This design comes from an exercise in tuning for small area on the open sky130 flow, not from production work. Where RTL was checked, it was by simulation tests only, not by an equivalence proof against the original. Not every run is shown, and edits may drop behaviour that the tests do not exercise. Function not checked in runs 4 and 5: the RTL went through the layout flow alone. In run 7 the design's own scripts or RTL, not TritonCTS, make the clock network. The clock input has no modelled driver; a real chip could not lean on it and would need a root buffer or a full tree. Power figures rest on the tool's default switching activity, not on a simulated workload.

**Run 1: wires after detailed routing**

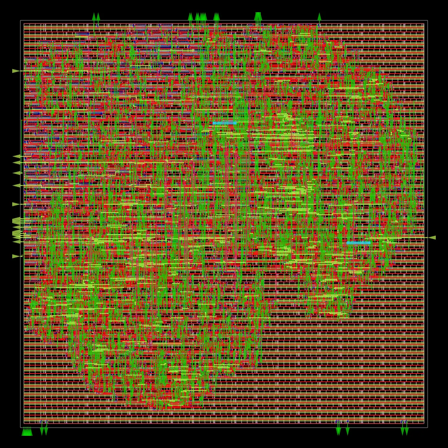
**Run 1: signal metal coverage by tile**

The die is cut into 27 by 27 equal tiles; black is low, pale yellow is high, scaled to the fullest tile. Values are wire area over tile area, all layers added.
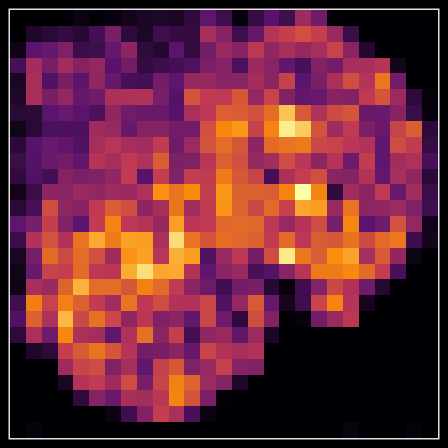
**Run 1: clock distribution**

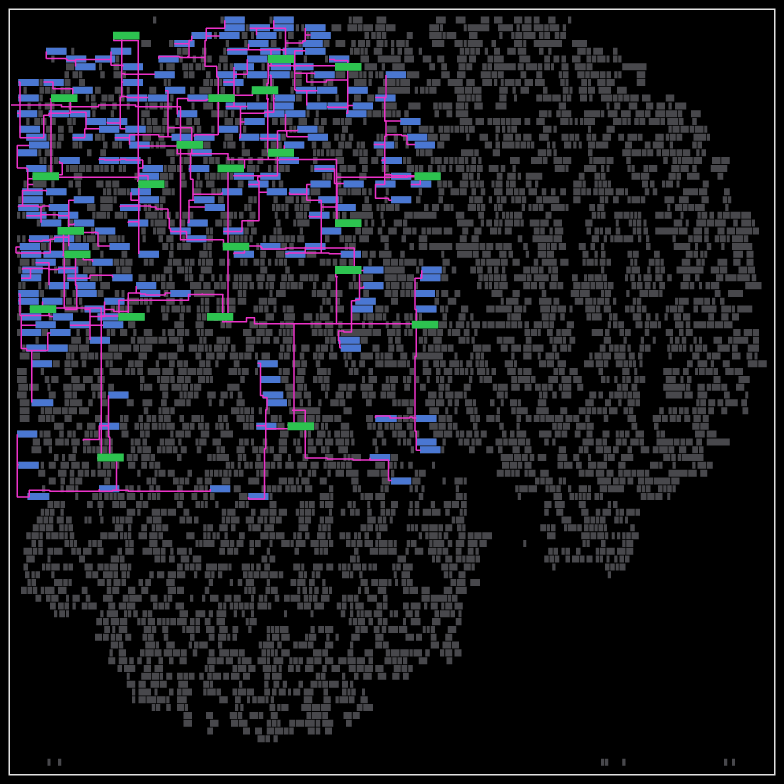
<file path="design/flow/run.sh">
#!/bin/bash
# synth_recipe.tcl (not shown) runs the flow's synth.tcl, then flattens the netlist and writes it again
# the make line also repeats each setting of config.mk as NAME=value (left out here)
make -C /OpenROAD-flow-scripts/flow DESIGN_CONFIG=/design/flow/config.mk WORK_HOME=/design/flow/orfs CLKGATE_MAP_FILE= SYNTH_SCRIPT=/design/flow/synth_recipe.tcl finish
</file>
<file path="design/flow/config.mk">
export PLATFORM = sky130hd
export DESIGN_NAME = gowin_top_entity
export DESIGN_NICKNAME = gowin_top_entity
export VERILOG_FILES = /design/flow/design.v
export SDC_FILE = /design/flow/constraint.sdc
export NUM_CORES = 4
export LEC_CHECK = 0
export CAP_MARGIN = 20
export CORE_MARGIN = 2
export CORE_UTILIZATION = 40
export SLEW_MARGIN = 20
</file>
<file path="design/flow/constraint.sdc">
create_clock -name core_clock -period 40.0 [get_ports {Sys_clk}]
set_input_delay 8.0000 -clock core_clock [delete_from_list [all_inputs] [get_ports {Sys_clk}]]
set_output_delay 8.0000 -clock core_clock [all_outputs]
set_load 0.01 [all_outputs]
</file>
<file path="design/flow/design.v">
module CW_DFF ( i_Clk , i_Rst , i_En , i_Din , o_Qout );
    parameter n = 4;
    parameter [ n -1 :0 ] RV = {n{1'b0}};
    input   i_Clk, i_Rst, i_En;
    input   [ n -1 :0 ]  i_Din;
    output  [ n -1 :0 ]  o_Qout;
    reg     [ n -1 :0 ]  o_Qout;
    always @ ( posedge i_Clk )
        if ( i_Rst )
            o_Qout <= RV;
        else if ( i_En )
            o_Qout <= i_Din;
endmodule
module CW_rDFF ( i_Clk , i_pRst, i_En, i_Din , o_Qout );
    parameter n = 4;
    input   i_Clk, i_pRst, i_En;
    input   [ n -1 :0 ]  i_Din;
    output  [ n -1 :0 ]  o_Qout;
    reg     [ n -1 :0 ]  o_Qout;
    always @ ( posedge i_Clk ) begin
        if (i_pRst)
            o_Qout <= {{n-1{1'b0}},1'b1};
        else if (i_En)
            o_Qout <= i_Din;
    end
endmodule
module CW_Div_Even (i_Clk,i_Rst,i_En,o_Clk,o_Rise,i_Div);
input i_Clk, i_Rst, i_En;
parameter WIDE = 32;
input [WIDE-1:0] i_Div;
output o_Clk, o_Rise;
reg outCLK;
reg [WIDE-1:0 ]Cnt ;
wire wrap = !(Cnt < (i_Div[WIDE-1:1]-1));
 always @ (posedge i_Clk)
 begin
 if (i_Rst) begin Cnt <= 0; outCLK <= 1'b0; end
 else if (i_En) begin
 if (!wrap) Cnt <= Cnt +32'b1;   
 else begin Cnt <= 0; outCLK <= ~outCLK; end
 end
 end
 assign o_Clk = outCLK ;
 assign o_Rise = i_En & wrap & ~outCLK ;
 endmodule
module CW_Clk_Div(i_CLK,i_Rst,i_En,o_CLK,o_Rise,i_Div);
  input i_CLK, i_Rst, i_En;
  output o_CLK, o_Rise;
  parameter WIDE = 32;
input [WIDE-1:0] i_Div ;
wire CLK_Even;
assign o_CLK = CLK_Even ;
CW_Div_Even DUT_Even (.i_Clk(i_CLK),.i_Rst(i_Rst),.i_En(i_En),.o_Clk(CLK_Even),.o_Rise(o_Rise), .i_Div(i_Div));
endmodule
module  CW_Reset_Delay ( i_Clk, i_Key, o_Reset);
parameter DELAY = 28'd16;
input       i_Clk;
input       i_Key;
output      o_Reset;
reg o_Reset;
reg [27:0]  Count;
always @ ( posedge i_Clk )
    begin
        if ( i_Key )
            begin
                Count   <=  28'h0;
                o_Reset <=  1'b0;
            end
        else
            begin
                if(Count!=DELAY)
                    begin
                        Count   <=  Count+28'h1;
                        o_Reset  <=  1'b0;
                    end
                else
                    o_Reset <=  1'b1;
            end
    end
endmodule
module CW_UDL_Count(Clk, kRst, En, pRst, Inc, Dec, Load, i_Data, o_Qout) ;
  parameter n = 8 , num = 100,initial_value = 17'd3661;
  input Clk, kRst, En, pRst, Inc, Dec, Load ;
  input  [n-1:0] i_Data ;
  output [n-1:0] o_Qout ;
  reg    [n-1:0]   next ;  
  wire carry_add,carry_sub;
  CW_DFF #(n, initial_value) Dut_UDL_Count( .i_Clk(Clk) , .i_Rst(kRst) , .i_En(En) , .i_Din(next) , .o_Qout(o_Qout) );
  assign  carry_add = pRst ? 1'b0 : ( Dec == 1'b0  &&   (o_Qout > (num - 1 ) ) ? 1'b1  :  1'b0 );
  assign  carry_sub = pRst ? 1'b0 : ( Dec == 1'b1  &&    o_Qout == {         n{1'b0}          }    ? 1'b1  :  1'b0 );
  always@(*) begin
	 casex( {pRst,carry_add, carry_sub,  Inc, Dec, Load} )
		  6'b1xxxxx: next = initial_value ;  
		  6'b0xxxx1: next = i_Data ;     
		  6'b010x0x: next = {n{1'b0}} ;  
        6'b001010: next = n - {{(n-1){1'b0}}, 1'b1} ; 
        6'b000100: next = o_Qout + {{(n-1){1'b0}}, 1'b1};  
        6'b000010: next = o_Qout - {{(n-1){1'b0}}, 1'b1};  
        default: next = o_Qout ;
    endcase
  end
endmodule
module CW_Shift_Register1(clk, rst, en, out) ;
  parameter n = 4 ;
  input clk, rst, en;
  output [n-1:0] out ;
wire [n-1:0] next =  {out[n-2:0],out[n-1]} ;
  CW_rDFF #(n) Dut_Shift_Register1(clk,rst, en, next, out) ;
endmodule
module CW_Mux21 (Data_Path_A, Data_Path_B, Sel, Data_Out);
     parameter n = 8 ;
   input[n-1:0] Data_Path_A; 
   input[n-1:0] Data_Path_B; 
   input Sel; 
   output[n-1:0] Data_Out; 
   wire  [n-1:0] Data_Out;
   assign Data_Out = (Sel == 1'b0) ? Data_Path_A : Data_Path_B ;
endmodule
module CW_Mux31 (Data_Path_A, Data_Path_B, Data_Path_C,Sel, Data_Out); 
   parameter n = 8 ;
   input[n-1:0] Data_Path_A; 
   input[n-1:0] Data_Path_B; 
   input[n-1:0] Data_Path_C; 
   input[2:0] Sel; 
   output[n-1:0] Data_Out; 
   wire  [n-1:0] Data_Out;
   assign Data_Out = (Sel ==  3'b100) ? Data_Path_A :
                     (Sel ==  3'b010) ? Data_Path_B :
                     (Sel ==  3'b001) ? Data_Path_C :  {n{1'bx}};
endmodule
module CW_Mux21_OneHot (Data_Path_A, Data_Path_B, Sel, Data_Out);
     parameter n = 8 ;
   input[n-1:0] Data_Path_A; 
   input[n-1:0] Data_Path_B; 
   input [1:0] Sel; 
   output[n-1:0] Data_Out; 
   wire  [n-1:0] Data_Out;
   assign Data_Out = (Sel == 2'b01) ? Data_Path_A : 
                     (Sel == 2'b10) ? Data_Path_B : {n{1'b0}};
endmodule
module CW_GT_Comp(a, b, eq) ;
  parameter k=8 ;
  input  [k-1:0]   a ;
  input  [k-1:0]   b ;
  output eq ;
  assign   eq = (a > b) ;
endmodule
module CW_LT_Comp(a, b, eq) ;
  parameter k=8 ;
  input  [k-1:0]   a ;
  input  [k-1:0]   b ;
  output eq ;
  assign   eq = (a < b) ;
endmodule
module CW_EqComp(a, b, eq) ;
  parameter k=8 ;
  input  [k-1:0]   a ;
  input  [k-1:0]   b ;
  output eq ;
  assign   eq = (a == b) ;
endmodule
module Dec24(a,b) ;
   parameter n=2 ;
   parameter m=4 ;
   input  [n-1:0] a ;
   output [m-1:0] b ;
   assign b = 4'b1<<a ;
endmodule
module Timer1(clk, en, krst, rst, tload, tsel, done) ;
  parameter n=3 ;
  input clk, en, krst, rst, tload, tsel ;
  output done ;
  wire [n-1:0] count ; 
  reg  [n-1:0] next_count ;
  CW_DFF  #(n) state(clk, krst, en, next_count, count) ;
  assign done = ~(|count) ; 
  always@(*) begin
    casex({rst, tload, tsel, done})
      4'b1xxx: next_count = 3'b0 ;
      4'b011x: next_count = 3'd2 ;
      4'b010x: next_count = 3'd1 ;
      4'b00x0: next_count = count - 3'b1 ;
      4'b00x1: next_count = count ;
      default: next_count = count ;
    endcase
  end
endmodule
module Flash(clk, en, krst, rst, in, out) ;
  input clk, en, krst, rst, in ;  
  output out ;	        
  reg  out ;                        
  wire [4-1:0] state, next ;  
  reg  [4-1:0] next1  ;       
  reg  tload, tsel ;                
  wire done ;                       
  CW_DFF #(4) state_reg(clk, krst, en, next, state) ;
  Timer1 timer(clk, en, krst, rst, tload, tsel, done) ;
  always @(*) begin
    case(state) 
      4'b0000: {out, tload, tsel, next1} = 
              {1'b0, 1'b1, 1'b1, in ? 4'b0001 : 4'b0000 } ;
      4'b0001:   {out, tload, tsel, next1} = 
              {1'b1, done, 1'b0, done ? 4'b0010 : 4'b0001 } ;
      4'b0010:   {out, tload, tsel, next1} = 
              {1'b0, done, 1'b1, done ? 4'b0011 : 4'b0010 } ;
      4'b0011:   {out, tload, tsel, next1} = 
              {1'b1, done, 1'b0, done ? 4'b0100 : 4'b0011 } ;
      4'b0100:   {out, tload, tsel, next1} = 
              {1'b0, done, 1'b1, done ? 4'b0101 : 4'b0100 } ;
      4'b0101:   {out, tload, tsel, next1} = 
              {1'b1, done, 1'b1, done ? 4'b1001 : 4'b0101 } ;
      4'b1001 :{out, tload, tsel, next1} = 
              {1'b0, 1'b1, 1'b1, 4'b1010 } ;
      4'b1010 :{out, tload, tsel, next1} = 
              {1'b0, 1'b1, 1'b1, 4'b1011 } ;
      4'b1011 :{out, tload, tsel, next1} = 
              {1'b0, 1'b1, 1'b1, 4'b1100 } ;
      4'b1100 :{out, tload, tsel, next1} = 
              {1'b0, 1'b1, 1'b1, 4'b1101 } ;
      4'b1101 :{out, tload, tsel, next1} = 
              {1'b0, 1'b1, 1'b1, 4'b1110 } ;
        4'b1110 :{out, tload, tsel, next1} = 
              {1'b0, 1'b1, 1'b1, 4'b1111 } ;
        4'b1111 :{out, tload, tsel, next1} = 
              {1'b0, 1'b1, 1'b1, 4'b1000 } ;
        4'b1000 :{out, tload, tsel, next1} = 
              {1'b0, 1'b1, 1'b1, 4'b0111 } ;
        4'b0111 :{out, tload, tsel, next1} = 
              {1'b0, 1'b1, 1'b1, 4'b0000 } ;
      default:{out, tload, tsel, next1} = 
              {1'b1, done, 1'b1, done ? 4'b0000 : 4'b0101 } ;
    endcase
  end
  assign next = rst ? 4'b0000 : next1 ;
endmodule 
module Timer2(clk, en, krst, rst, tload, tsel, done, codd) ;
  parameter n=4 ;
  input clk, en, krst, rst, tload, tsel, codd ;
  output done ;
  wire [n-1:0] count ; 
  reg  [n-1:0] next_count ;
  CW_DFF #(n) state(clk, krst, en, next_count, count) ;
  assign done = ~(|count) ;
  always@(*) begin
    casex({rst, tload, tsel, done})
      4'b1xxx: next_count = 4'b0 ;
      4'b011x: next_count = codd? 4'd4 :4'd4;
      4'b010x: next_count = 4'd4 ;
      4'b00x0: next_count = count - 1'b1 ;
      4'b00x1: next_count = count ;
      default: next_count = count ;
    endcase
  end
endmodule
module Counter2(clk, en, krst, rst, cload, cdec, cdone) ;
  parameter n=5 ;
  input clk, en, krst, rst, cload, cdec ;
  output cdone;
  wire [n-1:0] count ; 
  reg  [n-1:0] next_count ;
  wire cdone , codd ;
  CW_DFF #(n) state(clk, krst, en, next_count, count) ;
  assign cdone = ~(|count) ;
  always@(*) begin
    casex({rst, cload, cdec, cdone})
      4'b1xxx: next_count = 5'b0 ;
      4'b01xx: next_count = 20 - 1 ;
      4'b0010: next_count = count - 1'b1 ;
      4'b00x1: next_count = count ;
      default: next_count = count ;
    endcase
  end
endmodule
module Flash2(clk, en, krst, rst, in, out) ;
  input clk, en, krst, rst, in ;  
  output out ;	        
  reg  out ;                        
  wire [2-1:0] state, next ;  
  reg  [2-1:0] next1  ;       
  reg  tload, tsel, cload, cdec ;   
  wire tdone, cdone,codd ; 
  CW_DFF #(2) state_reg(clk, krst, en, next, state) ;
  Timer2   timer(clk, en, krst, rst, tload, tsel, tdone, 1'b1) ;
  Counter2 counter(clk, en, krst, rst, cload, cdec, cdone) ;
  always @(*) begin
    case(state) 
      2'b00:  {out, tload, tsel, cload, cdec,  next1} = 
               {1'b0, 1'b1, 1'b1, 1'b1, 1'b0, 
                in ? 2'b01 : 2'b00 } ;
      2'b01:{out, tload, tsel, cload, cdec, next1} = 
               {1'b1, tdone, 1'b0, 1'b0, 1'b0, 
                tdone ? (cdone ? 2'b00 : 2'b10) : 2'b01 } ;
      2'b10:{out, tload, tsel, cload, cdec, next1} = 
               {1'b0, tdone, 1'b1, 1'b0, tdone, 
                tdone ? 2'b01 : 2'b10 } ;
      default:{out, tload, tsel, cload, cdec, next1} = 
               {1'b0, tdone, 1'b1, 1'b0, tdone, 
                tdone ? 2'b01 : 2'b10 } ;
    endcase
  end
  assign next  = rst ?  2'b00:  next1;
endmodule  
module CW_Alarm(Clk,kRst,Clk_10hz,p_Global_Rst,Clock_Sec_Cnt,Sw,Key,BeepCtrl,Alarm_Hour_min);
input Clk,kRst,Clk_10hz,p_Global_Rst,Sw;
input [1:0] Key;
input [16:0] Clock_Sec_Cnt;
output BeepCtrl;
output [16:0]  Alarm_Hour_min;
wire [16:0] Alarm_Sec_Cnt;
wire EQ_Flag;
wire Beepctrl;
CW_EqComp #(17) Dut_Eqcomp_zero (.a(Alarm_Hour_min), .b(Clock_Sec_Cnt), .eq(EQ_Flag) );
Flash2 Dut_Flash2 (.clk(Clk), .en(Clk_10hz), .krst(kRst), .rst(p_Global_Rst), .in(EQ_Flag), .out(BeepCtrl)) ; 
CW_UDL_Count #(17,17'd86399,17'd3660) Dut_CW_UDL_Count_Alarm(
.Clk(Clk), .kRst(kRst), .En(Clk_10hz), .pRst(p_Global_Rst), .Inc(1'b0), .Dec(1'b0), .Load(Sw), 
.i_Data(Alarm_Sec_Cnt), .o_Qout(Alarm_Hour_min)) ;
 wire [3:0] Alarm_Mod_Cnt_oneHot ;
 wire [11:0] Alarm_Adjust_Increase;
 Dec24 Dut_Key2Onehot(.a(Key[1:0]),.b( Alarm_Mod_Cnt_oneHot)) ;
CW_Mux21_OneHot #(12) Dut_CW_Mux21_Alarm_Sec_Cnt(
	.Data_Path_A(12'd3600), 
	.Data_Path_B(12'd60), 
	.Sel(Alarm_Mod_Cnt_oneHot[2:1]),
	.Data_Out(Alarm_Adjust_Increase) );
wire [16:0] Alarm_Sec_Cnt_tmp;
assign Alarm_Sec_Cnt =  Alarm_Sec_Cnt_tmp > 17'd86399 ? 17'd0 : Alarm_Sec_Cnt_tmp ;	
assign Alarm_Sec_Cnt_tmp = Sw  ?   Alarm_Hour_min + Alarm_Adjust_Increase : Alarm_Hour_min ;
endmodule
module  CW_Seven_Segment_Numeric_LED_4Bit_Disp
(
	CLK, KRst, En, RSTn, idata_valid,oData_fetched,iLed_FourCode, Seven_Segment_Code_Out, Bit_Sel_Out
);
	input  CLK, KRst, En, RSTn, idata_valid;
	input  [23:0] iLed_FourCode;
	output [7:0]  Seven_Segment_Code_Out; 
	output [4:1]  Bit_Sel_Out;
	output oData_fetched;
	parameter	
	         bit_3 		= 6'b1101,
				bit_2 		= 6'b1011,
				bit_1 		= 6'b0111,
				bit_4 		= 6'b1110,
				bit_dark   	= 6'b1111,
				bit_all 	= 6'b0000;
	reg   [5:0]  Single_Seven_Segment_Code;
	wire  [23:0] Led_FourCode;
	wire  [23:0] Led_FourCode_TMP;
	wire [4:1] BIT_CS_Current;
   	wire  clk_400hz = CLK;
	CW_DFF #(24, {6'd40,6'd41,6'd63,6'd63}) Led_FourCode_DFF(.i_Clk(clk_400hz),.i_Rst(KRst),.i_En(En),.i_Din(Led_FourCode_TMP),.o_Qout(Led_FourCode));
	assign oData_fetched = idata_valid == 1'b1 &&  BIT_CS_Current == bit_2;
CW_Mux31 #(24) Dut_CW_Mux31(
	.Data_Path_A({6'd40,6'd41,6'd63,6'd63}), 
	.Data_Path_B(iLed_FourCode), 
	.Data_Path_C(Led_FourCode),
	.Sel(
	{ RSTn == 1'b0,
	~(RSTn == 1'b0) && idata_valid==1'b1 && BIT_CS_Current==4'b0111,
	~(RSTn == 1'b0|(idata_valid==1'b1 && BIT_CS_Current==4'b0111))}),
	.Data_Out(Led_FourCode_TMP) ); 
	parameter		_0    = 8'b1100_0000, 	  
					_1    = 8'b1111_1001, 	 
					_2    = 8'b10100100,	 
					_3    = 8'b10110000,	 
					_4    = 8'b10011001,	 
					_5    = 8'b10010010,	 
					_6    = 8'b10000010,	 
					_7    = 8'b11111000,	 
					_8    = 8'b10000000,	 
					_9    = 8'b10010000,	 
					_A    = 8'b11001110,	 
					_b    = 8'b11000111,	 
					_C    = 8'b11000011,	 
					_D    = 8'b11100001, 	 
					_E    = 8'b11010001,	 
					_F    = 8'b11010000,	 
					_0dot = 8'b0100_0000,
					_1dot = 8'b0111_1001, 
					_2dot = 8'b00100100,
					_3dot = 8'b00110000,
					_4dot = 8'b00011001,
					_5dot = 8'b00010010,
					_6dot = 8'b00000010,
					_7dot = 8'b01111000,
					_8dot = 8'b00000000,
					_9dot = 8'b00010000,
					_Adot = 8'b01001110,
					_bdot = 8'b01000111,
					_Cdot = 8'b01000011,
					_Ddot = 8'b01100001, 
					_Edot = 8'b01010001,
					_Fdot = 8'b01010000,
 					_neg  = 8'b10111111,            
					_h    = 8'b0000_1011,
					_i    = 8'b1101_1111, 
					_M    = 8'b0000_0000,  
					_Dark  = 8'b1111_1111;  
	always @ (*)
	 begin
		case (BIT_CS_Current)
			bit_1:     Single_Seven_Segment_Code = Led_FourCode[5:0];
			bit_2:     Single_Seven_Segment_Code = Led_FourCode[11:6];
			bit_3:     Single_Seven_Segment_Code = Led_FourCode[17:12];
			bit_4:     Single_Seven_Segment_Code = Led_FourCode[23:18];			
			default :  Single_Seven_Segment_Code = Led_FourCode[5:0];
		endcase
	end
	reg [7:0] seven_segment_code;
	always @ (*)	
	  begin
		case(Single_Seven_Segment_Code)
			6'd0:   seven_segment_code = _0;
			6'd1:   seven_segment_code = _1;
			6'd2:   seven_segment_code = _2;
			6'd3:   seven_segment_code = _3;
			6'd4:   seven_segment_code = _4;
			6'd5:   seven_segment_code = _5;
			6'd6:   seven_segment_code = _6;
			6'd7:   seven_segment_code = _7;
			6'd8:   seven_segment_code = _8;
			6'd9:   seven_segment_code = _9;
			6'd10:  seven_segment_code = _A;
			6'd11:  seven_segment_code = _b;
			6'd12:  seven_segment_code = _C;
			6'd13:  seven_segment_code = _D;
			6'd14:  seven_segment_code = _E;
			6'd15:  seven_segment_code = _F;
			6'd16:  seven_segment_code = _0dot;
			6'd17:  seven_segment_code = _1dot;
			6'd18:  seven_segment_code = _2dot;
			6'd19:  seven_segment_code = _3dot;
			6'd20:  seven_segment_code = _4dot;
			6'd21:  seven_segment_code = _5dot;
			6'd22:  seven_segment_code = _6dot;
			6'd23:  seven_segment_code = _7dot;
			6'd24:  seven_segment_code = _8dot;
			6'd25:  seven_segment_code = _9dot;
			6'd26:  seven_segment_code = _Adot;
			6'd27:  seven_segment_code = _bdot;
			6'd28:  seven_segment_code = _Cdot;
			6'd29:  seven_segment_code = _Ddot;
			6'd30:  seven_segment_code = _Edot;
			6'd31:  seven_segment_code = _Fdot;
			6'd40:  seven_segment_code = _h;
			6'd41:  seven_segment_code = _i;
			6'd62:  seven_segment_code = _M;
			6'd63:  seven_segment_code = _Dark;
		 default:  seven_segment_code = _Dark;
		endcase
	end
	assign Seven_Segment_Code_Out = ~seven_segment_code; 
	assign Bit_Sel_Out = BIT_CS_Current;
	reg [3:0] BIT_CS_next;
	CW_DFF #(4, 4'b0111) BIT_CS_DFF(.i_Clk(clk_400hz),.i_Rst(KRst),.i_En(En),.i_Din(BIT_CS_next),.o_Qout(BIT_CS_Current));
	always @ (*)
	 begin
	  case (BIT_CS_Current)
			bit_1: BIT_CS_next = bit_2;
			bit_2: BIT_CS_next = bit_3;
			bit_3: BIT_CS_next = bit_4;
			bit_4: BIT_CS_next = bit_1;
		  default:BIT_CS_next = bit_1;
	  endcase
	end
endmodule
module gowin_top_entity(
Sys_clk  ,
Beep ,
Key , 
Sw ,
Uart_rxd ,
Uart_txd ,
Blue_Led ,
Tri_color_LED_1,
Tri_color_LED_2,
Tri_color_LED_3,
Tri_color_LED_4,
Dig_Seg_Sel  ,
Seg_Blue_Led
);
    input            Sys_clk  ;        
    output       Beep ; 
    input   [8:1]  Key ;          
    input   [4:1]  Sw ;           
    input           Uart_rxd ;             
    output          Uart_txd ;            
    output  [8:1]  Blue_Led ;            
    output  [2:0] Tri_color_LED_1;         
    output  [2:0] Tri_color_LED_2;        
    output  [2:0] Tri_color_LED_3;        
    output  [2:0] Tri_color_LED_4;        
    output    [3:0]  Dig_Seg_Sel  ;        
    output    [7:0]  Seg_Blue_Led  ;        
assign Tri_color_LED_2 = 3'b000;
assign Tri_color_LED_3 = 3'b000;
assign Uart_txd = 1'b1;
wire [2:0] virtul_Tri_color_LED_1;
wire [2:0] virtul_Tri_color_LED_2;
wire [2:0] virtul_Tri_color_LED_3;
wire [2:0] virtul_Tri_color_LED_4;
wire [19:0] virtul_key;
wire  virtul_Sys_Clk_50Mhz;
wire [4:1] virtul_Sw;
wire [8:1]  virtul_Blue_Led ;  
wire    [3:0]  virtul_Dig_Seg_Sel  ;        
wire    [7:0]  virtul_Seg_Blue_Led  ;        
wire virtul_Beep ; 
wire [8:1]  Blue_Led ;  
wire [8:1]  Key;
wire [4:1]  Sw; 
wire Beep ; 
wire Sys_clk  ;        
wire    [3:0]  Dig_Seg_Sel  ;        
wire    [7:0]  Seg_Blue_Led  ;        
assign  Dig_Seg_Sel = {virtul_Dig_Seg_Sel[0],virtul_Dig_Seg_Sel[1],virtul_Dig_Seg_Sel[2],virtul_Dig_Seg_Sel[3]}  ;
assign  Seg_Blue_Led = ~virtul_Seg_Blue_Led;
assign  Beep  = virtul_Beep; 
assign  virtul_key[0] = ~Key[1] ;
assign  virtul_key[7:6] = ~Key[8:7] ;
assign virtul_Sys_Clk_50Mhz = Sys_clk;
assign virtul_Sw[1] = Sw[1];
assign virtul_Sw[2] = Sw[2];
assign virtul_Sw[3] = Sw[3];
assign virtul_Sw[4] = Sw[4];
assign Tri_color_LED_1 = virtul_Tri_color_LED_1 ;
assign Tri_color_LED_4 = virtul_Tri_color_LED_4 ;
assign virtul_Tri_color_LED_1[0] = virtul_key[0] ;
assign virtul_Tri_color_LED_1[2] = 1'b0 ;
wire Reset_Delay;
assign virtul_Tri_color_LED_1[1] = Reset_Delay;
assign Blue_Led = virtul_Blue_Led;
CW_Reset_Delay	#(28'd16)	DUT_Reset_Delay	(	
							 .i_Clk(virtul_Sys_Clk_50Mhz),   
							 .i_Key(virtul_key[0]), 
							 .o_Reset(Reset_Delay));
wire p_Global_Rst;
assign p_Global_Rst = ~ Reset_Delay ;							 
wire Clk_1khz,Clk_1hz, rst_clock;
wire [16:0] Sec_Cnt;
wire [3:0] hour_tens;
wire [3:0] hour_ones;
wire [3:0] minute_tens;
wire [3:0] minute_ones;
wire [3:0] sec_tens;
wire [3:0] sec_ones;
wire Clock_Load;
assign Clock_Load = virtul_Sw[1];
wire Adjust_Clock_Load ;
assign Adjust_Clock_Load = ~Clock_Load;
wire [16:0] Adjust_Sec_Cnt;
wire [16:0] next_Adjust_Sec_Cnt;
wire [16:0] next1_Adjust_Sec_Cnt;
wire [11:0] Adjust_Increase;
wire Tick_1khz, Tick_1hz, Tick_10hz, Tick_400hz;
wire k_Rst = virtul_key[0];
CW_Clk_Div Dut_CW_Clk_Div_1khz  (.i_CLK(virtul_Sys_Clk_50Mhz),.i_Rst(k_Rst),.i_En(1'b1),.o_CLK(Clk_1khz),.o_Rise(Tick_1khz),.i_Div(32'd4));
CW_Clk_Div  Dut_CW_Clk_Div_1hz   (.i_CLK(virtul_Sys_Clk_50Mhz),.i_Rst(k_Rst),.i_En(Tick_1khz),.o_CLK(Clk_1hz),.o_Rise(Tick_1hz),.i_Div(32'd20));
CW_UDL_Count #(17,17'd86399,17'd0) Dut_CW_UDL_Count_Run(.Clk(virtul_Sys_Clk_50Mhz), .kRst(k_Rst), .En(Tick_1hz), .pRst(p_Global_Rst), .Inc(1'b1), .Dec(1'b0), .Load(Clock_Load), .i_Data(Adjust_Sec_Cnt), .o_Qout(Sec_Cnt)) ;
 wire [1:0] Mod_Cnt_bin ;
 wire [2:0] Mod_Cnt_oneHot ;
reg previous_Sw,Sw_Pulse;
always @(posedge virtul_Sys_Clk_50Mhz)
begin
if (k_Rst) previous_Sw<=1'b0;
else if (Tick_10hz) previous_Sw<=virtul_Sw[1];
end 
always @(posedge virtul_Sys_Clk_50Mhz)
begin
if (k_Rst)
   Sw_Pulse <= 1'b0;
else if (Tick_10hz) begin
if ({previous_Sw,virtul_Sw[1]}==2'b01)
   Sw_Pulse <= 1'b1;
else if ({previous_Sw,virtul_Sw[1]}==2'b10)
   Sw_Pulse <= 1'b0;
end
end
wire Sw_Pulse_Rise = Tick_10hz & ~Sw_Pulse & ({previous_Sw,virtul_Sw[1]}==2'b01);
CW_Shift_Register1 #(3) Dut_CW_Shift_Register1(virtul_Sys_Clk_50Mhz, p_Global_Rst | k_Rst, Sw_Pulse_Rise, Mod_Cnt_oneHot) ;
assign virtul_Blue_Led [8:1] = {Mod_Cnt_oneHot,1'b0,virtul_key[7:6],1'b0,Sec_Cnt[0]};
 assign virtul_Tri_color_LED_4= Mod_Cnt_oneHot;
 CW_Mux31 #(12) Dut_CW_Mux31_Adjust_Sec_Cnt(
	.Data_Path_A(12'd3600), 
	.Data_Path_B(12'd60), 
	.Data_Path_C(12'b1),
	.Sel(Mod_Cnt_oneHot),
	.Data_Out(Adjust_Increase) );
wire [16:0] Adjust_Sec_Cnt_tmp;
assign Adjust_Sec_Cnt =  Adjust_Sec_Cnt_tmp > 17'd86399 ? 17'd0 : Adjust_Sec_Cnt_tmp ;
assign Adjust_Sec_Cnt_tmp = virtul_Sw[2]  ?   Sec_Cnt + Adjust_Increase : Sec_Cnt ;    
wire [11:0] min_sec;
assign min_sec = Sec_Cnt%12'd3600;
wire Clk_10hz;
wire GT_zero,LT_twenty;
wire Beep_ctrl;
CW_GT_Comp #(12) Dut_GTcomp_zero (.a(min_sec), .b(12'b0), .eq(GT_zero) );
CW_LT_Comp #(12) Dut_LTcomp_20seconds (.a(min_sec), .b(12'd20), .eq(LT_twenty) );
CW_Clk_Div  Dut_CW_Clk_Div_10hz   (.i_CLK(virtul_Sys_Clk_50Mhz),.i_Rst(k_Rst),.i_En(Tick_1khz),.o_CLK(Clk_10hz),.o_Rise(Tick_10hz),.i_Div(32'd2));
Flash Dut_Flash (.clk(virtul_Sys_Clk_50Mhz), .en(Tick_10hz), .krst(k_Rst), .rst(p_Global_Rst), .in(GT_zero&LT_twenty), .out(Beep_ctrl)) ; 
wire Alarm_BeepCtrl;
assign virtul_Beep = (Clk_1khz & Beep_ctrl) | (Clk_1khz & Alarm_BeepCtrl);
wire [16:0] Alarm_Sec_Cnt;
CW_Alarm Dut_alarm(
.Clk(virtul_Sys_Clk_50Mhz),
.kRst(k_Rst),
.Clk_10hz(Tick_10hz),
.p_Global_Rst(p_Global_Rst),
.Clock_Sec_Cnt(Sec_Cnt),
.Sw(virtul_Sw[3]),
.Key({~virtul_key[7],~virtul_key[6]}),
.BeepCtrl( Alarm_BeepCtrl ),
.Alarm_Hour_min(Alarm_Sec_Cnt));
wire [3:0] Alarm_hour_tens;
wire [3:0] Alarm_hour_ones;
wire [3:0] Alarm_minute_tens;
wire [3:0] Alarm_minute_ones;
wire [3:0] Alarm_sec_tens;
wire [3:0] Alarm_sec_ones;
wire [12:0] Alarm_tmp_line;
wire [11:0] Alarm_tmp_line_jia;
wire [7:0] Alarm_tmp_line_yi;
wire [5:0] Alarm_tmp_line_bing;
wire [1:0] Alarm_tmp_line_ding;
assign  { Alarm_tmp_line,Alarm_hour_tens} = Alarm_Sec_Cnt/16'd36_000;
assign  { Alarm_tmp_line_jia, Alarm_hour_ones} = (Alarm_Sec_Cnt%16'd36_000)/12'd3600 ;
assign   { Alarm_tmp_line_yi, Alarm_minute_tens} = (Alarm_Sec_Cnt%12'd3600)/10'd600;
assign   { Alarm_tmp_line_bing, Alarm_minute_ones } = (Alarm_Sec_Cnt%10'd600)/6'd60 ;
assign   { Alarm_tmp_line_ding, Alarm_sec_tens } = (Alarm_Sec_Cnt%6'd60)/4'd10 ;
assign   Alarm_sec_ones  =Alarm_Sec_Cnt%4'd10;
wire [3:0] Alarm_bit4_seg7 ;
wire [3:0] Alarm_bit3_seg7 ;
wire [3:0] Alarm_bit2_seg7 ;
wire [3:0] Alarm_bit1_seg7 ;
wire Alarm_data_fetched;
wire [23:0] Alarm_Hex_FourNum;
CW_Mux21 Alarm_Dut_mux_mod1 (.Data_Path_A({Alarm_hour_tens,Alarm_hour_ones}), .Data_Path_B({Alarm_minute_tens,Alarm_minute_ones}), .Sel(virtul_Sw[4]), .Data_Out({Alarm_bit4_seg7,Alarm_bit3_seg7}));
CW_Mux21 Alarm_Dut_mux_mod2 (.Data_Path_A({Alarm_minute_tens,Alarm_minute_ones}), .Data_Path_B({Alarm_sec_tens,Alarm_sec_ones}), .Sel(virtul_Sw[4]), .Data_Out({Alarm_bit2_seg7,Alarm_bit1_seg7}));
assign Alarm_Hex_FourNum = {{2'b01,Alarm_bit1_seg7,2'b01,Alarm_bit2_seg7,2'b01,Alarm_bit3_seg7,2'b01,Alarm_bit4_seg7}};
wire [12:0] tmp_line;
wire [11:0] tmp_line_jia;
wire [7:0] tmp_line_yi;
wire [5:0] tmp_line_bing;
wire [1:0] tmp_line_ding;
assign  { tmp_line,hour_tens} = Sec_Cnt/16'd36_000;
assign  { tmp_line_jia, hour_ones} = (Sec_Cnt%16'd36_000)/12'd3600 ;
assign   { tmp_line_yi, minute_tens} = (Sec_Cnt%12'd3600)/10'd600;
assign   { tmp_line_bing, minute_ones } = (Sec_Cnt%10'd600)/6'd60 ;
assign   { tmp_line_ding, sec_tens } = (Sec_Cnt%6'd60)/4'd10 ;
assign   sec_ones  =Sec_Cnt%4'd10;
wire [3:0] bit4_seg7 ;
wire [3:0] bit3_seg7 ;
wire [3:0] bit2_seg7 ;
wire [3:0] bit1_seg7 ;
wire data_fetched;
wire [23:0] Hex_FourNum;
CW_Mux21 Dut_mux_mod1 (.Data_Path_A({hour_tens,hour_ones}), .Data_Path_B({minute_tens,minute_ones}), .Sel(virtul_Sw[4]), .Data_Out({bit4_seg7,bit3_seg7}));
CW_Mux21 Dut_mux_mod2 (.Data_Path_A({minute_tens,minute_ones}), .Data_Path_B({sec_tens,sec_ones}), .Sel(virtul_Sw[4]), .Data_Out({bit2_seg7,bit1_seg7}));
assign Hex_FourNum = {{2'b00,bit1_seg7,2'b00,bit2_seg7,1'b0,Sec_Cnt[0],bit3_seg7,2'b00,bit4_seg7}};
wire [23:0] Hex_FourNum_path;
assign Hex_FourNum_path = virtul_Sw[3] ? Alarm_Hex_FourNum : Hex_FourNum ;
wire Clk_400hz;
CW_Clk_Div Dut_CW_Clk_400hz(.i_CLK(virtul_Sys_Clk_50Mhz),.i_Rst(k_Rst),.i_En(1'b1),.o_CLK(Clk_400hz),.o_Rise(Tick_400hz),.i_Div(32'd10) );
CW_Seven_Segment_Numeric_LED_4Bit_Disp  Dut_CW_Seven_Segment_Numeric_LED_Disp
(
	.CLK(virtul_Sys_Clk_50Mhz), .KRst(k_Rst), .En(Tick_400hz), .RSTn(~p_Global_Rst), .idata_valid(1'b1),.oData_fetched(data_fetched),
    .iLed_FourCode(Hex_FourNum_path), .Seven_Segment_Code_Out(virtul_Seg_Blue_Led), .Bit_Sel_Out(virtul_Dig_Seg_Sel) );	 
endmodule
</file>
==> flow_metrics.tcl, run 1 <==
set metrics [dict create \
    cts-root-buf "clkbuf_16" \
    wire_per_inst_um 17.21 \
    coreArea_um2 68230 \
    max-vdd-ir-drop_v 0.00003909 \
    rrSetupSlack_ps 26570 \
    final_core_util_pct 42.79 \
    clock-sinks 208 \
    cp.required_ps 32000 \
    syn_area_per_cell_um2 6.866 \
    viasPerCell 6.160 \
    num_vias 29585 \
    grt.total_usage_pct 22.33 \
    antenna_cells 0 \
    power_density_nw_per_um2 23.18 \
    clock_latency_ps 530 \
    grt_pass1_vias 26473 \
    setup_tns_ps 0 \
    timing.critical_path.cells "clkdlybuf4s50_1, buf_4, inv_2, clkdlybuf4s50_1" \
    synth-seq-cells 208 \
    p_sw_uw 240.2 \
    crit_buf_inv 4 \
    cts_hold_buf 0 \
    area_delta_synth_final_pct 6.373 \
    syn_inst 3997 \
    synth_warnings 20 \
    worst_setup_path_start_kind "input pin" \
    fill_cells 7086 \
    worstMarginPinSlew_ps 1066 \
    drive_gt1_share_pct 7.065 \
    hold_ws_ps 434.4 \
    grt_max_degree 70 \
    skew_ps 11.85 \
    power_leakage_uw 0.01056 \
    cts_max_level 1 \
    cts_post_setup_buffers_inserted 0 \
    num_io_pins 48 \
    synth_top_area_share_pct 15.17 \
    final_area_um2 29190 \
    gr-total-overflow 0 \
    syn_area_um2 27450 \
    place_area_um2 28420 \
    die-area_um2 70720 \
    max_freq_mhz 56.61 \
    row_count 96 \
    layout_common_cells "nor2_1, nand2_1, o21ai_0" \
    p_int_uw 436.5 \
    cts_buffers 23 \
    hold_viol 0 \
    dieWidth_um 265.9 \
    setup_viol_count_final 0 \
    drc 0 \
    routabilityCongestion 0.9201 \
    slowest_delay_ps 550 \
    preCtsSetupSlack_ps 22330 \
    drt-pass1-iter-count 7 \
    outcome "no timing/DRC/antenna violations" \
    rsz0062_at_grt "false" \
    synth_ff_type "dfxtp_1" \
    critPathTopFamily "buffers and inverters" \
    nets 3970 \
    synth_edf_count 0 \
    portBuffers 31 \
    clk_pin_slew_worst_paths_ps 60 \
    cp_slowest_cell "clkdlybuf4s50_1" \
    post_cts_resized 0 \
    finalWorstSetupSlack_ps 22340 \
    seq_area_frac_synth_pct 15.17 \
    cts_tree "yes" \
    critPathKind "in -> out" \
    drtAntennaViolNets 0 \
    drtIter0Drc 2357 \
    relSlewSlack_pct 28.72 \
    die_h_um 265.9 \
    switching_share_pct 35.50 \
    final_common_cell "nor2_1" \
    clkPwrFrac_pct 32.0 \
    hp-class "reg -> reg" \
    grt_pass1_wl_um 135700 \
    start_util_pct 40.23 \
    cp-end-kind "output port" \
    fin_crit_sh_pct 44.16 \
    crit_fanout 30 \
    p_comb_share_pct 35.9 \
    max-cap-violations 0 \
    fin_crit_ps 17660 \
    crit_path_frequent_cell "clkdlybuf4s50_1" \
    ys_async_sr_fraction_pct 0 \
    grt_antenna_before_repair 2 \
    cp.arrival_ps 9660 \
    final_max_slew_viol_count 0 \
    synth.largest_area_cell "dfxtp_1" \
    clockBufferDepth 3 \
    synthTopCellsByArea "dfxtp_1, nor2_1, o21ai_0" \
    place_hpwl_um 59780 \
    synth.distinct_cells 138 \
    seqPwrFrac_pct 32.1 \
]
About 'wires after detailed routing':
total length of routed wires: 82670 um
met3 WL: 4310 um

About 'signal metal coverage by tile':
- densest ninth of the die: center
- fullest tile: 0.58
- tiles over half the peak: 27%
- mean over tiles: 0.19

About 'clock distribution':
- clock wires: magenta (length 2750 um)
- flip-flops: blue (count 208)
- clock drivers: green (count 23)
- routed clock nets: 24

## run 1: state kept, by name (all words and copies together), names as in the netlist, named ones only
signal,cells
Dut_CW_Seven_Segment_Numeric_LED_Disp.BIT_CS_DFF.o_Qout,4
Dut_Flash.timer.state.o_Qout,3
Sw_Pulse,1
Dut_Flash.state_reg.o_Qout,4
DUT_Reset_Delay.o_Reset,1
DUT_Reset_Delay.Count,28
Dut_CW_Clk_Div_1hz.DUT_Even.Cnt,32
Dut_CW_Clk_Div_1khz.DUT_Even.outCLK,1
Dut_CW_Clk_400hz.DUT_Even.Cnt,32
Dut_CW_Clk_400hz.DUT_Even.outCLK,1
Dut_CW_Clk_Div_1hz.DUT_Even.outCLK,1
Dut_alarm.Dut_Flash2.state_reg.o_Qout,2
Dut_CW_Shift_Register1.Dut_Shift_Register1.o_Qout,3
Dut_alarm.Dut_Flash2.timer.state.o_Qout,4
Dut_alarm.Dut_CW_UDL_Count_Alarm.Dut_UDL_Count.o_Qout,15
Dut_CW_Clk_Div_1khz.DUT_Even.Cnt,32
Dut_alarm.Dut_Flash2.counter.state.o_Qout,5
previous_Sw,1
Dut_CW_Clk_Div_10hz.DUT_Even.outCLK,1
Dut_CW_UDL_Count_Run.Dut_UDL_Count.o_Qout,17
## run 1: final timing paths
| check | start | to | cells past startpoint |
|---|---|---|---|
| max reg2reg | register | register | 36 |
| max | Key[1] | Tri_color_LED_1[0] | 4 |
| min | Dut_CW_Clk_400hz.DUT_Even.Cnt[0] | Dut_CW_Clk_400hz.DUT_Even.Cnt[0] | 1 |
| min reg2reg | Dut_CW_Clk_400hz.DUT_Even.Cnt[0] | Dut_CW_Clk_400hz.DUT_Even.Cnt[0] | 1 |
## run 1: per-layer routing
| layer | share of wire (%) | vias up | track usage, % |
|---|---|---|---|
| met5 | 0.033 | - | 0 |
| li1 | - | 14760 | - |
| met3 | 5.2 | 127 | 2.061 |
| met1 | 47 | 13848 | 30.82 |
| met4 | 2.5 | 4 | 5.998 |
| met2 | 45 | 846 | 37.13 |
## run 1: power by group through the flow
| stage | Clock (uW) | Combinational, uW | Sequential [uW] |
|---|---|---|---|
| after CTS | 221 | 241 | 217 |
| after global routing | 230 | 269 | 218 |
| after floorplan | 0 | 189 | 220 |
| after global placement | 0 | 237 | 222 |
| final | 216 | 243 | 217 |
| after detailed placement | 0 | 239 | 222 |
## run 1: stage by stage
stage / cells / power (uW)
after floorplan: 4063 / 409.4
after global placement: 4764 / 459.1
after detailed placement: 4764 / 460.8
after CTS: 4802 / 679.3
after global routing: 4803 / 716.8
final: 4803 / 676.7
## run 1: cell usage after synthesis (all sizes together) (18+ instances only)
| cell type | n |
|---|---|
| nor4 | 62 |
| a211oi | 54 |
| nand4 | 46 |
| o22ai | 47 |
| and3 | 59 |
| o31ai | 49 |
| mux2 | 23 |
| a22oi | 42 |
| nand3 | 162 |
| o211ai | 63 |
| and2 | 60 |
| buf | 78 |
| xnor2 | 168 |
| or3 | 48 |
| ha | 47 |
| o21a | 41 |
| a21boi | 22 |
| o221ai | 20 |
| xor2 | 72 |
| o32ai | 21 |
| a2111oi | 21 |
| inv | 116 |
| clkbuf | 193 |
| nor2b | 50 |
| nor3 | 130 |
| maj3 | 18 |
| a211o | 18 |
| nor2 | 413 |
| a21oi | 292 |
| nand2b | 38 |
| or2 | 48 |
| o2111ai | 18 |
| a21o | 33 |
| nand2 | 376 |
| a31oi | 75 |
| a221oi | 20 |
| dfxtp | 208 |
| mux2i | 71 |
| o21ai | 328 |
## run 1: cell families after synthesis
family	Yosys count	synth area share, %
and+or+nand+nor	1599	29.22
DFF	208	15.17
other	2	0.02736
muxes	99	4.117
adders and majority gates	66	2.872
xor gates and xnor gates	242	7.992
buffers and inverters	394	5.881
AOI/OAI and AO/OA	1387	34.72
## run 1: final cells by class
cell class | count | area, um2 | share of cell area, %
multi-input cells | 3461 | 21940 | 75.14
repair buffers | 91 | 760.7 | 2.606
clock inverters | 6 | 122.6 | 0.4200
inverters | 123 | 461.7 | 1.581
flip-flops and latches | 208 | 4170 | 14.28
clock buffers | 32 | 639.4 | 2.190
well taps | 882 | 1104 | 3.780
**Run 1: metal layers overlaid**

Bar = 100 um. Only two layers are drawn.
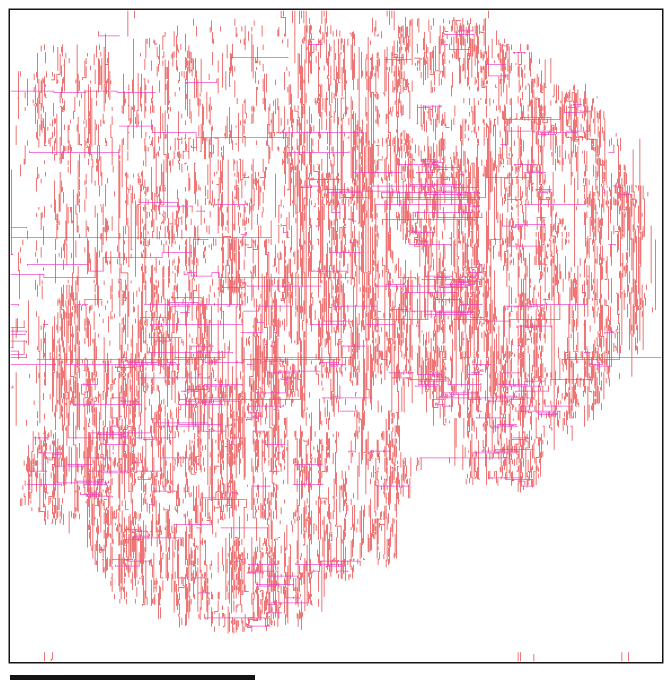

--- run 2 (changed files replaced; the others as in run 1) ---
removed: design/flow/run.sh
==> design/flow/design.v <==
module gowin_top_entity(
    Sys_clk, Beep, Key, Sw, Uart_rxd, Uart_txd, Blue_Led,
    Tri_color_LED_1, Tri_color_LED_2, Tri_color_LED_3, Tri_color_LED_4,
    Dig_Seg_Sel, Seg_Blue_Led
);
    input        Sys_clk;
    output       Beep;
    input  [8:1] Key;
    input  [4:1] Sw;
    input        Uart_rxd;
    output       Uart_txd;
    output [8:1] Blue_Led;
    output [2:0] Tri_color_LED_1;
    output [2:0] Tri_color_LED_2;
    output [2:0] Tri_color_LED_3;
    output [2:0] Tri_color_LED_4;
    output [3:0] Dig_Seg_Sel;
    output [7:0] Seg_Blue_Led;
    wire rst = ~Key[1];
    reg [3:0] u;       
    reg [2:0] q;       
    reg       rd;      
    wire u9 = (u == 4'd9);
    always @(posedge Sys_clk)
        if (rst) begin
            u  <= 4'd5;
            q  <= 3'd0;
            rd <= 1'b0;
        end else begin
            u <= u9 ? 4'd0 : u + 4'd1;
            if (u9) q <= q + 3'd1;
            if (q == 3'd2 && u == 4'd1) rd <= 1'b1;    
        end
    wire [2:0] w8      = {q[1:0], 1'b0} + u[2:0];               
    wire       tick10  = (w8 == 3'd6);                           
    wire       clk1k   = (w8[1:0] == 2'd3) | (w8[1:0] == 2'd0);  
    wire       tick1hz = (q == 3'd4) && (u == 4'd2);             
    wire       latch   = u9 && (q[1:0] == 2'd0) && rd;           
    reg       prev_sw;
    reg [2:0] md;      
    always @(posedge Sys_clk) begin
        if (rst) prev_sw <= 1'b0;
        else if (tick10) prev_sw <= Sw[1];
        if (rst) md <= 3'b001;
        else if (tick10 && rd && !prev_sw && Sw[1]) md <= {md[1:0], md[2]};
    end
    reg [4:0] hr;
    reg [5:0] mn;
    reg [5:0] sc;
    wire inc_s = ~Sw[1] | (Sw[2] & md[0]);
    wire inc_m = Sw[1] & Sw[2] & md[1];
    wire inc_h = Sw[1] & Sw[2] & md[2];
    wire hr23 = (hr == 5'd23);
    wire mn59 = (mn == 6'd59);
    wire sc59 = (sc == 6'd59);
    wire s_c  = inc_s & sc59;
    wire m_in = inc_m | s_c;
    wire m_c  = m_in & mn59;
    wire h_in = inc_h | m_c;
    always @(posedge Sys_clk)
        if (rst || (tick1hz && h_in && hr23)) begin
            hr <= 5'd0; mn <= 6'd0; sc <= 6'd0;
        end else if (tick1hz) begin
            if (inc_s) sc <= sc59 ? 6'd0 : sc + 6'd1;
            if (m_in)  mn <= mn59 ? 6'd0 : mn + 6'd1;
            if (h_in)  hr <= hr + 5'd1;
        end
    reg [4:0] ah;
    reg [5:0] am;
    wire a_en  = tick10 & rd & Sw[3];
    wire a_m   = ~Key[7] &  Key[8];    
    wire a_h   =  Key[7] & ~Key[8];    
    wire am59  = (am == 6'd59);
    wire ah23  = (ah == 5'd23);
    wire ah_in = a_h | (a_m & am59);
    always @(posedge Sys_clk)
        if (rst) begin
            ah <= 5'd1; am <= 6'd1;
        end else if (a_en && ah_in && ah23) begin
            ah <= 5'd0; am <= 6'd0;
        end else if (a_en) begin
            if (a_m)   am <= am59 ? 6'd0 : am + 6'd1;
            if (ah_in) ah <= ah + 5'd1;
        end
    reg [4:0] cp;      
    wire chime_in = (mn == 6'd0) && (sc != 6'd0) && (sc < 6'd20);
    always @(posedge Sys_clk)
        if (rst) cp <= 5'd0;
        else if (tick10) begin
            if (cp == 5'd0) cp <= chime_in ? 5'd1 : 5'd0;
            else if (cp == 5'd22) cp <= 5'd0;
            else cp <= cp + 5'd1;
        end
    wire chime_out = (cp == 5'd1) | (cp == 5'd2) | (cp == 5'd3) |
                     (cp == 5'd6) | (cp == 5'd7) | (cp == 5'd8) |
                     (cp == 5'd11) | (cp == 5'd12) | (cp == 5'd13);
    reg [5:0] fs;      
    reg [2:0] ft;      
    wire eq = (ah == hr) && (am == mn) && (sc == 6'd0);
    always @(posedge Sys_clk)
        if (rst) begin
            fs <= 6'd0; ft <= 3'd0;
        end else if (tick10) begin
            if (fs == 6'd0) begin
                if (eq) fs <= 6'd1;
                ft <= 3'd0;
            end else if (ft == 3'd4) begin
                ft <= 3'd0;
                fs <= (fs == 6'd39) ? 6'd0 : fs + 6'd1;
            end else
                ft <= ft + 3'd1;
        end
    assign Beep = clk1k & (chime_out | fs[0]);
    reg [5:0] p1, p2;    
    reg       da, dob;   
    always @(posedge Sys_clk)
        if (rst) begin
            p1 <= 6'd63; p2 <= 6'd63; da <= 1'b0; dob <= 1'b0;
        end else if (latch) begin
            p1  <= Sw[4] ? (Sw[3] ? am : mn) : (Sw[3] ? {1'b0, ah} : {1'b0, hr});
            p2  <= Sw[4] ? (Sw[3] ? 6'd0 : sc) : (Sw[3] ? am : mn);
            da  <= Sw[3] | sc[0];
            dob <= Sw[3];
        end
    wire [1:0] s = q[1:0];
    wire [5:0] pv = s[1] ? p2 : p1;
    reg  [7:0] seg;
    reg  [3:0] dg;
    always @(*) begin
        dg = s[0] ? (pv % 6'd10) : (pv / 6'd10);
        if (pv == 6'd63)
            seg = !s[1] ? 8'hFF : (s[0] ? 8'h0B : 8'hDF);
        else begin
            case (dg)
                4'd0: seg[6:0] = 7'h40;
                4'd1: seg[6:0] = 7'h79;
                4'd2: seg[6:0] = 7'h24;
                4'd3: seg[6:0] = 7'h30;
                4'd4: seg[6:0] = 7'h19;
                4'd5: seg[6:0] = 7'h12;
                4'd6: seg[6:0] = 7'h02;
                4'd7: seg[6:0] = 7'h78;
                4'd8: seg[6:0] = 7'h00;
                default: seg[6:0] = 7'h10;
            endcase
            seg[7] = ~((s == 2'd1) ? da : dob);
        end
    end
    assign Seg_Blue_Led = seg;
    assign Dig_Seg_Sel  = ~(4'b0001 << s);
    assign Blue_Led        = {md, 1'b0, ~Key[8], ~Key[7], 1'b0, sc[0]};
    assign Tri_color_LED_1 = {1'b0, rd, ~Key[1]};
    assign Tri_color_LED_2 = 3'b000;
    assign Tri_color_LED_3 = 3'b000;
    assign Tri_color_LED_4 = md;
    assign Uart_txd        = 1'b1;
endmodule
==> design/flow/flow/run.sh <==
#!/bin/bash
# Layout flow: ORFS as in standard.sh, with these changes:
#  - synthesis: the standard flow's synthesis script, but adders are left to ABC
#    (no ha/fa pre-mapping) and ABC maps for area with a deeper script
#    (flow/abc_area_deep.script); registers are inferred and named as in the
#    standard synthesis;
#  - port buffers use the smallest buffer (buf_1);
#  - CTS inserts no dummy loads.
# Each tool's output goes to a log file in this folder.
set -uo pipefail
HERE=$(pwd)
FLOWDIR=$HERE/flow
CFG=${FLOW_CONFIG:-$HERE/config.mk}
export MY_ABC_SCRIPT=$FLOWDIR/abc_area_deep.script
CTS="-sink_clustering_enable -repair_clock_nets -dont_use_dummy_load"
[ -f $FLOWDIR/cts_args.txt ] && CTS="$(cat $FLOWDIR/cts_args.txt)"
make -C $FLOW_HOME DESIGN_CONFIG=$CFG WORK_HOME=$HERE/orfs CLKGATE_MAP_FILE= \
  SYNTH_SCRIPT=$FLOWDIR/my_synth.tcl ADDER_MAP_FILE= \
  BUFFER_PORTS_ARGS="-buffer_cell sky130_fd_sc_hd__buf_1" \
  CTS_ARGS="$CTS" \
  finish > $HERE/make_finish.log 2>&1
status=$?
R=$HERE/orfs/results/${FLOW_PLATFORM:-sky130hd}/gowin_top_entity/base
if [[ -f $R/6_final.odb ]]; then
  : # left out here: write the final layout as DEF
fi
exit $status
==> design/flow/flow/abc_area_deep.script <==
strash
&get -n
&deepsyn -T 30
&put
dch
map -a
==> design/flow/flow/my_synth.tcl <==
# The standard flow's synthesis script with one change: the technology mapping ABC pass
# (the one given a -script) uses the script named in MY_ABC_SCRIPT.
proc synth {args} { yosys synth -nofsm -noshare {*}$args }
proc abc {args} {
  set i [lsearch -exact $args -script]
  if { $i >= 0 && [info exists ::env(MY_ABC_SCRIPT)] } {
    set args [lreplace $args [expr {$i + 1}] [expr {$i + 1}] $::env(MY_ABC_SCRIPT)]
  }
  yosys abc {*}$args
}
source $::env(SCRIPTS_DIR)/synth.tcl
# left out here: clear keep_hierarchy, flatten, clean up, hide names made inside functions, write 1_2_yosys.v
==> design/flow/standard.sh <==
#!/bin/bash
# synth_recipe.tcl (not shown) runs the flow's synth.tcl, then flattens the netlist and writes it again
# the make line also repeats each setting of config.mk as NAME=value (left out here)
make -C /OpenROAD-flow-scripts/flow DESIGN_CONFIG=/design/flow/config.mk WORK_HOME=/design/flow/orfs CLKGATE_MAP_FILE= SYNTH_SCRIPT=/design/flow/synth_recipe.tcl "${@:-finish}"
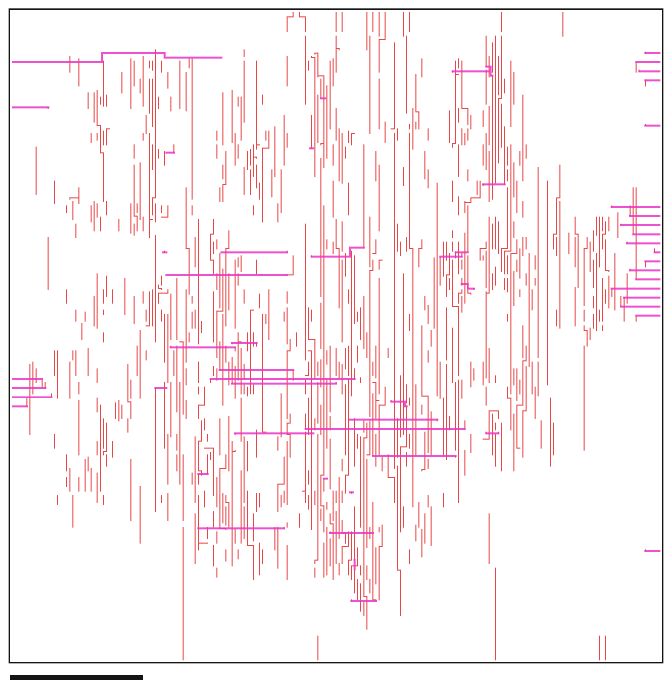
**Above:** run 2 (metal layers overlaid).
Bar = 20 um. Only two layers are drawn.
- metal 2: red (wire length 3710 um)
- metal 3: magenta (wire length 343 um)

==> run 2 against run 1 <==
Total power down 83%. Via count down 88%. Critical path depth unchanged. Hold slack worse by 1.5 ps. Clock power down about 80%. Global-route usage down 4.3 points. Maximum frequency up 3.4%. Synthesized cell count down 87%. Die area down 86%. Critical endpoint unchanged.
==> flow_metrics.tcl, run 2 <==
set metrics [dict create \
    cp.required_ps 32000 \
    clk_pin_slew_worst_paths_ps 70 \
    wl_met2_um 3711 \
    worstMarginPinSlew_ps 623.4 \
    outcome "no timing/DRC/antenna violations" \
    power_leakage_uw 0.001305 \
    synth_compound_gate_area_share_pct 19.64 \
    dieWidth_um 97.94 \
    post_cts_resized 0 \
    max-vdd-ir-drop_v 0.00001831 \
    synthMuxAreaShare_pct 0.2836 \
    cts_max_level 3 \
    cts_buffers 9 \
    synth.most_common_cell "nor2_1" \
    max-cap-violations 0 \
    nets 569 \
    routabilityCongestion 0.9501 \
    cp-end-kind "output port" \
    fill_cells 930 \
    antenna_cells 0 \
    area_delta_synth_final_pct 8.295 \
    instances_no_fill 661 \
    slowest_delay_ps 510 \
    drc 0 \
    max_freq_mhz 58.51 \
    clock_latency_ps 340 \
    final_common_cell "nor2_1" \
    wire_per_inst_um 12.64 \
    p_sw_uw 27.40 \
    layout_common_cells "nor2_1, clkinv_1, dfxtp_1" \
    cp.arrival_ps 9090 \
    die_h_um 97.94 \
    coreArea_um2 8636 \
    seqPwrFrac_pct 58.6 \
    power_density_nw_per_um2 30.68 \
    clock-sinks 68 \
    synthTopCellsByArea "dfxtp_1, nor2_1, clkinv_1" \
    synth_edf_count 0 \
    synthAdderAreaFrac_pct 0 \
    crit_fanout 20 \
    p_comb_share_pct 5.3 \
    die-area_um2 9591 \
    ys_async_sr_fraction_pct 0 \
    drtIter0Drc 189 \
    dp_cells 652 \
    grt_pass1_vias 3111 \
    synth_common_cells "nor2_1, clkinv_1, dfxtp_1" \
    seq_area_frac_synth_pct 38.57 \
    hp-class "reg -> reg" \
    wl_um 8354 \
    cts_hold_buf 0 \
    synthSimpleGateAreaFrac_pct 26.27 \
    worst_setup_path_start_kind "input pin" \
    grt_pass1_wl_um 14170 \
    viasPerCell 5.159 \
    synth_ff_type "dfxtp_1" \
    final_max_slew_viol_count 0 \
    dr_wl_met3_um 342 \
    synth-seq-cells 68 \
    start_util_pct 40.87 \
    drtAntennaViolNets 0 \
    p_int_uw 89.88 \
    gr-total-overflow 0 \
    synth.largest_area_cell "dfxtp_1" \
    setup_tns_ps 0 \
    grt.total_usage_pct 18.00 \
    wl_met1_um 4100 \
    hold_viol 0 \
    clockBufferDepth 2 \
    cp_slowest_cell "clkinv_1" \
    syn_area_per_cell_um2 6.788 \
    grt_max_degree 21 \
    setup_viol_count_final 0 \
    highest_layer "met4" \
    row_count 34 \
    fin_crit_ps 17090 \
    skew_ps 25.95 \
    synth.distinct_cells 32 \
    synth_top_family_by_area "simple AND/OR/NAND/NOR gates" \
    cts-root-buf "clkbuf_8" \
    rsz0062_at_grt "false" \
    critPathKind "in -> out" \
    crit_path_frequent_cell "buf_1" \
    place_hpwl_um 6455 \
    synth_xor_xnor_area_share_pct 2.481 \
    cts_post_setup_buffers_inserted 0 \
    syn_inst 520 \
    drt-pass1-iter-count 4 \
    switching_share_pct 23.36 \
    relSlewSlack_pct 58.00 \
    num_vias 3410 \
    drive_gt1_share_pct 3.074 \
    synth_top_area_share_pct 38.57 \
]
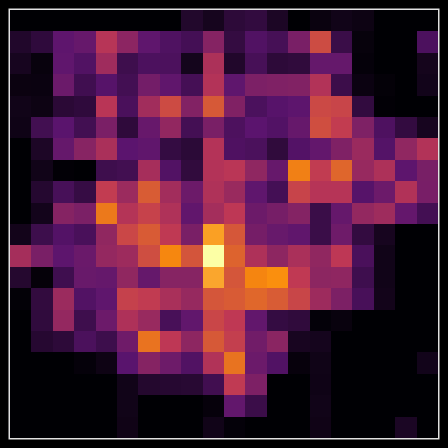
**Above:** run 2 (signal metal coverage by tile).
The die is cut into 20 by 20 equal tiles; black is low, pale yellow is high, scaled to the fullest tile. Values are wire area over tile area, all layers added.
- tiles over half the peak: 12%
- mean over tiles: 0.14
- densest ninth of the die: center
- emptiest ninth of the die: lower right
- fullest tile: 0.62
- nearly empty tiles: 26%

run 2: changes by cell type after synthesis, moves of 79 or more:
cell	change
nor2_1	-317
nand2_1	-309
o21ai_0	-257
a21oi_1	-253
clkbuf_1	-193
xnor2_1	-164
nand3_1	-152
dfxtp_1	-140
inv_1	-110
nor3_1	-92
clkinv_1	+79
run 2: through the flow:
stage	hold slack [ps]	util, %	total power [uW]	setup slack (ps)	area, um2
4_1_cts	429.4	44.26	118.5	22920	3822
3_3_place_gp	409.3	42.83	76.42	22920	3699
3_5_place_dp	413.4	42.83	76.42	22920	3699
6_report	432.9	44.26	117.3	22910	3822
5_1_grt	457.7	44.26	122.4	22770	3822
2_1_floorplan	387.5	-	75.03	23540	3560
run 2: cell families (layout without fill, tap and decap cells):
group / after synthesis / after routing
AND/OR/NAND/NOR: 221 / 221
other: 2 / 10
buffers and inverters: 102 / 127
multiplexers: 1 / 1
AO/OA/AOI/OAI: 116 / 116
XOR/XNOR: 10 / 10
flip-flops: 68 / 68
run 2: power groups by stage:
| stage | Sequential [uW] | Clock, uW | Combinational (uW) |
|---|---|---|---|
| after floorplan | 70.1 | 0 | 4.92 |
| after global placement | 70.3 | 0 | 6.15 |
| after detailed placement | 70.3 | 0 | 6.17 |
| after CTS | 68.7 | 43.5 | 6.20 |
| after global routing | 68.8 | 46.5 | 7.17 |
| final | 68.8 | 42.3 | 6.24 |
run 2: cell type report:
type / instances / area [um2] / area share [%]
Inverter: 86 / 322.8 / 8.445
Clock buffer: 9 / 123.9 / 3.241
Tap cell: 108 / 135.1 / 3.535
Sequential cell: 68 / 1361 / 35.61
Timing Repair Buffer: 32 / 123.9 / 3.241
Multi-Input combinational cell: 358 / 1755 / 45.92
run 2: layer usage:
metal  vias up  track usage [%]
li1       1797                -
met1      1522            23.71
met2        78            29.03
met3        13            2.720
met4         0            8.440
met5         -                0
run 2: worst max-delay path, delay by kind of cell:
kind                   cells  cell delay [ps]
buffers and inverters      4             1080
run 2: path summary, 6_finish.rpt:
path / start / slack (ps) / depth (start not counted) / to
max: Key[1] / 22910 / 4 / Tri_color_LED_1[0]
min: u[0] / 430 / 1 / u[0]
max reg2reg: q[1] / 35060 / 24 / sc[2]
min reg2reg: u[0] / 430 / 1 / u[0]
**Run 2: wires after detailed routing**

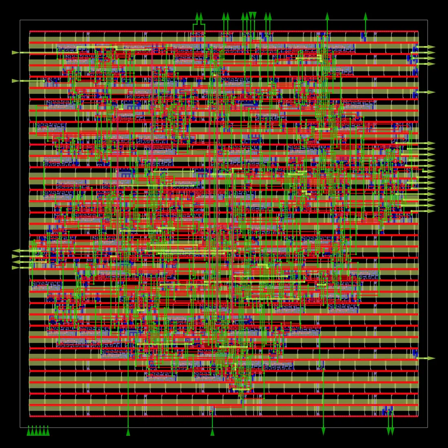

## Run 3: what changed since run 2
--- a/design/flow/config.mk
+++ b/design/flow/config.mk
@@ -7,5 +7,5 @@
 export LEC_CHECK = 0
 export CAP_MARGIN = 20
 export CORE_MARGIN = 2
-export CORE_UTILIZATION = 40
+export CORE_UTILIZATION = 70
 export SLEW_MARGIN = 20
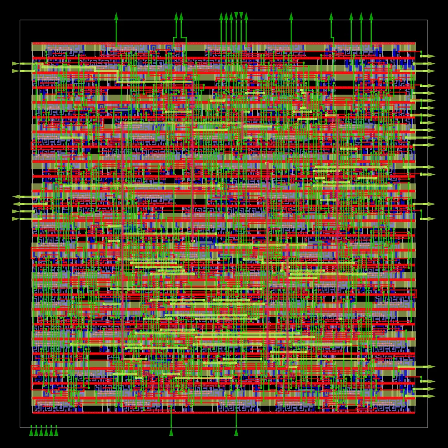
**Above:** run 3 (wires after detailed routing).
via count: 3561
GRT Resource Usage Total: 31.16%
total length of routed wires: 8363 um
highest routed layer: met4
WL per Instance: 13.49 um

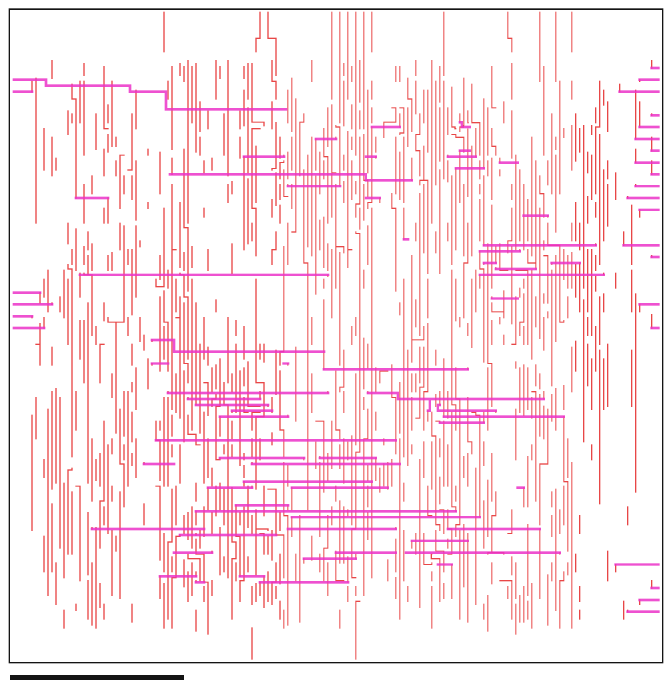
**Above:** run 3 (metal layers overlaid).
Bar = 20 um. Only two layers are drawn.
- metal 3: magenta (wire length 629 um)
- metal 2: red (wire length 3910 um)

==> run 3 against run 2 <==
Still clean. First-iteration DRC count increased by 39%. Non-clock buffer count is the same. Total power fell by 0.14%. Die area down 41%. Clock-buffer cell count unchanged. Global-route usage increased by 13 points. Synthesized cell count unchanged. Combinational power up 2%. Via count up 4.4%.
==> flow_metrics.tcl, run 3 <==
set metrics [dict create \
    outcome "no timing/DRC/antenna violations" \
    routabilityCongestion 0.9635 \
    cp-end-kind "output port" \
    clockBufferDepth 2 \
    synth.distinct_cells 32 \
    worstHoldStart "u[0]" \
    clock_latency_ps 340 \
    crit_fanout 20 \
    critPathLaunch "Key[1]" \
    final_max_slew_viol_count 0 \
    timing.critical_path.cells "buf_1, buf_4, clkinv_1, buf_1" \
    num_io_pins 48 \
    synthAdderAreaFrac_pct 0 \
    place_hpwl_um 6326 \
    ys_async_sr_fraction_pct 0 \
    cts-root-buf "clkbuf_8" \
    cts_hold_buf 0 \
    final_core_util_pct 78.80 \
    grt_antenna_before_repair 0 \
    seq_area_frac_synth_pct 38.57 \
    power_leakage_uw 0.001305 \
    synth_ff_type "dfxtp_1" \
    reg2reg_from "q[1]" \
    instances_no_fill 620 \
    wl_met2_um 3905 \
    drtAntennaViolNets 0 \
    synth-seq-cells 68 \
    synth_xor_xnor_area_share_pct 2.481 \
    crit_path_frequent_cell "buf_1" \
    setup_viol_count_final 0 \
    syn_inst 520 \
    synth_top_family_by_area "simple AND/OR/NAND/NOR gates" \
    drtIter0Drc 262 \
    power_density_nw_per_um2 31.06 \
    synthSimpleGateAreaFrac_pct 26.27 \
    synth.most_common_cell "nor2_1" \
    die-area_um2 5627 \
    syn_area_um2 3530 \
    relSlewSlack_pct 55.99 \
    row_count 25 \
    antenna_cells 0 \
    clock-sinks 68 \
    final_common_cell "nor2_1" \
    cts_max_level 3 \
    gr-total-overflow 0 \
    cp.required_ps 32000 \
    max_freq_mhz 58.60 \
    wl_met1_um 3652 \
    dr_wl_met3_um 628 \
    die_h_um 75.01 \
    area_delta_synth_final_pct 6.842 \
    hold_viol 0 \
    coreArea_um2 4786 \
    synthMuxAreaShare_pct 0.2836 \
    drive_gt1_share_pct 3.074 \
    max-vdd-ir-drop_v 0.00002278 \
    cts_tree "yes" \
    syn_area_per_cell_um2 6.788 \
    total_power_uw 117.1 \
    synth_warnings 1 \
    hp-class "reg -> reg" \
    max-cap-violations 0 \
    synthTopCellsByArea "dfxtp_1, nor2_1, clkinv_1" \
    drt-pass1-iter-count 5 \
    dp_cells 611 \
    viasPerCell 5.744 \
    rsz0062_at_grt "false" \
    multiInputGateArea_um2 1755 \
    hold_ws_ps 430.4 \
    fin_crit_sh_pct 42.67 \
    post_cts_resized 0 \
    clk_pin_slew_worst_paths_ps 70 \
    layout_common_cells "nor2_1, clkinv_1, dfxtp_1" \
    skew_ps 14.19 \
    worstMarginPinSlew_ps 653.2 \
    portBuffers 31 \
    cp_slowest_cell "clkinv_1" \
    start_util_pct 73.75 \
    fin_crit_ps 17070 \
    synth.largest_area_cell "dfxtp_1" \
    grt_max_degree 21 \
    synth_edf_count 0 \
    grt_pass1_vias 2977 \
    dieWidth_um 75.01 \
    synth_top_area_share_pct 38.57 \
    slowest_delay_ps 500 \
    grt_pass1_wl_um 13230 \
    drc 0 \
    cts_post_setup_buffers_inserted 0 \
    critPathKind "in -> out" \
    setup_tns_ps 0 \
    cp.arrival_ps 9070 \
    nets 569 \
    fill_cells 380 \
    synth_common_cells "nor2_1, clkinv_1, dfxtp_1" \
    final-seq-area_um2 1361 \
    synth_compound_gate_area_share_pct 19.64 \
    worst_setup_path_start_kind "input pin" \
    cts_buffers 9 \
]
run 3: layout make-up:
class | count | share of cell area (%)
Clock buffer | 9 | 3.285
Inverter | 86 | 8.560
Multi-Input combinational cell | 358 | 46.55
Sequential cell | 68 | 36.10
Tap cell | 67 | 2.223
Timing Repair Buffer | 32 | 3.285
run 3: cell families after synthesis:
family          count (synthesis)
buf+inv                       102
compound gates                116
xor+xnor                       10
other cells                     2
simple gates                  221
mux                             1
flops                          68
run 3: metrics by stage:
stage	setup slack [ps]	cell area (um2)
floorplan	23540	3560
global placement	23000	3647
detailed placement	22960	3647
CTS	22960	3771
global route	22900	3771
finish	22930	3771
run 3: metal layers:
metal,up-vias,GRT usage [%]
met4,0,12.50
met2,140,51.07
met1,1611,40.56
met5,-,0
li1,1793,-
met3,17,6.024
run 3: critical path, delay by kind of cell:
family	cells	cell delay [ps]
buffers and inverters	4	1060
run 3: where the power goes:
group / leakage [uW] / internal [uW] / switching (uW)
combinational: 0.000691 / 1.67 / 4.71
sequential: 0.000549 / 68.2 / 0.581
clock: 0.0000647 / 20.0 / 21.9
run 3: path summary, 6_finish.rpt:
| check | slack (ps) | cells past startpoint | to |
|---|---|---|---|
| setup reg to reg | 34970 | 24 | sc[3] |
| setup / recovery | 22930 | 4 | Tri_color_LED_1[0] |
| hold / removal | 430 | 1 | u[0] |
| hold reg to reg | 430 | 1 | u[0] |
**Run 3: signal metal coverage by tile**

The die is cut into 15 by 15 equal tiles; black is low, pale yellow is high, scaled to the fullest tile. Values are wire area over tile area, all layers added.
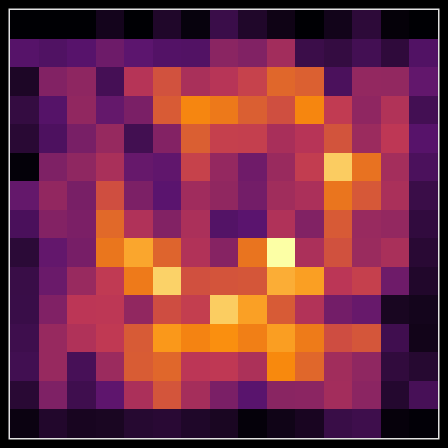

## Run 4: what changed since run 3
--- a/design/flow/design.v
+++ b/design/flow/design.v
@@ -19,18 +19,20 @@
     wire rst = ~Key[1];
     reg [3:0] u;       
     reg [2:0] q;       
-    reg       rd;      
+    reg       fl;      
     wire u9 = (u == 4'd9);
     always @(posedge Sys_clk)
         if (rst) begin
             u  <= 4'd5;
             q  <= 3'd0;
-            rd <= 1'b0;
+            fl <= 1'b1;
         end else begin
             u <= u9 ? 4'd0 : u + 4'd1;
             if (u9) q <= q + 3'd1;
-            if (q == 3'd2 && u == 4'd1) rd <= 1'b1;    
+            if (u9 && q == 3'd7) fl <= 1'b0;
         end
+    wire rd = ~fl | (q > 3'd2) | ((q == 3'd2) & (u > 4'd1));
+    wire hi = fl & ((q < 3'd4) | (q == 3'd4));
     wire [2:0] w8      = {q[1:0], 1'b0} + u[2:0];               
     wire       tick10  = (w8 == 3'd6);                           
     wire       clk1k   = (w8[1:0] == 2'd3) | (w8[1:0] == 2'd0);  
@@ -39,8 +41,7 @@
     reg       prev_sw;
     reg [2:0] md;      
     always @(posedge Sys_clk) begin
-        if (rst) prev_sw <= 1'b0;
-        else if (tick10) prev_sw <= Sw[1];
+        if (tick10) prev_sw <= Sw[1];    
         if (rst) md <= 3'b001;
         else if (tick10 && rd && !prev_sw && Sw[1]) md <= {md[1:0], md[2]};
     end
@@ -97,26 +98,21 @@
     reg [5:0] fs;      
     reg [2:0] ft;      
     wire eq = (ah == hr) && (am == mn) && (sc == 6'd0);
-    always @(posedge Sys_clk)
-        if (rst) begin
-            fs <= 6'd0; ft <= 3'd0;
-        end else if (tick10) begin
+    always @(posedge Sys_clk) begin
+        if (rst) fs <= 6'd0;
+        else if (tick10) begin
             if (fs == 6'd0) begin
                 if (eq) fs <= 6'd1;
-                ft <= 3'd0;
-            end else if (ft == 3'd4) begin
-                ft <= 3'd0;
+            end else if (ft == 3'd4)
                 fs <= (fs == 6'd39) ? 6'd0 : fs + 6'd1;
-            end else
-                ft <= ft + 3'd1;
         end
+        if (tick10) ft <= (fs == 6'd0 || ft == 3'd4) ? 3'd0 : ft + 3'd1;
+    end
     assign Beep = clk1k & (chime_out | fs[0]);
     reg [5:0] p1, p2;    
     reg       da, dob;   
     always @(posedge Sys_clk)
-        if (rst) begin
-            p1 <= 6'd63; p2 <= 6'd63; da <= 1'b0; dob <= 1'b0;
-        end else if (latch) begin
+        if (latch) begin
             p1  <= Sw[4] ? (Sw[3] ? am : mn) : (Sw[3] ? {1'b0, ah} : {1'b0, hr});
             p2  <= Sw[4] ? (Sw[3] ? 6'd0 : sc) : (Sw[3] ? am : mn);
             da  <= Sw[3] | sc[0];
@@ -128,7 +124,7 @@
     reg  [3:0] dg;
     always @(*) begin
         dg = s[0] ? (pv % 6'd10) : (pv / 6'd10);
-        if (pv == 6'd63)
+        if (hi)
             seg = !s[1] ? 8'hFF : (s[0] ? 8'h0B : 8'hDF);
         else begin
             case (dg)
==> design/flow/flow/cts_args.txt (new file) <==
-sink_clustering_enable -sink_clustering_size 100 -sink_clustering_max_diameter 500 -buf_list sky130_fd_sc_hd__clkbuf_16 -root_buf sky130_fd_sc_hd__clkbuf_16 -dont_use_dummy_load -repair_clock_nets
--- a/design/flow/config.mk
+++ b/design/flow/config.mk
@@ -7,5 +7,5 @@
 export LEC_CHECK = 0
 export CAP_MARGIN = 20
 export CORE_MARGIN = 2
-export CORE_UTILIZATION = 70
+export CORE_UTILIZATION = 60
 export SLEW_MARGIN = 20
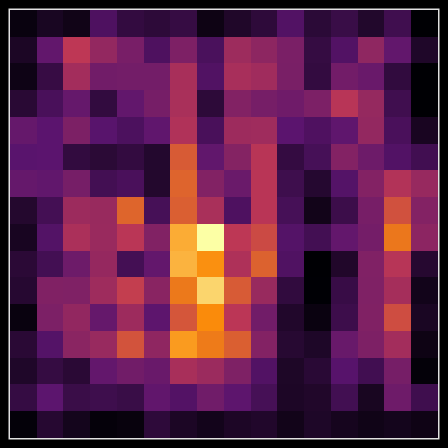
**Above:** run 4 (signal metal coverage by tile).
The die is cut into 16 by 16 equal tiles; black is low, pale yellow is high, scaled to the fullest tile. Values are wire area over tile area, all layers added.
WL per Instance: 13.04 um
total length of routed wires: 8017 um
via count: 3373
GRT Resource Usage Total: 26.39%

==> run 4 against run 3 <==
Sequential share of layout area up 3.1 points. Register-to-register slack worse by 30 ps. Combinational power down 2%. First-iteration DRC count down 29%. Utilization down 11 points. Critical endpoint unchanged. Largest cell class unchanged.
==> flow_metrics.tcl, run 4 <==
set metrics [dict create \
    synth_top_area_share_pct 28.07 \
    cp.required_ps 32000 \
    hp-class "reg -> reg" \
    relSlewSlack_pct 32.86 \
    cp.arrival_ps 8890 \
    cp-end-kind "output port" \
    fin_crit_sh_pct 42.22 \
    grt_antenna_before_repair 0 \
    place_hpwl_um 6141 \
    drtIter0Drc 187 \
    reg2regPathDepth 34 \
    finalWorstSetupSlack_ps 23110 \
    seq_area_frac_synth_pct 43.23 \
    dieWidth_um 81.09 \
    whs_path_depth 1 \
    layout_common_cells "nor2_1, clkinv_1, nand2_1" \
    grt_max_degree 21 \
    synth-seq-cells 68 \
    antenna_cells 0 \
    grt_pass1_wl_um 13170 \
    nets 556 \
    rsz0062_at_grt "false" \
    syn_area_per_cell_um2 7.047 \
    area_delta_synth_final_pct 10.25 \
    worstMarginPinSlew_ps 1002 \
    cts_tree "yes" \
    grt_pass1_vias 2944 \
    cts_buffers 9 \
    clock_latency_ps 330 \
    fin_crit_ps 16890 \
    viasPerCell 5.485 \
    cts_post_setup_buffers_inserted 0 \
    die_h_um 81.09 \
    drtAntennaViolNets 0 \
    synth_warnings 1 \
    whs_endpoint "u[0]" \
    power_density_nw_per_um2 36.03 \
    final_core_util_pct 67.60 \
    syn_inst 506 \
    routabilityCongestion 0.8915 \
    drive_gt1_share_pct 2.407 \
    drc 0 \
    drt-pass1-iter-count 5 \
    syn_area_um2 3566 \
    cts_hold_buf 0 \
    die-area_um2 6576 \
    setup_tns_ps 0 \
    synth_edf_count 18 \
    synth.largest_area_cell "dfxtp_1" \
    cts-root-buf "clkbuf_16" \
    synth_ff_type "dfxtp_1" \
    power_leakage_uw 0.001328 \
    r2r_end "am[4]" \
    skew_ps 17.60 \
    coreArea_um2 5816 \
    preCtsSetupSlack_ps 23130 \
    worst_setup_path_start_kind "input pin" \
    outcome "no timing/DRC/antenna violations" \
    clockBufferDepth 2 \
    post_cts_resized 0 \
    final_common_cell "nor2_1" \
    crit_fanout 20 \
    worstHoldStart "u[0]" \
    critPathKind "in -> out" \
    cts_max_level 3 \
    max_freq_mhz 59.22 \
    max-vdd-ir-drop_v 0.00002667 \
    hold_viol 0 \
    clk_pin_slew_worst_paths_ps 50 \
    setup_viol_count_final 0 \
    clock-sinks 68 \
    row_count 28 \
    max-cap-violations 0 \
    rrSetupSlack_ps 34940 \
    synth_common_cells "nor2_1, clkinv_1, nand2_1" \
]
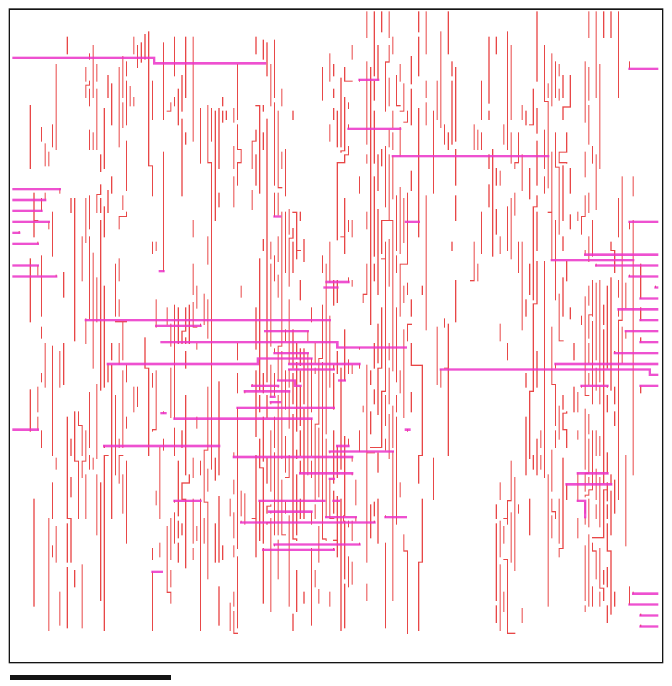
**Above:** run 4 (metal layers overlaid).
Bar = 20 um. Only two layers are drawn.
- metal 2: red (wire length 3600 um)
- metal 3: magenta (wire length 490 um)

run 4: logic make-up after synthesis:
family                    after synthesis  share of synthesized area, %
and+or+nand+nor                       217                         25.05
buffers and inverters                 112                         13.47
muxes                                   1                        0.2807
AOI/OAI and AO/OA                     101                         16.53
other                                   2                        0.2106
DFF                                    68                         43.23
xor gates and xnor gates                5                         1.228
run 4: area by class of cell:
| class | count | area [um2] |
|---|---|---|
| well taps | 75 | 93.84 |
| repair buffers | 33 | 131.4 |
| multi-input cells | 334 | 1579 |
| inverters | 96 | 360.3 |
| fillers | 536 | 1884 |
| clock buffers | 9 | 225.2 |
| flip-flops and latches | 68 | 1541 |
run 4: power breakdown:
group	internal [uW]	total [uW]	switching [uW]
Clock	39.2	63.6	24.4
Sequential	71.2	71.8	0.568
Combinational	1.61	6.24	4.62
run 4: worst max-delay path by stage:
stage / from / to / slack [ps] / cells after the start
global placement: Key[1] / Tri_color_LED_1[0] / 23160 / 4
finish: Key[1] / Tri_color_LED_1[0] / 23110 / 4
detailed placement: Key[1] / Tri_color_LED_1[0] / 23130 / 4
CTS: Key[1] / Tri_color_LED_1[0] / 23130 / 4
global route: Key[1] / Tri_color_LED_1[0] / 23010 / 4
floorplan: Key[1] / Tri_color_LED_1[0] / 23660 / 2
run 4: per-layer routing:
layer	up-vias	GRT usage [%]	routed length [um]
li1	1734	-	-
met5	-	0	0
met2	111	42.07	3603
met3	20	4.333	490
met1	1508	34.54	3712
met4	0	13.73	210
run 4: critical path: stages:
cell and delay (ps):
buf_1 70, buf_4 230, clkinv_1 360, buf_1 230
run 4: stage by stage:
step / cells / area (um2) / hold WS (ps) / total power (uW)
after global routing: 615 / 3931 / 455.7 / 146.1
after global placement: 606 / 3706 / 409.8 / 79.14
after detailed placement: 606 / 3706 / 410.4 / 79.24
after CTS: 615 / 3931 / 423.7 / 142.3
final: 615 / 3931 / 420.6 / 141.7
after floorplan: 514 / 3596 / 388.2 / 77.92
**Run 4: wires after detailed routing**

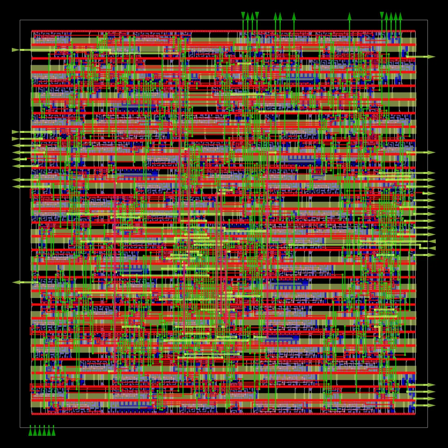

## Run 5: what changed since run 4
==> design/flow/flow/cts_args.txt (replaced) <==
-sink_clustering_enable -sink_clustering_size 100 -sink_clustering_max_diameter 500 -dont_use_dummy_load -repair_clock_nets
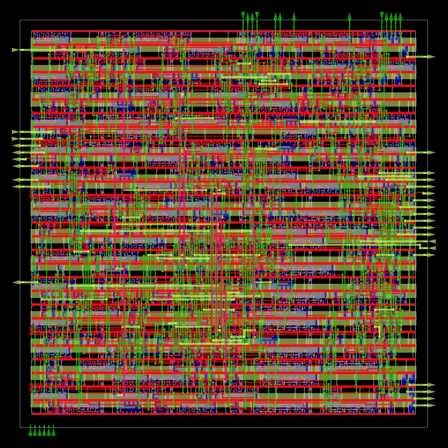
**Above:** run 5 (wires after detailed routing).
WL per Instance: 12.85 um
via count: 3336

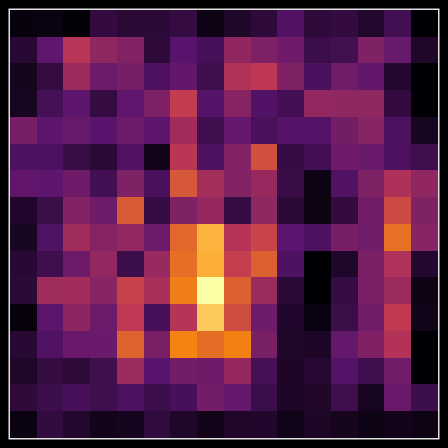
**Above:** run 5 (signal metal coverage by tile).
The die is cut into 16 by 16 equal tiles; black is low, pale yellow is high, scaled to the fullest tile. Values are wire area over tile area, all layers added.
- nearly empty tiles: 3.1%
- densest ninth of the die: center
- emptiest ninth of the die: lower right
- tiles over half the peak: 10%

==> run 5 against run 4 <==
Sequential share of layout area rose by 1.0 points. Critical endpoint unchanged. Critical path type unchanged. Setup slack got worse by 12 ps. Still clean. Non-clock buffer count did not move.
==> flow_metrics.tcl, run 5 <==
set metrics [dict create \
    place_hpwl_um 6141 \
    setup_tns_ps 0 \
    final-seq-area_um2 1541 \
    final_max_slew_viol_count 0 \
    seq_area_frac_synth_pct 43.23 \
    cp-end-kind "output port" \
    cts_tree "yes" \
    grt_max_degree 21 \
    skew_ps 25.85 \
    worstMarginPinSlew_ps 1003 \
    post_cts_resized 0 \
    worstHoldStart "u[0]" \
    final_area_um2 3830 \
    switching_share_pct 22.58 \
    critPathKind "in -> out" \
    hp-class "reg -> reg" \
    nets 556 \
    cp.required_ps 32000 \
    max_freq_mhz 59.18 \
    cp_slowest_cell "clkinv_1" \
    setup_viol_count_final 0 \
    clock_latency_ps 340 \
    worst_setup_path_start_kind "input pin" \
    drtIter0Drc 137 \
    synth_common_cells "nor2_1, clkinv_1, nand2_1" \
    layout_common_cells "nor2_1, clkinv_1, nand2_1" \
    final_common_cell "nor2_1" \
    clkPwrFrac_pct 35.0 \
    row_count 28 \
    drive_gt1_share_pct 2.407 \
    syn_area_per_cell_um2 7.047 \
    grt.total_usage_pct 26.07 \
    synth_top_area_share_pct 28.07 \
    grt_antenna_before_repair 0 \
    critPathTopFamily "buffers and inverters" \
    crit_path_frequent_cell "buf_1" \
    max-cap-violations 0 \
    start_util_pct 61.32 \
    critPathLaunch "Key[1]" \
    power_leakage_uw 0.001282 \
    max-vdd-ir-drop_v 0.00002417 \
    dieWidth_um 81.09 \
    num_io_pins 48 \
    p_comb_share_pct 5.2 \
    cts_max_level 3 \
    coreArea_um2 5816 \
    crit_buf_inv 4 \
    gr-total-overflow 0 \
    die_h_um 81.09 \
    grt_pass1_wl_um 13050 \
    viasPerCell 5.424 \
    cts-root-buf "clkbuf_8" \
    synth.distinct_cells 27 \
    reg2reg_from "u[0]" \
    fill_cells 545 \
    multiInputGateArea_um2 1579 \
    die-area_um2 6576 \
    p_sw_uw 27.02 \
    area_delta_synth_final_pct 7.403 \
    syn_inst 506 \
    cts_buffers 9 \
    rsz0062_at_grt "false" \
    rrSetupSlack_ps 34920 \
    drtAntennaViolNets 0 \
    synth.largest_area_cell "dfxtp_1" \
    wl_um 7904 \
    place_area_um2 3706 \
    grt_pass1_vias 2932 \
    synth_edf_count 18 \
    slowest_delay_ps 360 \
    antenna_cells 0 \
    ys_async_sr_fraction_pct 0 \
    fin_crit_ps 16900 \
    portBuffers 31 \
    clock-sinks 68 \
    timing.critical_path.cells "buf_1, buf_4, clkinv_1, buf_1" \
    synth_warnings 1 \
    clk_pin_slew_worst_paths_ps 70 \
    cts_post_setup_buffers_inserted 0 \
    synth.most_common_cell "nor2_1" \
    drt-pass1-iter-count 5 \
    p_int_uw 92.68 \
    synth_ff_type "dfxtp_1" \
    fin_crit_sh_pct 42.25 \
    outcome "no timing/DRC/antenna violations" \
    drc 0 \
    relSlewSlack_pct 32.78 \
    syn_area_um2 3566 \
    power_density_nw_per_um2 31.26 \
    clockBufferDepth 2 \
    synth-seq-cells 68 \
    cp.arrival_ps 8900 \
    crit_fanout 20 \
    seqPwrFrac_pct 59.8 \
    hold_viol 0 \
    cts_hold_buf 0 \
    routabilityCongestion 0.8915 \
    synthTopCellsByArea "dfxtp_1, edfxtp_1, nor2_1" \
]
-- run 5: cell count changes in the layout (fill, tap and decap cells not counted) --
cell	change
clkbuf_8	+9
clkbuf_16	-9
-- run 5: through the flow --
| step | util (%) | worst slack (ps) | hold slack [ps] | cells | power (uW) |
|---|---|---|---|---|---|
| final | 65.86 | 23100 | 424.1 | 615 | 119.7 |
| after global routing | 65.86 | 23010 | 461.0 | 615 | 124.1 |
| after CTS | 65.86 | 23130 | 428.3 | 615 | 120.4 |
| after global placement | 63.73 | 23160 | 409.8 | 606 | 79.14 |
| after floorplan | - | 23660 | 388.2 | 514 | 77.92 |
| after detailed placement | 63.73 | 23130 | 410.4 | 606 | 79.24 |
-- run 5: power groups by stage --
stage | Clock [uW] | Sequential (uW) | Combinational (uW)
after global routing | 45.2 | 71.7 | 7.17
after CTS | 42.6 | 71.6 | 6.14
final | 41.9 | 71.6 | 6.20
after global placement | 0 | 73.1 | 6.01
after floorplan | 0 | 73.0 | 4.90
after detailed placement | 0 | 73.1 | 6.12
-- run 5: final cells by class --
class	count	share of cell area, %
Sequential cell	68	40.25
Inverter	96	9.409
Timing Repair Buffer	33	3.430
Clock buffer	9	3.234
Multi-Input combinational cell	334	41.23
Tap cell	75	2.450
-- run 5: path summary, 6_finish.rpt --
check / to / cells past startpoint
hold reg to reg: u[0] / 1
hold / removal: u[0] / 1
setup reg to reg: am[2] / 34
setup / recovery: Tri_color_LED_1[0] / 4
-- run 5: logic make-up (layout without fill, tap and decap cells) --
group / count (synthesis) / after routing / synth area share, %
AO/OA/AOI/OAI: 101 / 101 / 16.53
XOR/XNOR: 5 / 5 / 1.228
buffers and inverters: 112 / 138 / 13.47
flip-flops: 68 / 68 / 43.23
multiplexers: 1 / 1 / 0.2807
other: 2 / 10 / 0.2106
AND/OR/NAND/NOR: 217 / 217 / 25.05
-- run 5: metal layers --
layer / vias to the layer above / share of wire, % / GRT usage (%) / wire [um]
li1: 1733 / - / - / -
met1: 1470 / 46 / 34.59 / 3673
met2: 110 / 44 / 40.91 / 3510
met3: 23 / 5.8 / 4.333 / 461
met4: 0 / 3.3 / 13.73 / 258
met5: - / 0 / 0 / 0
-- run 5: worst register-to-register path: cells and delay by family, from the launching register on --
kind                   cells  cell delay, ps
AO/OA/AOI/OAI              1             170
buffers and inverters     12            1360
flip-flops                 1             340
AND/OR/NAND/NOR           21            3130
**Run 5: metal layers overlaid**

Bar = 20 um. Only two layers are drawn.
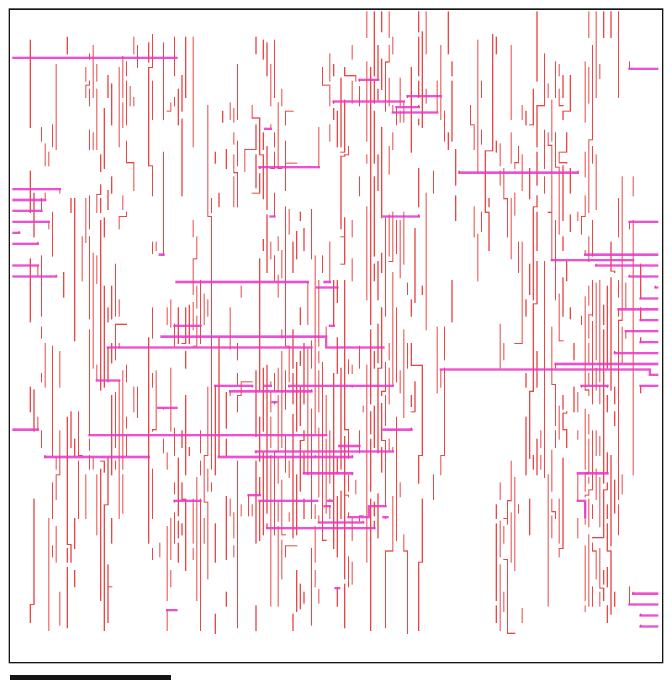

## Run 6: what changed since run 5
--- a/design/flow/design.v
+++ b/design/flow/design.v
@@ -19,20 +19,18 @@
     wire rst = ~Key[1];
     reg [3:0] u;       
     reg [2:0] q;       
-    reg       fl;      
+    reg       rd;      
     wire u9 = (u == 4'd9);
     always @(posedge Sys_clk)
         if (rst) begin
             u  <= 4'd5;
             q  <= 3'd0;
-            fl <= 1'b1;
+            rd <= 1'b0;
         end else begin
             u <= u9 ? 4'd0 : u + 4'd1;
             if (u9) q <= q + 3'd1;
-            if (u9 && q == 3'd7) fl <= 1'b0;
+            if (q == 3'd2 && u == 4'd1) rd <= 1'b1;    
         end
-    wire rd = ~fl | (q > 3'd2) | ((q == 3'd2) & (u > 4'd1));
-    wire hi = fl & ((q < 3'd4) | (q == 3'd4));
     wire [2:0] w8      = {q[1:0], 1'b0} + u[2:0];               
     wire       tick10  = (w8 == 3'd6);                           
     wire       clk1k   = (w8[1:0] == 2'd3) | (w8[1:0] == 2'd0);  
@@ -41,7 +39,8 @@
     reg       prev_sw;
     reg [2:0] md;      
     always @(posedge Sys_clk) begin
-        if (tick10) prev_sw <= Sw[1];    
+        if (rst) prev_sw <= 1'b0;
+        else if (tick10) prev_sw <= Sw[1];
         if (rst) md <= 3'b001;
         else if (tick10 && rd && !prev_sw && Sw[1]) md <= {md[1:0], md[2]};
     end
@@ -98,21 +97,26 @@
     reg [5:0] fs;      
     reg [2:0] ft;      
     wire eq = (ah == hr) && (am == mn) && (sc == 6'd0);
-    always @(posedge Sys_clk) begin
-        if (rst) fs <= 6'd0;
-        else if (tick10) begin
+    always @(posedge Sys_clk)
+        if (rst) begin
+            fs <= 6'd0; ft <= 3'd0;
+        end else if (tick10) begin
             if (fs == 6'd0) begin
                 if (eq) fs <= 6'd1;
-            end else if (ft == 3'd4)
+                ft <= 3'd0;
+            end else if (ft == 3'd4) begin
+                ft <= 3'd0;
                 fs <= (fs == 6'd39) ? 6'd0 : fs + 6'd1;
+            end else
+                ft <= ft + 3'd1;
         end
-        if (tick10) ft <= (fs == 6'd0 || ft == 3'd4) ? 3'd0 : ft + 3'd1;
-    end
     assign Beep = clk1k & (chime_out | fs[0]);
     reg [5:0] p1, p2;    
     reg       da, dob;   
     always @(posedge Sys_clk)
-        if (latch) begin
+        if (rst) begin
+            p1 <= 6'd63; p2 <= 6'd63; da <= 1'b0; dob <= 1'b0;
+        end else if (latch) begin
             p1  <= Sw[4] ? (Sw[3] ? am : mn) : (Sw[3] ? {1'b0, ah} : {1'b0, hr});
             p2  <= Sw[4] ? (Sw[3] ? 6'd0 : sc) : (Sw[3] ? am : mn);
             da  <= Sw[3] | sc[0];
@@ -124,7 +128,7 @@
     reg  [3:0] dg;
     always @(*) begin
         dg = s[0] ? (pv % 6'd10) : (pv / 6'd10);
-        if (hi)
+        if (pv == 6'd63)
             seg = !s[1] ? 8'hFF : (s[0] ? 8'h0B : 8'hDF);
         else begin
             case (dg)
==> design/flow/run.sh (new file) <==
#!/bin/bash
# synth_recipe.tcl (not shown) runs the flow's synth.tcl, then flattens the netlist and writes it again
# the make line also repeats each setting of config.mk as NAME=value (left out here)
make -C /OpenROAD-flow-scripts/flow DESIGN_CONFIG=/design/flow/config.mk WORK_HOME=/design/flow/orfs CLKGATE_MAP_FILE= SYNTH_SCRIPT=/design/flow/synth_recipe.tcl finish
--- a/design/flow/config.mk
+++ b/design/flow/config.mk
@@ -7,5 +7,5 @@
 export LEC_CHECK = 0
 export CAP_MARGIN = 20
 export CORE_MARGIN = 2
-export CORE_UTILIZATION = 60
+export CORE_UTILIZATION = 40
 export SLEW_MARGIN = 20
removed: design/flow/flow/run.sh
removed: design/flow/flow/abc_area_deep.script
removed: design/flow/flow/cts_args.txt
removed: design/flow/flow/my_synth.tcl
removed: design/flow/standard.sh
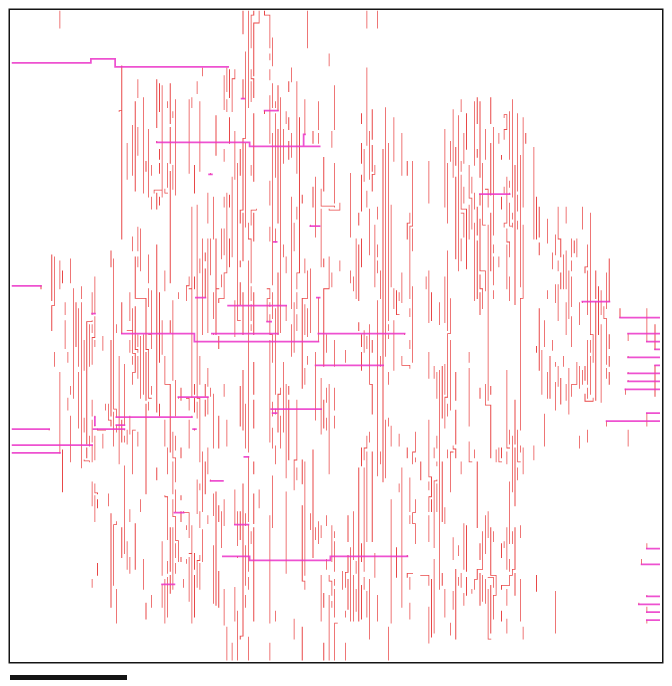
**Above:** run 6 (metal layers overlaid).
Bar = 20 um. Only two layers are drawn.
WL per Instance: 14.79 um
via count: 3889
total length of routed wires: 10540 um
GRT Resource Usage Total: 17.76%

==> run 6 against run 5 <==
Non-clock buffer count fell by 1. Utilization down 20 points. Register-to-register slack better by 2000 ps. Combinational power grew 41%. Largest power group is now clock. Hold slack improved by 37 ps. Sequential share of layout area fell by 14 points. Critical endpoint unchanged. Routed wire length grew 33%. Global-route usage shrank 8.3 points. Via count increased by 17%. Sequential power is 3.4% lower.
==> flow_metrics.tcl, run 6 <==
set metrics [dict create \
    outcome "no timing/DRC/antenna violations" \
    rrSetupSlack_ps 36890 \
    num_io_pins 48 \
    die_h_um 111.4 \
    grt_pass1_wl_um 18240 \
    clockBufferDepth 2 \
    rsz0062_at_grt "false" \
    grt_max_degree 30 \
    hp-class "reg -> reg" \
    nets 610 \
    viasPerCell 5.454 \
    drive_gt1_share_pct 9.298 \
    final_core_util_pct 46.16 \
    syn_area_per_cell_um2 8.338 \
    ys_async_sr_fraction_pct 0 \
    dieWidth_um 111.4 \
    drtIter0Drc 185 \
    grt_pass1_vias 3796 \
    total_power_uw 158.4 \
    layout_common_cells "nor2_1, dfxtp_1, nand2_1" \
    synth.distinct_cells 72 \
    fin_crit_sh_pct 45.16 \
    antenna_cells 0 \
    synth.largest_area_cell "dfxtp_1" \
    gr-total-overflow 0 \
    drt-pass1-iter-count 6 \
    row_count 39 \
    cts-root-buf "clkbuf_16" \
    clock_latency_ps 330 \
    cts_buffers 9 \
    instances_no_fill 713 \
    critPathLaunch "Key[1]" \
    clk_pin_slew_worst_paths_ps 60 \
    syn_inst 553 \
    cp.arrival_ps 10060 \
    drc 0 \
    crit_fanout 29 \
    worstMarginPinSlew_ps 1006 \
    syn_area_um2 4611 \
    max_freq_mhz 55.36 \
    grt_antenna_before_repair 0 \
    worst_setup_path_start_kind "input pin" \
    crit_buf_inv 4 \
    power_density_nw_per_um2 30.30 \
    seq_area_frac_synth_pct 29.53 \
    synthTopCellsByArea "dfxtp_1, ha_1, nor2_1" \
    power_leakage_uw 0.001985 \
    skew_ps 7.057 \
    area_delta_synth_final_pct 13.35 \
    critPathKind "in -> out" \
    relSlewSlack_pct 32.86 \
    routabilityCongestion 0.8388 \
    portBuffers 31 \
    whs_path_depth 2 \
    synth_common_cells "dfxtp_1, nor2_1, nand2_1" \
    r2r_end "am[3]" \
    reg2regPathDepth 9 \
    synth_top_area_share_pct 29.53 \
    clock-sinks 68 \
    final_max_slew_viol_count 0 \
    cts_tree "yes" \
    synth_edf_count 0 \
    path_depth 4 \
    cts_post_setup_buffers_inserted 0 \
    synth_ff_type "dfxtp_1" \
    crit_path_frequent_cell "clkdlybuf4s50_1" \
    critPathTopFamily "buffers and inverters" \
    start_util_pct 40.73 \
    max-vdd-ir-drop_v 0.00002337 \
    hold_viol 0 \
    coreArea_um2 11320 \
    synth_warnings 1 \
    crit_path_end "Tri_color_LED_1[0]" \
    slowest_delay_ps 760 \
    die-area_um2 12400 \
    max-cap-violations 0 \
    cp.required_ps 32000 \
    reg2reg_from "q[0]" \
    synth-seq-cells 68 \
    cp_slowest_cell "inv_1" \
    drtAntennaViolNets 0 \
    dp_cells 697 \
    place_hpwl_um 7771 \
    fin_crit_ps 18060 \
    setup_viol_count_final 0 \
    timing.critical_path.cells "clkdlybuf4s50_1, buf_4, inv_1, clkdlybuf4s50_1" \
    cts_hold_buf 0 \
    post_cts_resized 0 \
    setup_tns_ps 0 \
    cp-end-kind "output port" \
    cts_max_level 3 \
]
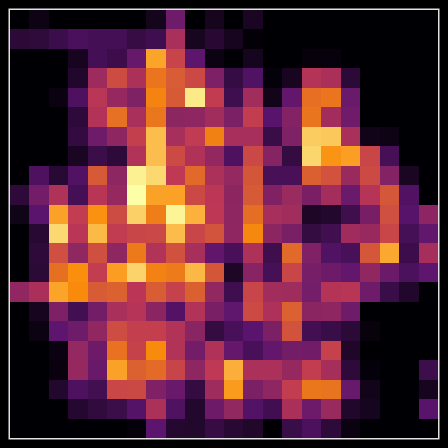
**Above:** run 6 (signal metal coverage by tile).
The die is cut into 22 by 22 equal tiles; black is low, pale yellow is high, scaled to the fullest tile. Values are wire area over tile area, all layers added.
- tiles over half the peak: 23%
- fullest tile: 0.45
- mean over tiles: 0.13
- emptiest ninth of the die: upper right
- nearly empty tiles: 25%

==> run 6: cells by family (layout without fill, tap and decap cells) <==
group	Yosys count	in the layout	share of synthesized area (%)
adders and majority gates	31	31	8.412
other	2	10	0.1629
buffers and inverters	69	78	7.110
DFF	68	68	29.53
xor gates and xnor gates	36	36	6.838
AOI/OAI and AO/OA	106	106	16.61
and+or+nand+nor	209	209	21.90
muxes	32	32	9.444
==> run 6: area by class of cell <==
class                   count  area, um2
well taps                 143      178.9
fillers                  1101       6095
inverters                  30      112.6
clock buffers              12      256.5
multi-input cells         424       2952
repair buffers             32      317.8
flip-flops and latches     68       1361
clock inverters             4      47.55
==> run 6: how the worst min path moves through the flow <==
stage                         end  slack [ps]    start
after floorplan           prev_sw         430  prev_sw
after global placement    prev_sw         440  prev_sw
after detailed placement  prev_sw         450  prev_sw
after CTS                 prev_sw         460  prev_sw
after global routing          dob         480      dob
final                         dob         460      dob
==> run 6: where the power goes <==
| group | leakage [uW] | switching, uW | total [uW] | internal, uW |
|---|---|---|---|---|
| sequential | 0.000549 | 0.874 | 69.2 | 68.4 |
| clock | 0.000149 | 29.0 | 80.4 | 51.4 |
| combinational | 0.00129 | 5.34 | 8.75 | 3.41 |
| total | 0.00198 | 35.2 | 158 | 123 |
==> run 6: stage by stage <==
step	hold WS, ps	instance area, um2	setup WS [ps]
after floorplan	431.1	4641	23230
after global placement	436.8	4922	21960
after detailed placement	448.5	4922	21920
after CTS	457.2	5226	21920
after global routing	482.6	5226	21820
final	461.5	5226	21940
==> run 6: routing by layer <==
| metal | up-vias | track usage [%] | routed length, um |
|---|---|---|---|
| met3 | 22 | 4.083 | 341 |
| met5 | - | 0 | 0 |
| li1 | 1953 | - | - |
| met2 | 70 | 29.27 | 4867 |
| met4 | 0 | 6.584 | 290 |
| met1 | 1844 | 22.84 | 5045 |
==> run 6: worst register-to-register path, delay by kind of cell (launching register included) <==
family          cells  cell delay, ps
fa+ha+maj           1             260
simple gates        3             720
xor+xnor            2             310
compound gates      3            1060
flops               1             660
**Run 6: clock distribution**

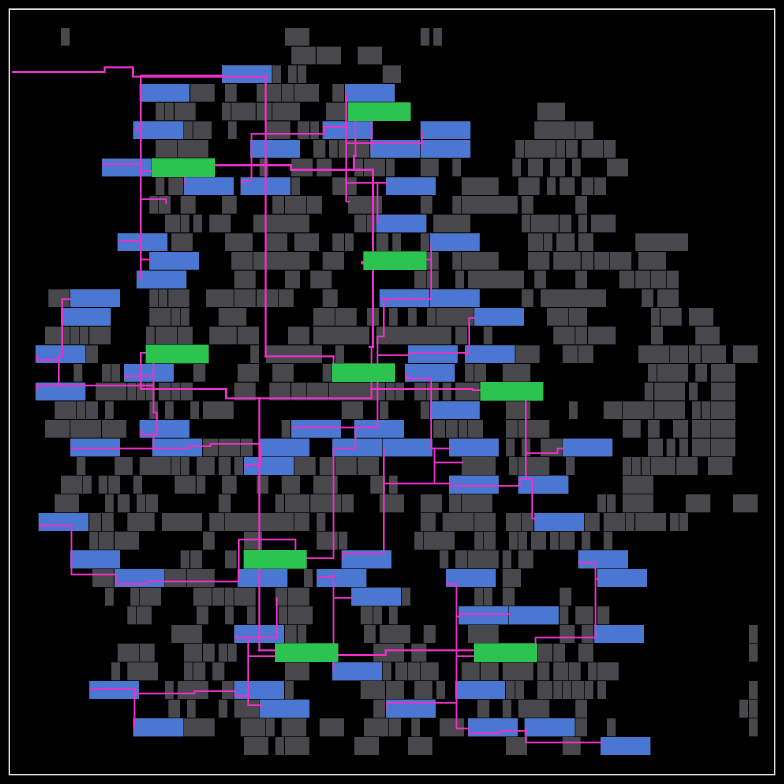

## Run 7: large edit since run 6, in outline
design/flow/design.v: 157 -> 152 lines; modules unchanged: 0
  gowin_top_entity: edited, 157 -> 152 lines
==> design/flow/flow/run.sh (new file) <==
#!/bin/bash
# Layout flow: ORFS as in standard.sh, with these changes:
#  - synthesis: the standard flow's synthesis script, but adders are left to ABC
#    (no ha/fa pre-mapping) and ABC maps for area with a deeper script
#    (flow/abc_area_deep.script); registers are inferred and named as in the
#    standard synthesis;
#  - port buffers use the smallest buffer (buf_1);
#  - one tie cell per constant value, without splitting its fanout;
set -uo pipefail
HERE=$(pwd)
FLOWDIR=$HERE/flow
CFG=${FLOW_CONFIG:-$HERE/config.mk}
export MY_ABC_SCRIPT=$FLOWDIR/abc_area_deep.script
[ -f $FLOWDIR/clk_buf.txt ] && export MY_CLK_BUF="$(cat $FLOWDIR/clk_buf.txt)"
[ -f $FLOWDIR/clk_n.txt ] && export MY_CLK_N="$(cat $FLOWDIR/clk_n.txt)"
make -C $FLOW_HOME DESIGN_CONFIG=$CFG WORK_HOME=$HERE/orfs CLKGATE_MAP_FILE= \
  SYNTH_SCRIPT=$FLOWDIR/my_synth.tcl ADDER_MAP_FILE= \
  BUFFER_PORTS_ARGS="-buffer_cell sky130_fd_sc_hd__buf_1" \
  PRE_CTS_TCL=$FLOWDIR/pre_cts.tcl SKIP_REPAIR_TIE_FANOUT=1 \
  finish > $HERE/make_finish.log 2>&1
status=$?
R=$HERE/orfs/results/${FLOW_PLATFORM:-sky130hd}/gowin_top_entity/base
if [[ -f $R/6_final.odb ]]; then
  : # left out here: write the final layout as DEF
fi
exit $status
==> design/flow/flow/abc_area_deep.script (new file) <==
strash
&get -n
&deepsyn -T 30
&put
dch
map -a
==> design/flow/flow/clk_buf.txt (new file) <==
sky130_fd_sc_hd__clkbuf_8
==> design/flow/flow/clk_n.txt (new file) <==
4
==> design/flow/flow/my_synth.tcl (new file) <==
# The standard flow's synthesis script with one change: the technology mapping ABC pass
# (the one given a -script) uses the script named in MY_ABC_SCRIPT.
proc synth {args} { yosys synth -nofsm -noshare {*}$args }
proc abc {args} {
  set i [lsearch -exact $args -script]
  if { $i >= 0 && [info exists ::env(MY_ABC_SCRIPT)] } {
    set args [lreplace $args [expr {$i + 1}] [expr {$i + 1}] $::env(MY_ABC_SCRIPT)]
  }
  yosys abc {*}$args
}
source $::env(SCRIPTS_DIR)/synth.tcl
# left out here: clear keep_hierarchy, flatten, clean up, hide names made inside functions, write 1_2_yosys.v
==> design/flow/flow/pre_cts.tcl (new file) <==
set cts_buf_cell sky130_fd_sc_hd__clkbuf_8
if { [info exists ::env(MY_CLK_BUF)] } { set cts_buf_cell $::env(MY_CLK_BUF) }
set k 4
if { [info exists ::env(MY_CLK_N)] } { set k $::env(MY_CLK_N) }
set block [ord::get_db_block]
set clknet [$block findNet Sys_clk]
set master [[ord::get_db] findMaster $cts_buf_cell]

set sinks {}
foreach it [$clknet getITerms] {
  set bb [[$it getInst] getBBox]
  lappend sinks [list $it [expr {([$bb xMin] + [$bb xMax]) / 2.0}] [expr {([$bb yMin] + [$bb yMax]) / 2.0}]]
}
# initial centres: spread along the diagonal of the sinks' bounding box
set xs [lsort -real [lmap s $sinks {lindex $s 1}]]
set ys [lsort -real [lmap s $sinks {lindex $s 2}]]
set n [llength $sinks]
set centres {}
for {set c 0} {$c < $k} {incr c} {
  set i [expr {int(($c + 0.5) * $n / $k)}]
  lappend centres [list [lindex $xs $i] [lindex $ys [expr {($c % 2) ? $n - 1 - $i : $i}]]]
}
for {set iter 0} {$iter < 20} {incr iter} {
  set assign {}
  foreach s $sinks {
    set best 0; set bd 1e30
    for {set c 0} {$c < $k} {incr c} {
      lassign [lindex $centres $c] cx cy
      set d [expr {abs([lindex $s 1] - $cx) + abs([lindex $s 2] - $cy)}]
      if { $d < $bd } { set bd $d; set best $c }
    }
    lappend assign $best
  }
  set newc {}
  for {set c 0} {$c < $k} {incr c} {
    set sx 0.0; set sy 0.0; set m 0
    foreach s $sinks a $assign {
      if { $a == $c } { set sx [expr {$sx + [lindex $s 1]}]; set sy [expr {$sy + [lindex $s 2]}]; incr m }
    }
    if { $m > 0 } { lappend newc [list [expr {$sx / $m}] [expr {$sy / $m}]] } else { lappend newc [lindex $centres $c] }
  }
  set centres $newc
}
for {set c 0} {$c < $k} {incr c} {
  set members {}
  foreach s $sinks a $assign { if { $a == $c } { lappend members [lindex $s 0] } }
  if { [llength $members] == 0 } { continue }
  set inst [odb::dbInst_create $block $master clkbuf_leaf_$c]
  set net [odb::dbNet_create $block clknet_leaf_$c]
  $net setSigType CLOCK
  foreach it $members { $it disconnect; $it connect $net }
  [$inst findITerm A] connect $clknet
  [$inst findITerm X] connect $net
  lassign [lindex $centres $c] cx cy
  $inst setLocation [expr {int($cx)}] [expr {int($cy)}]
  $inst setPlacementStatus PLACED
  puts "pre_cts: $cts_buf_cell clkbuf_leaf_$c drives [llength $members] registers"
}
proc clock_tree_synthesis {args} { puts "pre_cts: clock_tree_synthesis skipped" }
==> design/flow/standard.sh (new file) <==
#!/bin/bash
# synth_recipe.tcl (not shown) runs the flow's synth.tcl, then flattens the netlist and writes it again
# the make line also repeats each setting of config.mk as NAME=value (left out here)
make -C /OpenROAD-flow-scripts/flow DESIGN_CONFIG=/design/flow/config.mk WORK_HOME=/design/flow/orfs CLKGATE_MAP_FILE= SYNTH_SCRIPT=/design/flow/synth_recipe.tcl "${@:-finish}"
--- a/design/flow/config.mk
+++ b/design/flow/config.mk
@@ -8,4 +8,4 @@
 export CAP_MARGIN = 20
 export CORE_MARGIN = 2
-export CORE_UTILIZATION = 40
+export CORE_UTILIZATION = 60
 export SLEW_MARGIN = 20
removed: design/flow/run.sh
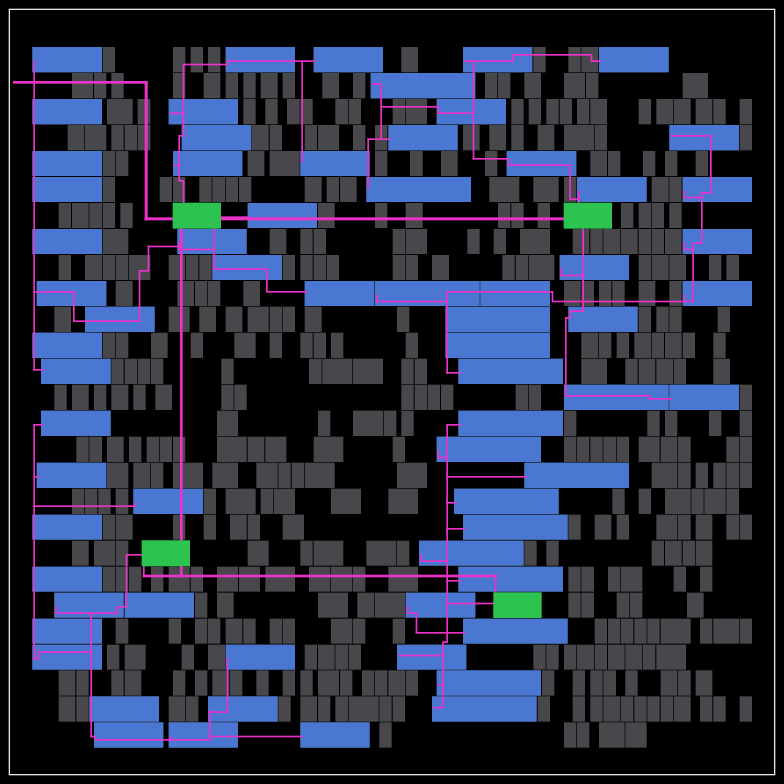
**Above:** run 7 (clock distribution).
clock-net power: 25.2 uW
clock latency (worst-skew pair): 180 ps

==> run 7 against run 6 <==
Still clean on timing, DRC and antenna. Sequential power rose by 2%. First-iteration DRC count fell by 37%. Register-to-register slack got worse by 1900 ps. Synthesized cell count fell by 13%. Clock skew rose by 33 ps. Combinational power fell by 23%. Hold slack got worse by 4.8 ps. Setup slack improved by 950 ps. Largest cell class is now sequential cells. Largest power group is now sequential cells. Highest routed layer unchanged.
==> flow_metrics.tcl, run 7 <==
set metrics [dict create \
    outcome "no timing/DRC/antenna violations" \
    clkPwrFrac_pct 24.6 \
    synth_top_area_share_pct 28.88 \
    syn_area_per_cell_um2 7.191 \
    synth.largest_area_cell "dfxtp_1" \
    p_comb_share_pct 6.5 \
    synth_common_cells "clkinv_1, nor2_1, nand2_1" \
    worst_setup_path_start_kind "input pin" \
    gr-total-overflow 0 \
    cp.arrival_ps 9110 \
    synth.distinct_cells 26 \
    critPathLaunch "Key[1]" \
    cp-end-kind "output port" \
    fin_crit_sh_pct 42.78 \
    cts_hold_buf 0 \
    drtIter0Drc 117 \
    grt.total_usage_pct 25.59 \
    seq_area_frac_synth_pct 43.61 \
    dp_cells 571 \
    power_density_nw_per_um2 28.27 \
    p_int_uw 80.94 \
    antenna_cells 0 \
    switching_share_pct 20.96 \
    path_depth 4 \
    finalWorstSetupSlack_ps 22890 \
    dieWidth_um 80 \
    multiInputGateArea_um2 1493 \
    die_h_um 80 \
    r2r_end "mn[4]" \
    viasPerCell 5.525 \
    timing.critical_path.cells "buf_1, buf_4, clkinv_1, buf_1" \
    layout_common_cells "clkinv_1, nor2_1, nand2_1" \
    crit_buf_inv 4 \
    final_area_um2 3622 \
    num_io_pins 48 \
    setup_viol_count_final 0 \
    syn_inst 482 \
    final_common_cell "clkinv_1" \
    rsz0062_at_grt "false" \
    routabilityCongestion 0.8958 \
    worstMarginPinSlew_ps 851.0 \
    max_freq_mhz 58.44 \
    crit_path_frequent_cell "buf_1" \
    reg2regPathDepth 23 \
    coreArea_um2 5540 \
    hold_viol 0 \
    grt_max_degree 22 \
    power_leakage_uw 0.001194 \
    place_area_um2 3567 \
    syn_area_um2 3466 \
    nets 519 \
    cp.required_ps 32000 \
    row_count 27 \
    start_util_pct 62.56 \
    reg2reg_from "q[0]" \
    synth_edf_count 17 \
    critPathKind "in -> out" \
    grt_pass1_vias 2885 \
    synthTopCellsByArea "dfxtp_1, edfxtp_1, clkinv_1" \
    grt_pass1_wl_um 13280 \
    instances_no_fill 575 \
    synth_warnings 1 \
    drc 0 \
    die-area_um2 6400 \
    clk_pin_slew_worst_paths_ps 120 \
    post_cts_resized 0 \
    synth_ff_type "dfxtp_1" \
    portBuffers 31 \
    p_sw_uw 21.47 \
    crit_fanout 18 \
    fin_crit_ps 17110 \
    synth.most_common_cell "clkinv_1" \
    slowest_delay_ps 530 \
    max-cap-violations 0 \
    critPathTopFamily "buffers and inverters" \
    final-seq-area_um2 1511 \
    place_hpwl_um 6281 \
    crit_path_end "Tri_color_LED_1[0]" \
    cp_slowest_cell "clkinv_1" \
    wl_um 7957 \
    rrSetupSlack_ps 35020 \
    synth-seq-cells 67 \
    grt_antenna_before_repair 0 \
    skew_ps 40.19 \
    max-vdd-ir-drop_v 0.00002495 \
    drive_gt1_share_pct 1.590 \
    hp-class "reg -> reg" \
    area_delta_synth_final_pct 4.513 \
    seqPwrFrac_pct 68.8 \
    cts_post_setup_buffers_inserted 0 \
    setup_tns_ps 0 \
    ys_async_sr_fraction_pct 0 \
    drt-pass1-iter-count 4 \
    fill_cells 541 \
    relSlewSlack_pct 42.66 \
    final_max_slew_viol_count 0 \
    drtAntennaViolNets 0 \
    preCtsSetupSlack_ps 22910 \
]
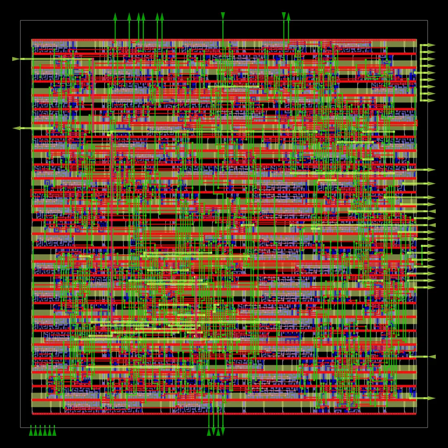
**Above:** run 7 (wires after detailed routing).
via count: 3177
WL per Instance: 13.84 um

[run 7: cell count changes in the layout (fill, tap and decap cells not counted), moves of 15 or more]
cell | before | now
mux2i_1 | 15 | 0
ha_1 | 31 | 0
nand2_1 | 51 | 76
buf_1 | 0 | 31
edfxtp_1 | 0 | 17
nor3_1 | 8 | 32
clkdlybuf4s50_1 | 31 | 0
xor2_1 | 17 | 2
inv_1 | 29 | 0
dfxtp_1 | 68 | 50
nand3_1 | 26 | 6
xnor2_1 | 19 | 1
clkinv_1 | 0 | 91
[run 7: cell families (layout without fill, tap and decap cells)]
logic type | Yosys count | after routing | share of synthesized area [%]
buffers and inverters | 107 | 128 | 13.32
other | 2 | 2 | 0.2167
XOR/XNOR | 3 | 3 | 0.7583
AND/OR/NAND/NOR | 209 | 209 | 24.95
AO/OA/AOI/OAI | 94 | 94 | 17.15
flip-flops | 67 | 67 | 43.61
[run 7: worst reg2reg max path, stage by stage, from the launching register on]
cell and delay, ps:
dfxtp_1 530, clkinv_1 310, o21ai_0 220, nand2_1 90
nor2_1 120, o2111ai_1 150, a21oi_1 200, nand2_1 90
nor2_1 240, nand4_1 180, o21ai_0 230, nand2_1 100
nor2_1 210, nand4_1 140, o21ai_0 260, nand2_1 110
nor2_1 160, clkinv_1 100, nor2_1 170, nand2_1 90
o21ai_0 680, clkinv_1 220, nand2_1 180, nor3_1 60
[run 7: area by class of cell]
type | instances | share of cell area [%]
buffer | 4 | 1.520
sequential | 67 | 41.73
tap | 72 | 2.487
inverter | 91 | 9.430
multi-input combinational | 308 | 41.21
timing repair buffer | 33 | 3.627
[run 7: worst min-delay path by stage]
stage,startpoint,to,slack (ps),cells past startpoint
2_1_floorplan,u[0],u[0],390,1
3_3_place_gp,u[0],u[0],400,1
3_5_place_dp,u[0],u[0],420,1
4_1_cts,u[0],u[0],420,1
5_1_grt,u[0],u[0],470,1
6_report,u[0],u[0],460,1
[run 7: metrics by stage]
| stage | hold WS (ps) | total power [uW] | utilization, % |
|---|---|---|---|
| after floorplan | 388.0 | 77.26 | - |
| after global placement | 403.9 | 78.35 | 64.39 |
| after detailed placement | 419.2 | 78.56 | 64.39 |
| after CTS | 419.2 | 97.87 | 65.38 |
| after global routing | 470.1 | 106.1 | 65.38 |
| final | 456.6 | 102.4 | 65.38 |
[run 7: per-layer routing]
| metal | global-route usage (%) | share of wire [%] |
|---|---|---|
| met1 | 36.09 | 46 |
| met2 | 44.67 | 47 |
| met3 | 2.036 | 5.7 |
| met4 | 2.373 | 0.78 |
| met5 | 0 | 0 |
[run 7: power groups by stage]
stage	sequential [uW]	combinational, uW	clock, uW
2_1_floorplan	71.9	5.40	0
3_3_place_gp	72.0	6.36	0
3_5_place_dp	72.0	6.54	0
4_1_cts	72.0	6.60	19.2
5_1_grt	70.6	7.79	27.8
6_report	70.5	6.70	25.2

==> gallery <==
Clock distribution.
shot_01.png
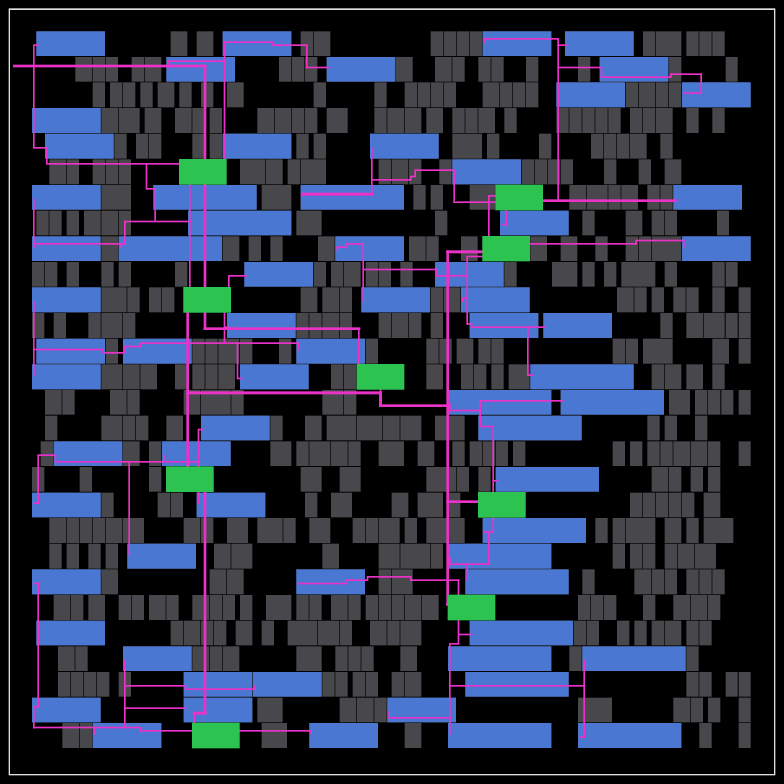
shot_02.png
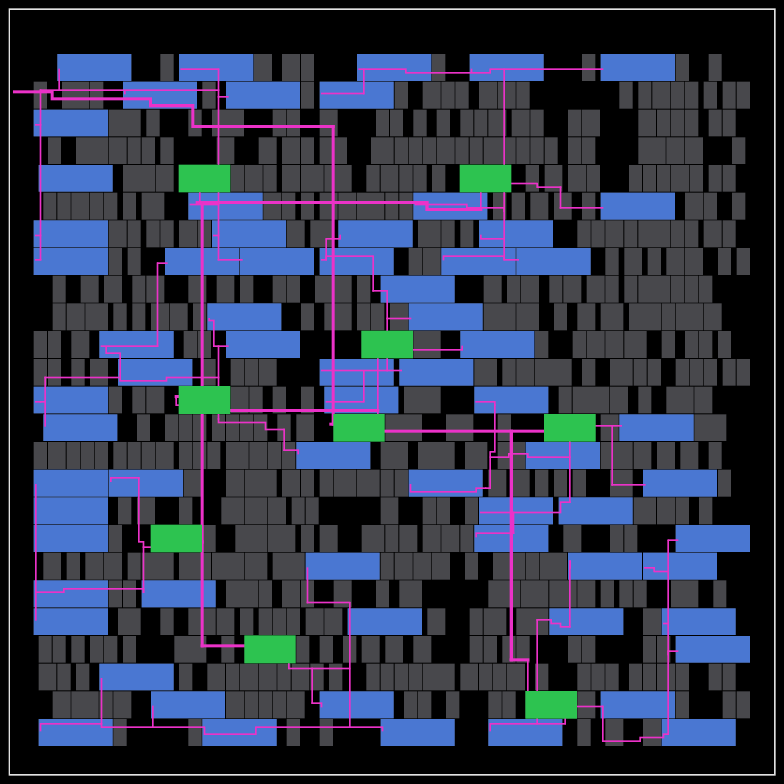
shot_03.png
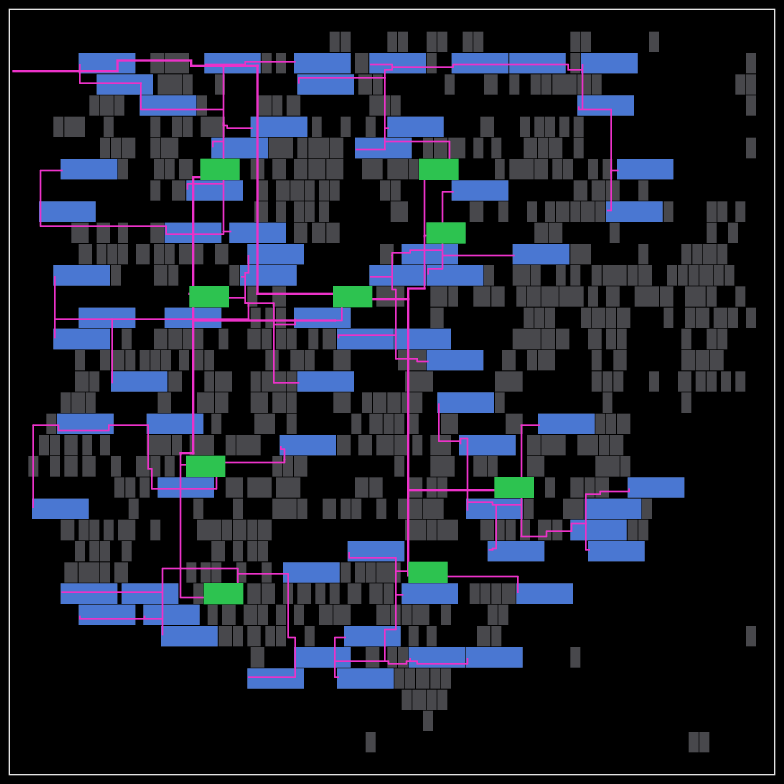
Run 5 is shot_01.png.
Run 3 is shot_02.png.
Run 2 is shot_03.png.

Key to shot_02.png:
- flip-flops: blue (count 68)
- clock wires: magenta (length 746 um)
- clock drivers: green (count 9)
- flops lie: all over the die
- routed clock nets: 10

-- port drivers added, routing unchanged --
In the flow no input, the clock included, has a driving cell. The finished layouts below were timed again as built, in two steps. Step 1, drivers: a clkbuf_16 drives Sys_clk and a buf_2 each remaining input, both assumed. Step 2 moves the port delays by t, midway between the first and last clock arrival at a register: inputs arrive t later, outputs are due t later. That takes back most of the time a late clock gives input paths. a / b / c = ideal ports / drivers / drivers and shift; a / b = the first two.
run	shift t [ns]	slack for setup (ns)	hold slack, ns
run 1	0.566	22.335 / 22.314 / 22.314	0.434 / 0.434 / 0.434
run 2	0.359	22.910 / 22.888 / 22.888	0.433 / 0.433 / 0.433
run 3	0.364	22.934 / 22.912 / 22.912	0.430 / 0.430 / 0.430
run 4	0.353	23.113 / 23.092 / 23.092	0.421 / 0.421 / 0.421
run 5	0.360	23.101 / 23.080 / 23.080	0.424 / 0.424 / 0.424
run 6	0.366	21.936 / 21.915 / 21.915	0.461 / 0.461 / 0.461
run 7	0.217	22.889 / 22.868 / 22.868	0.457 / 0.457 / 0.457
After both steps every run listed still meets setup and hold.
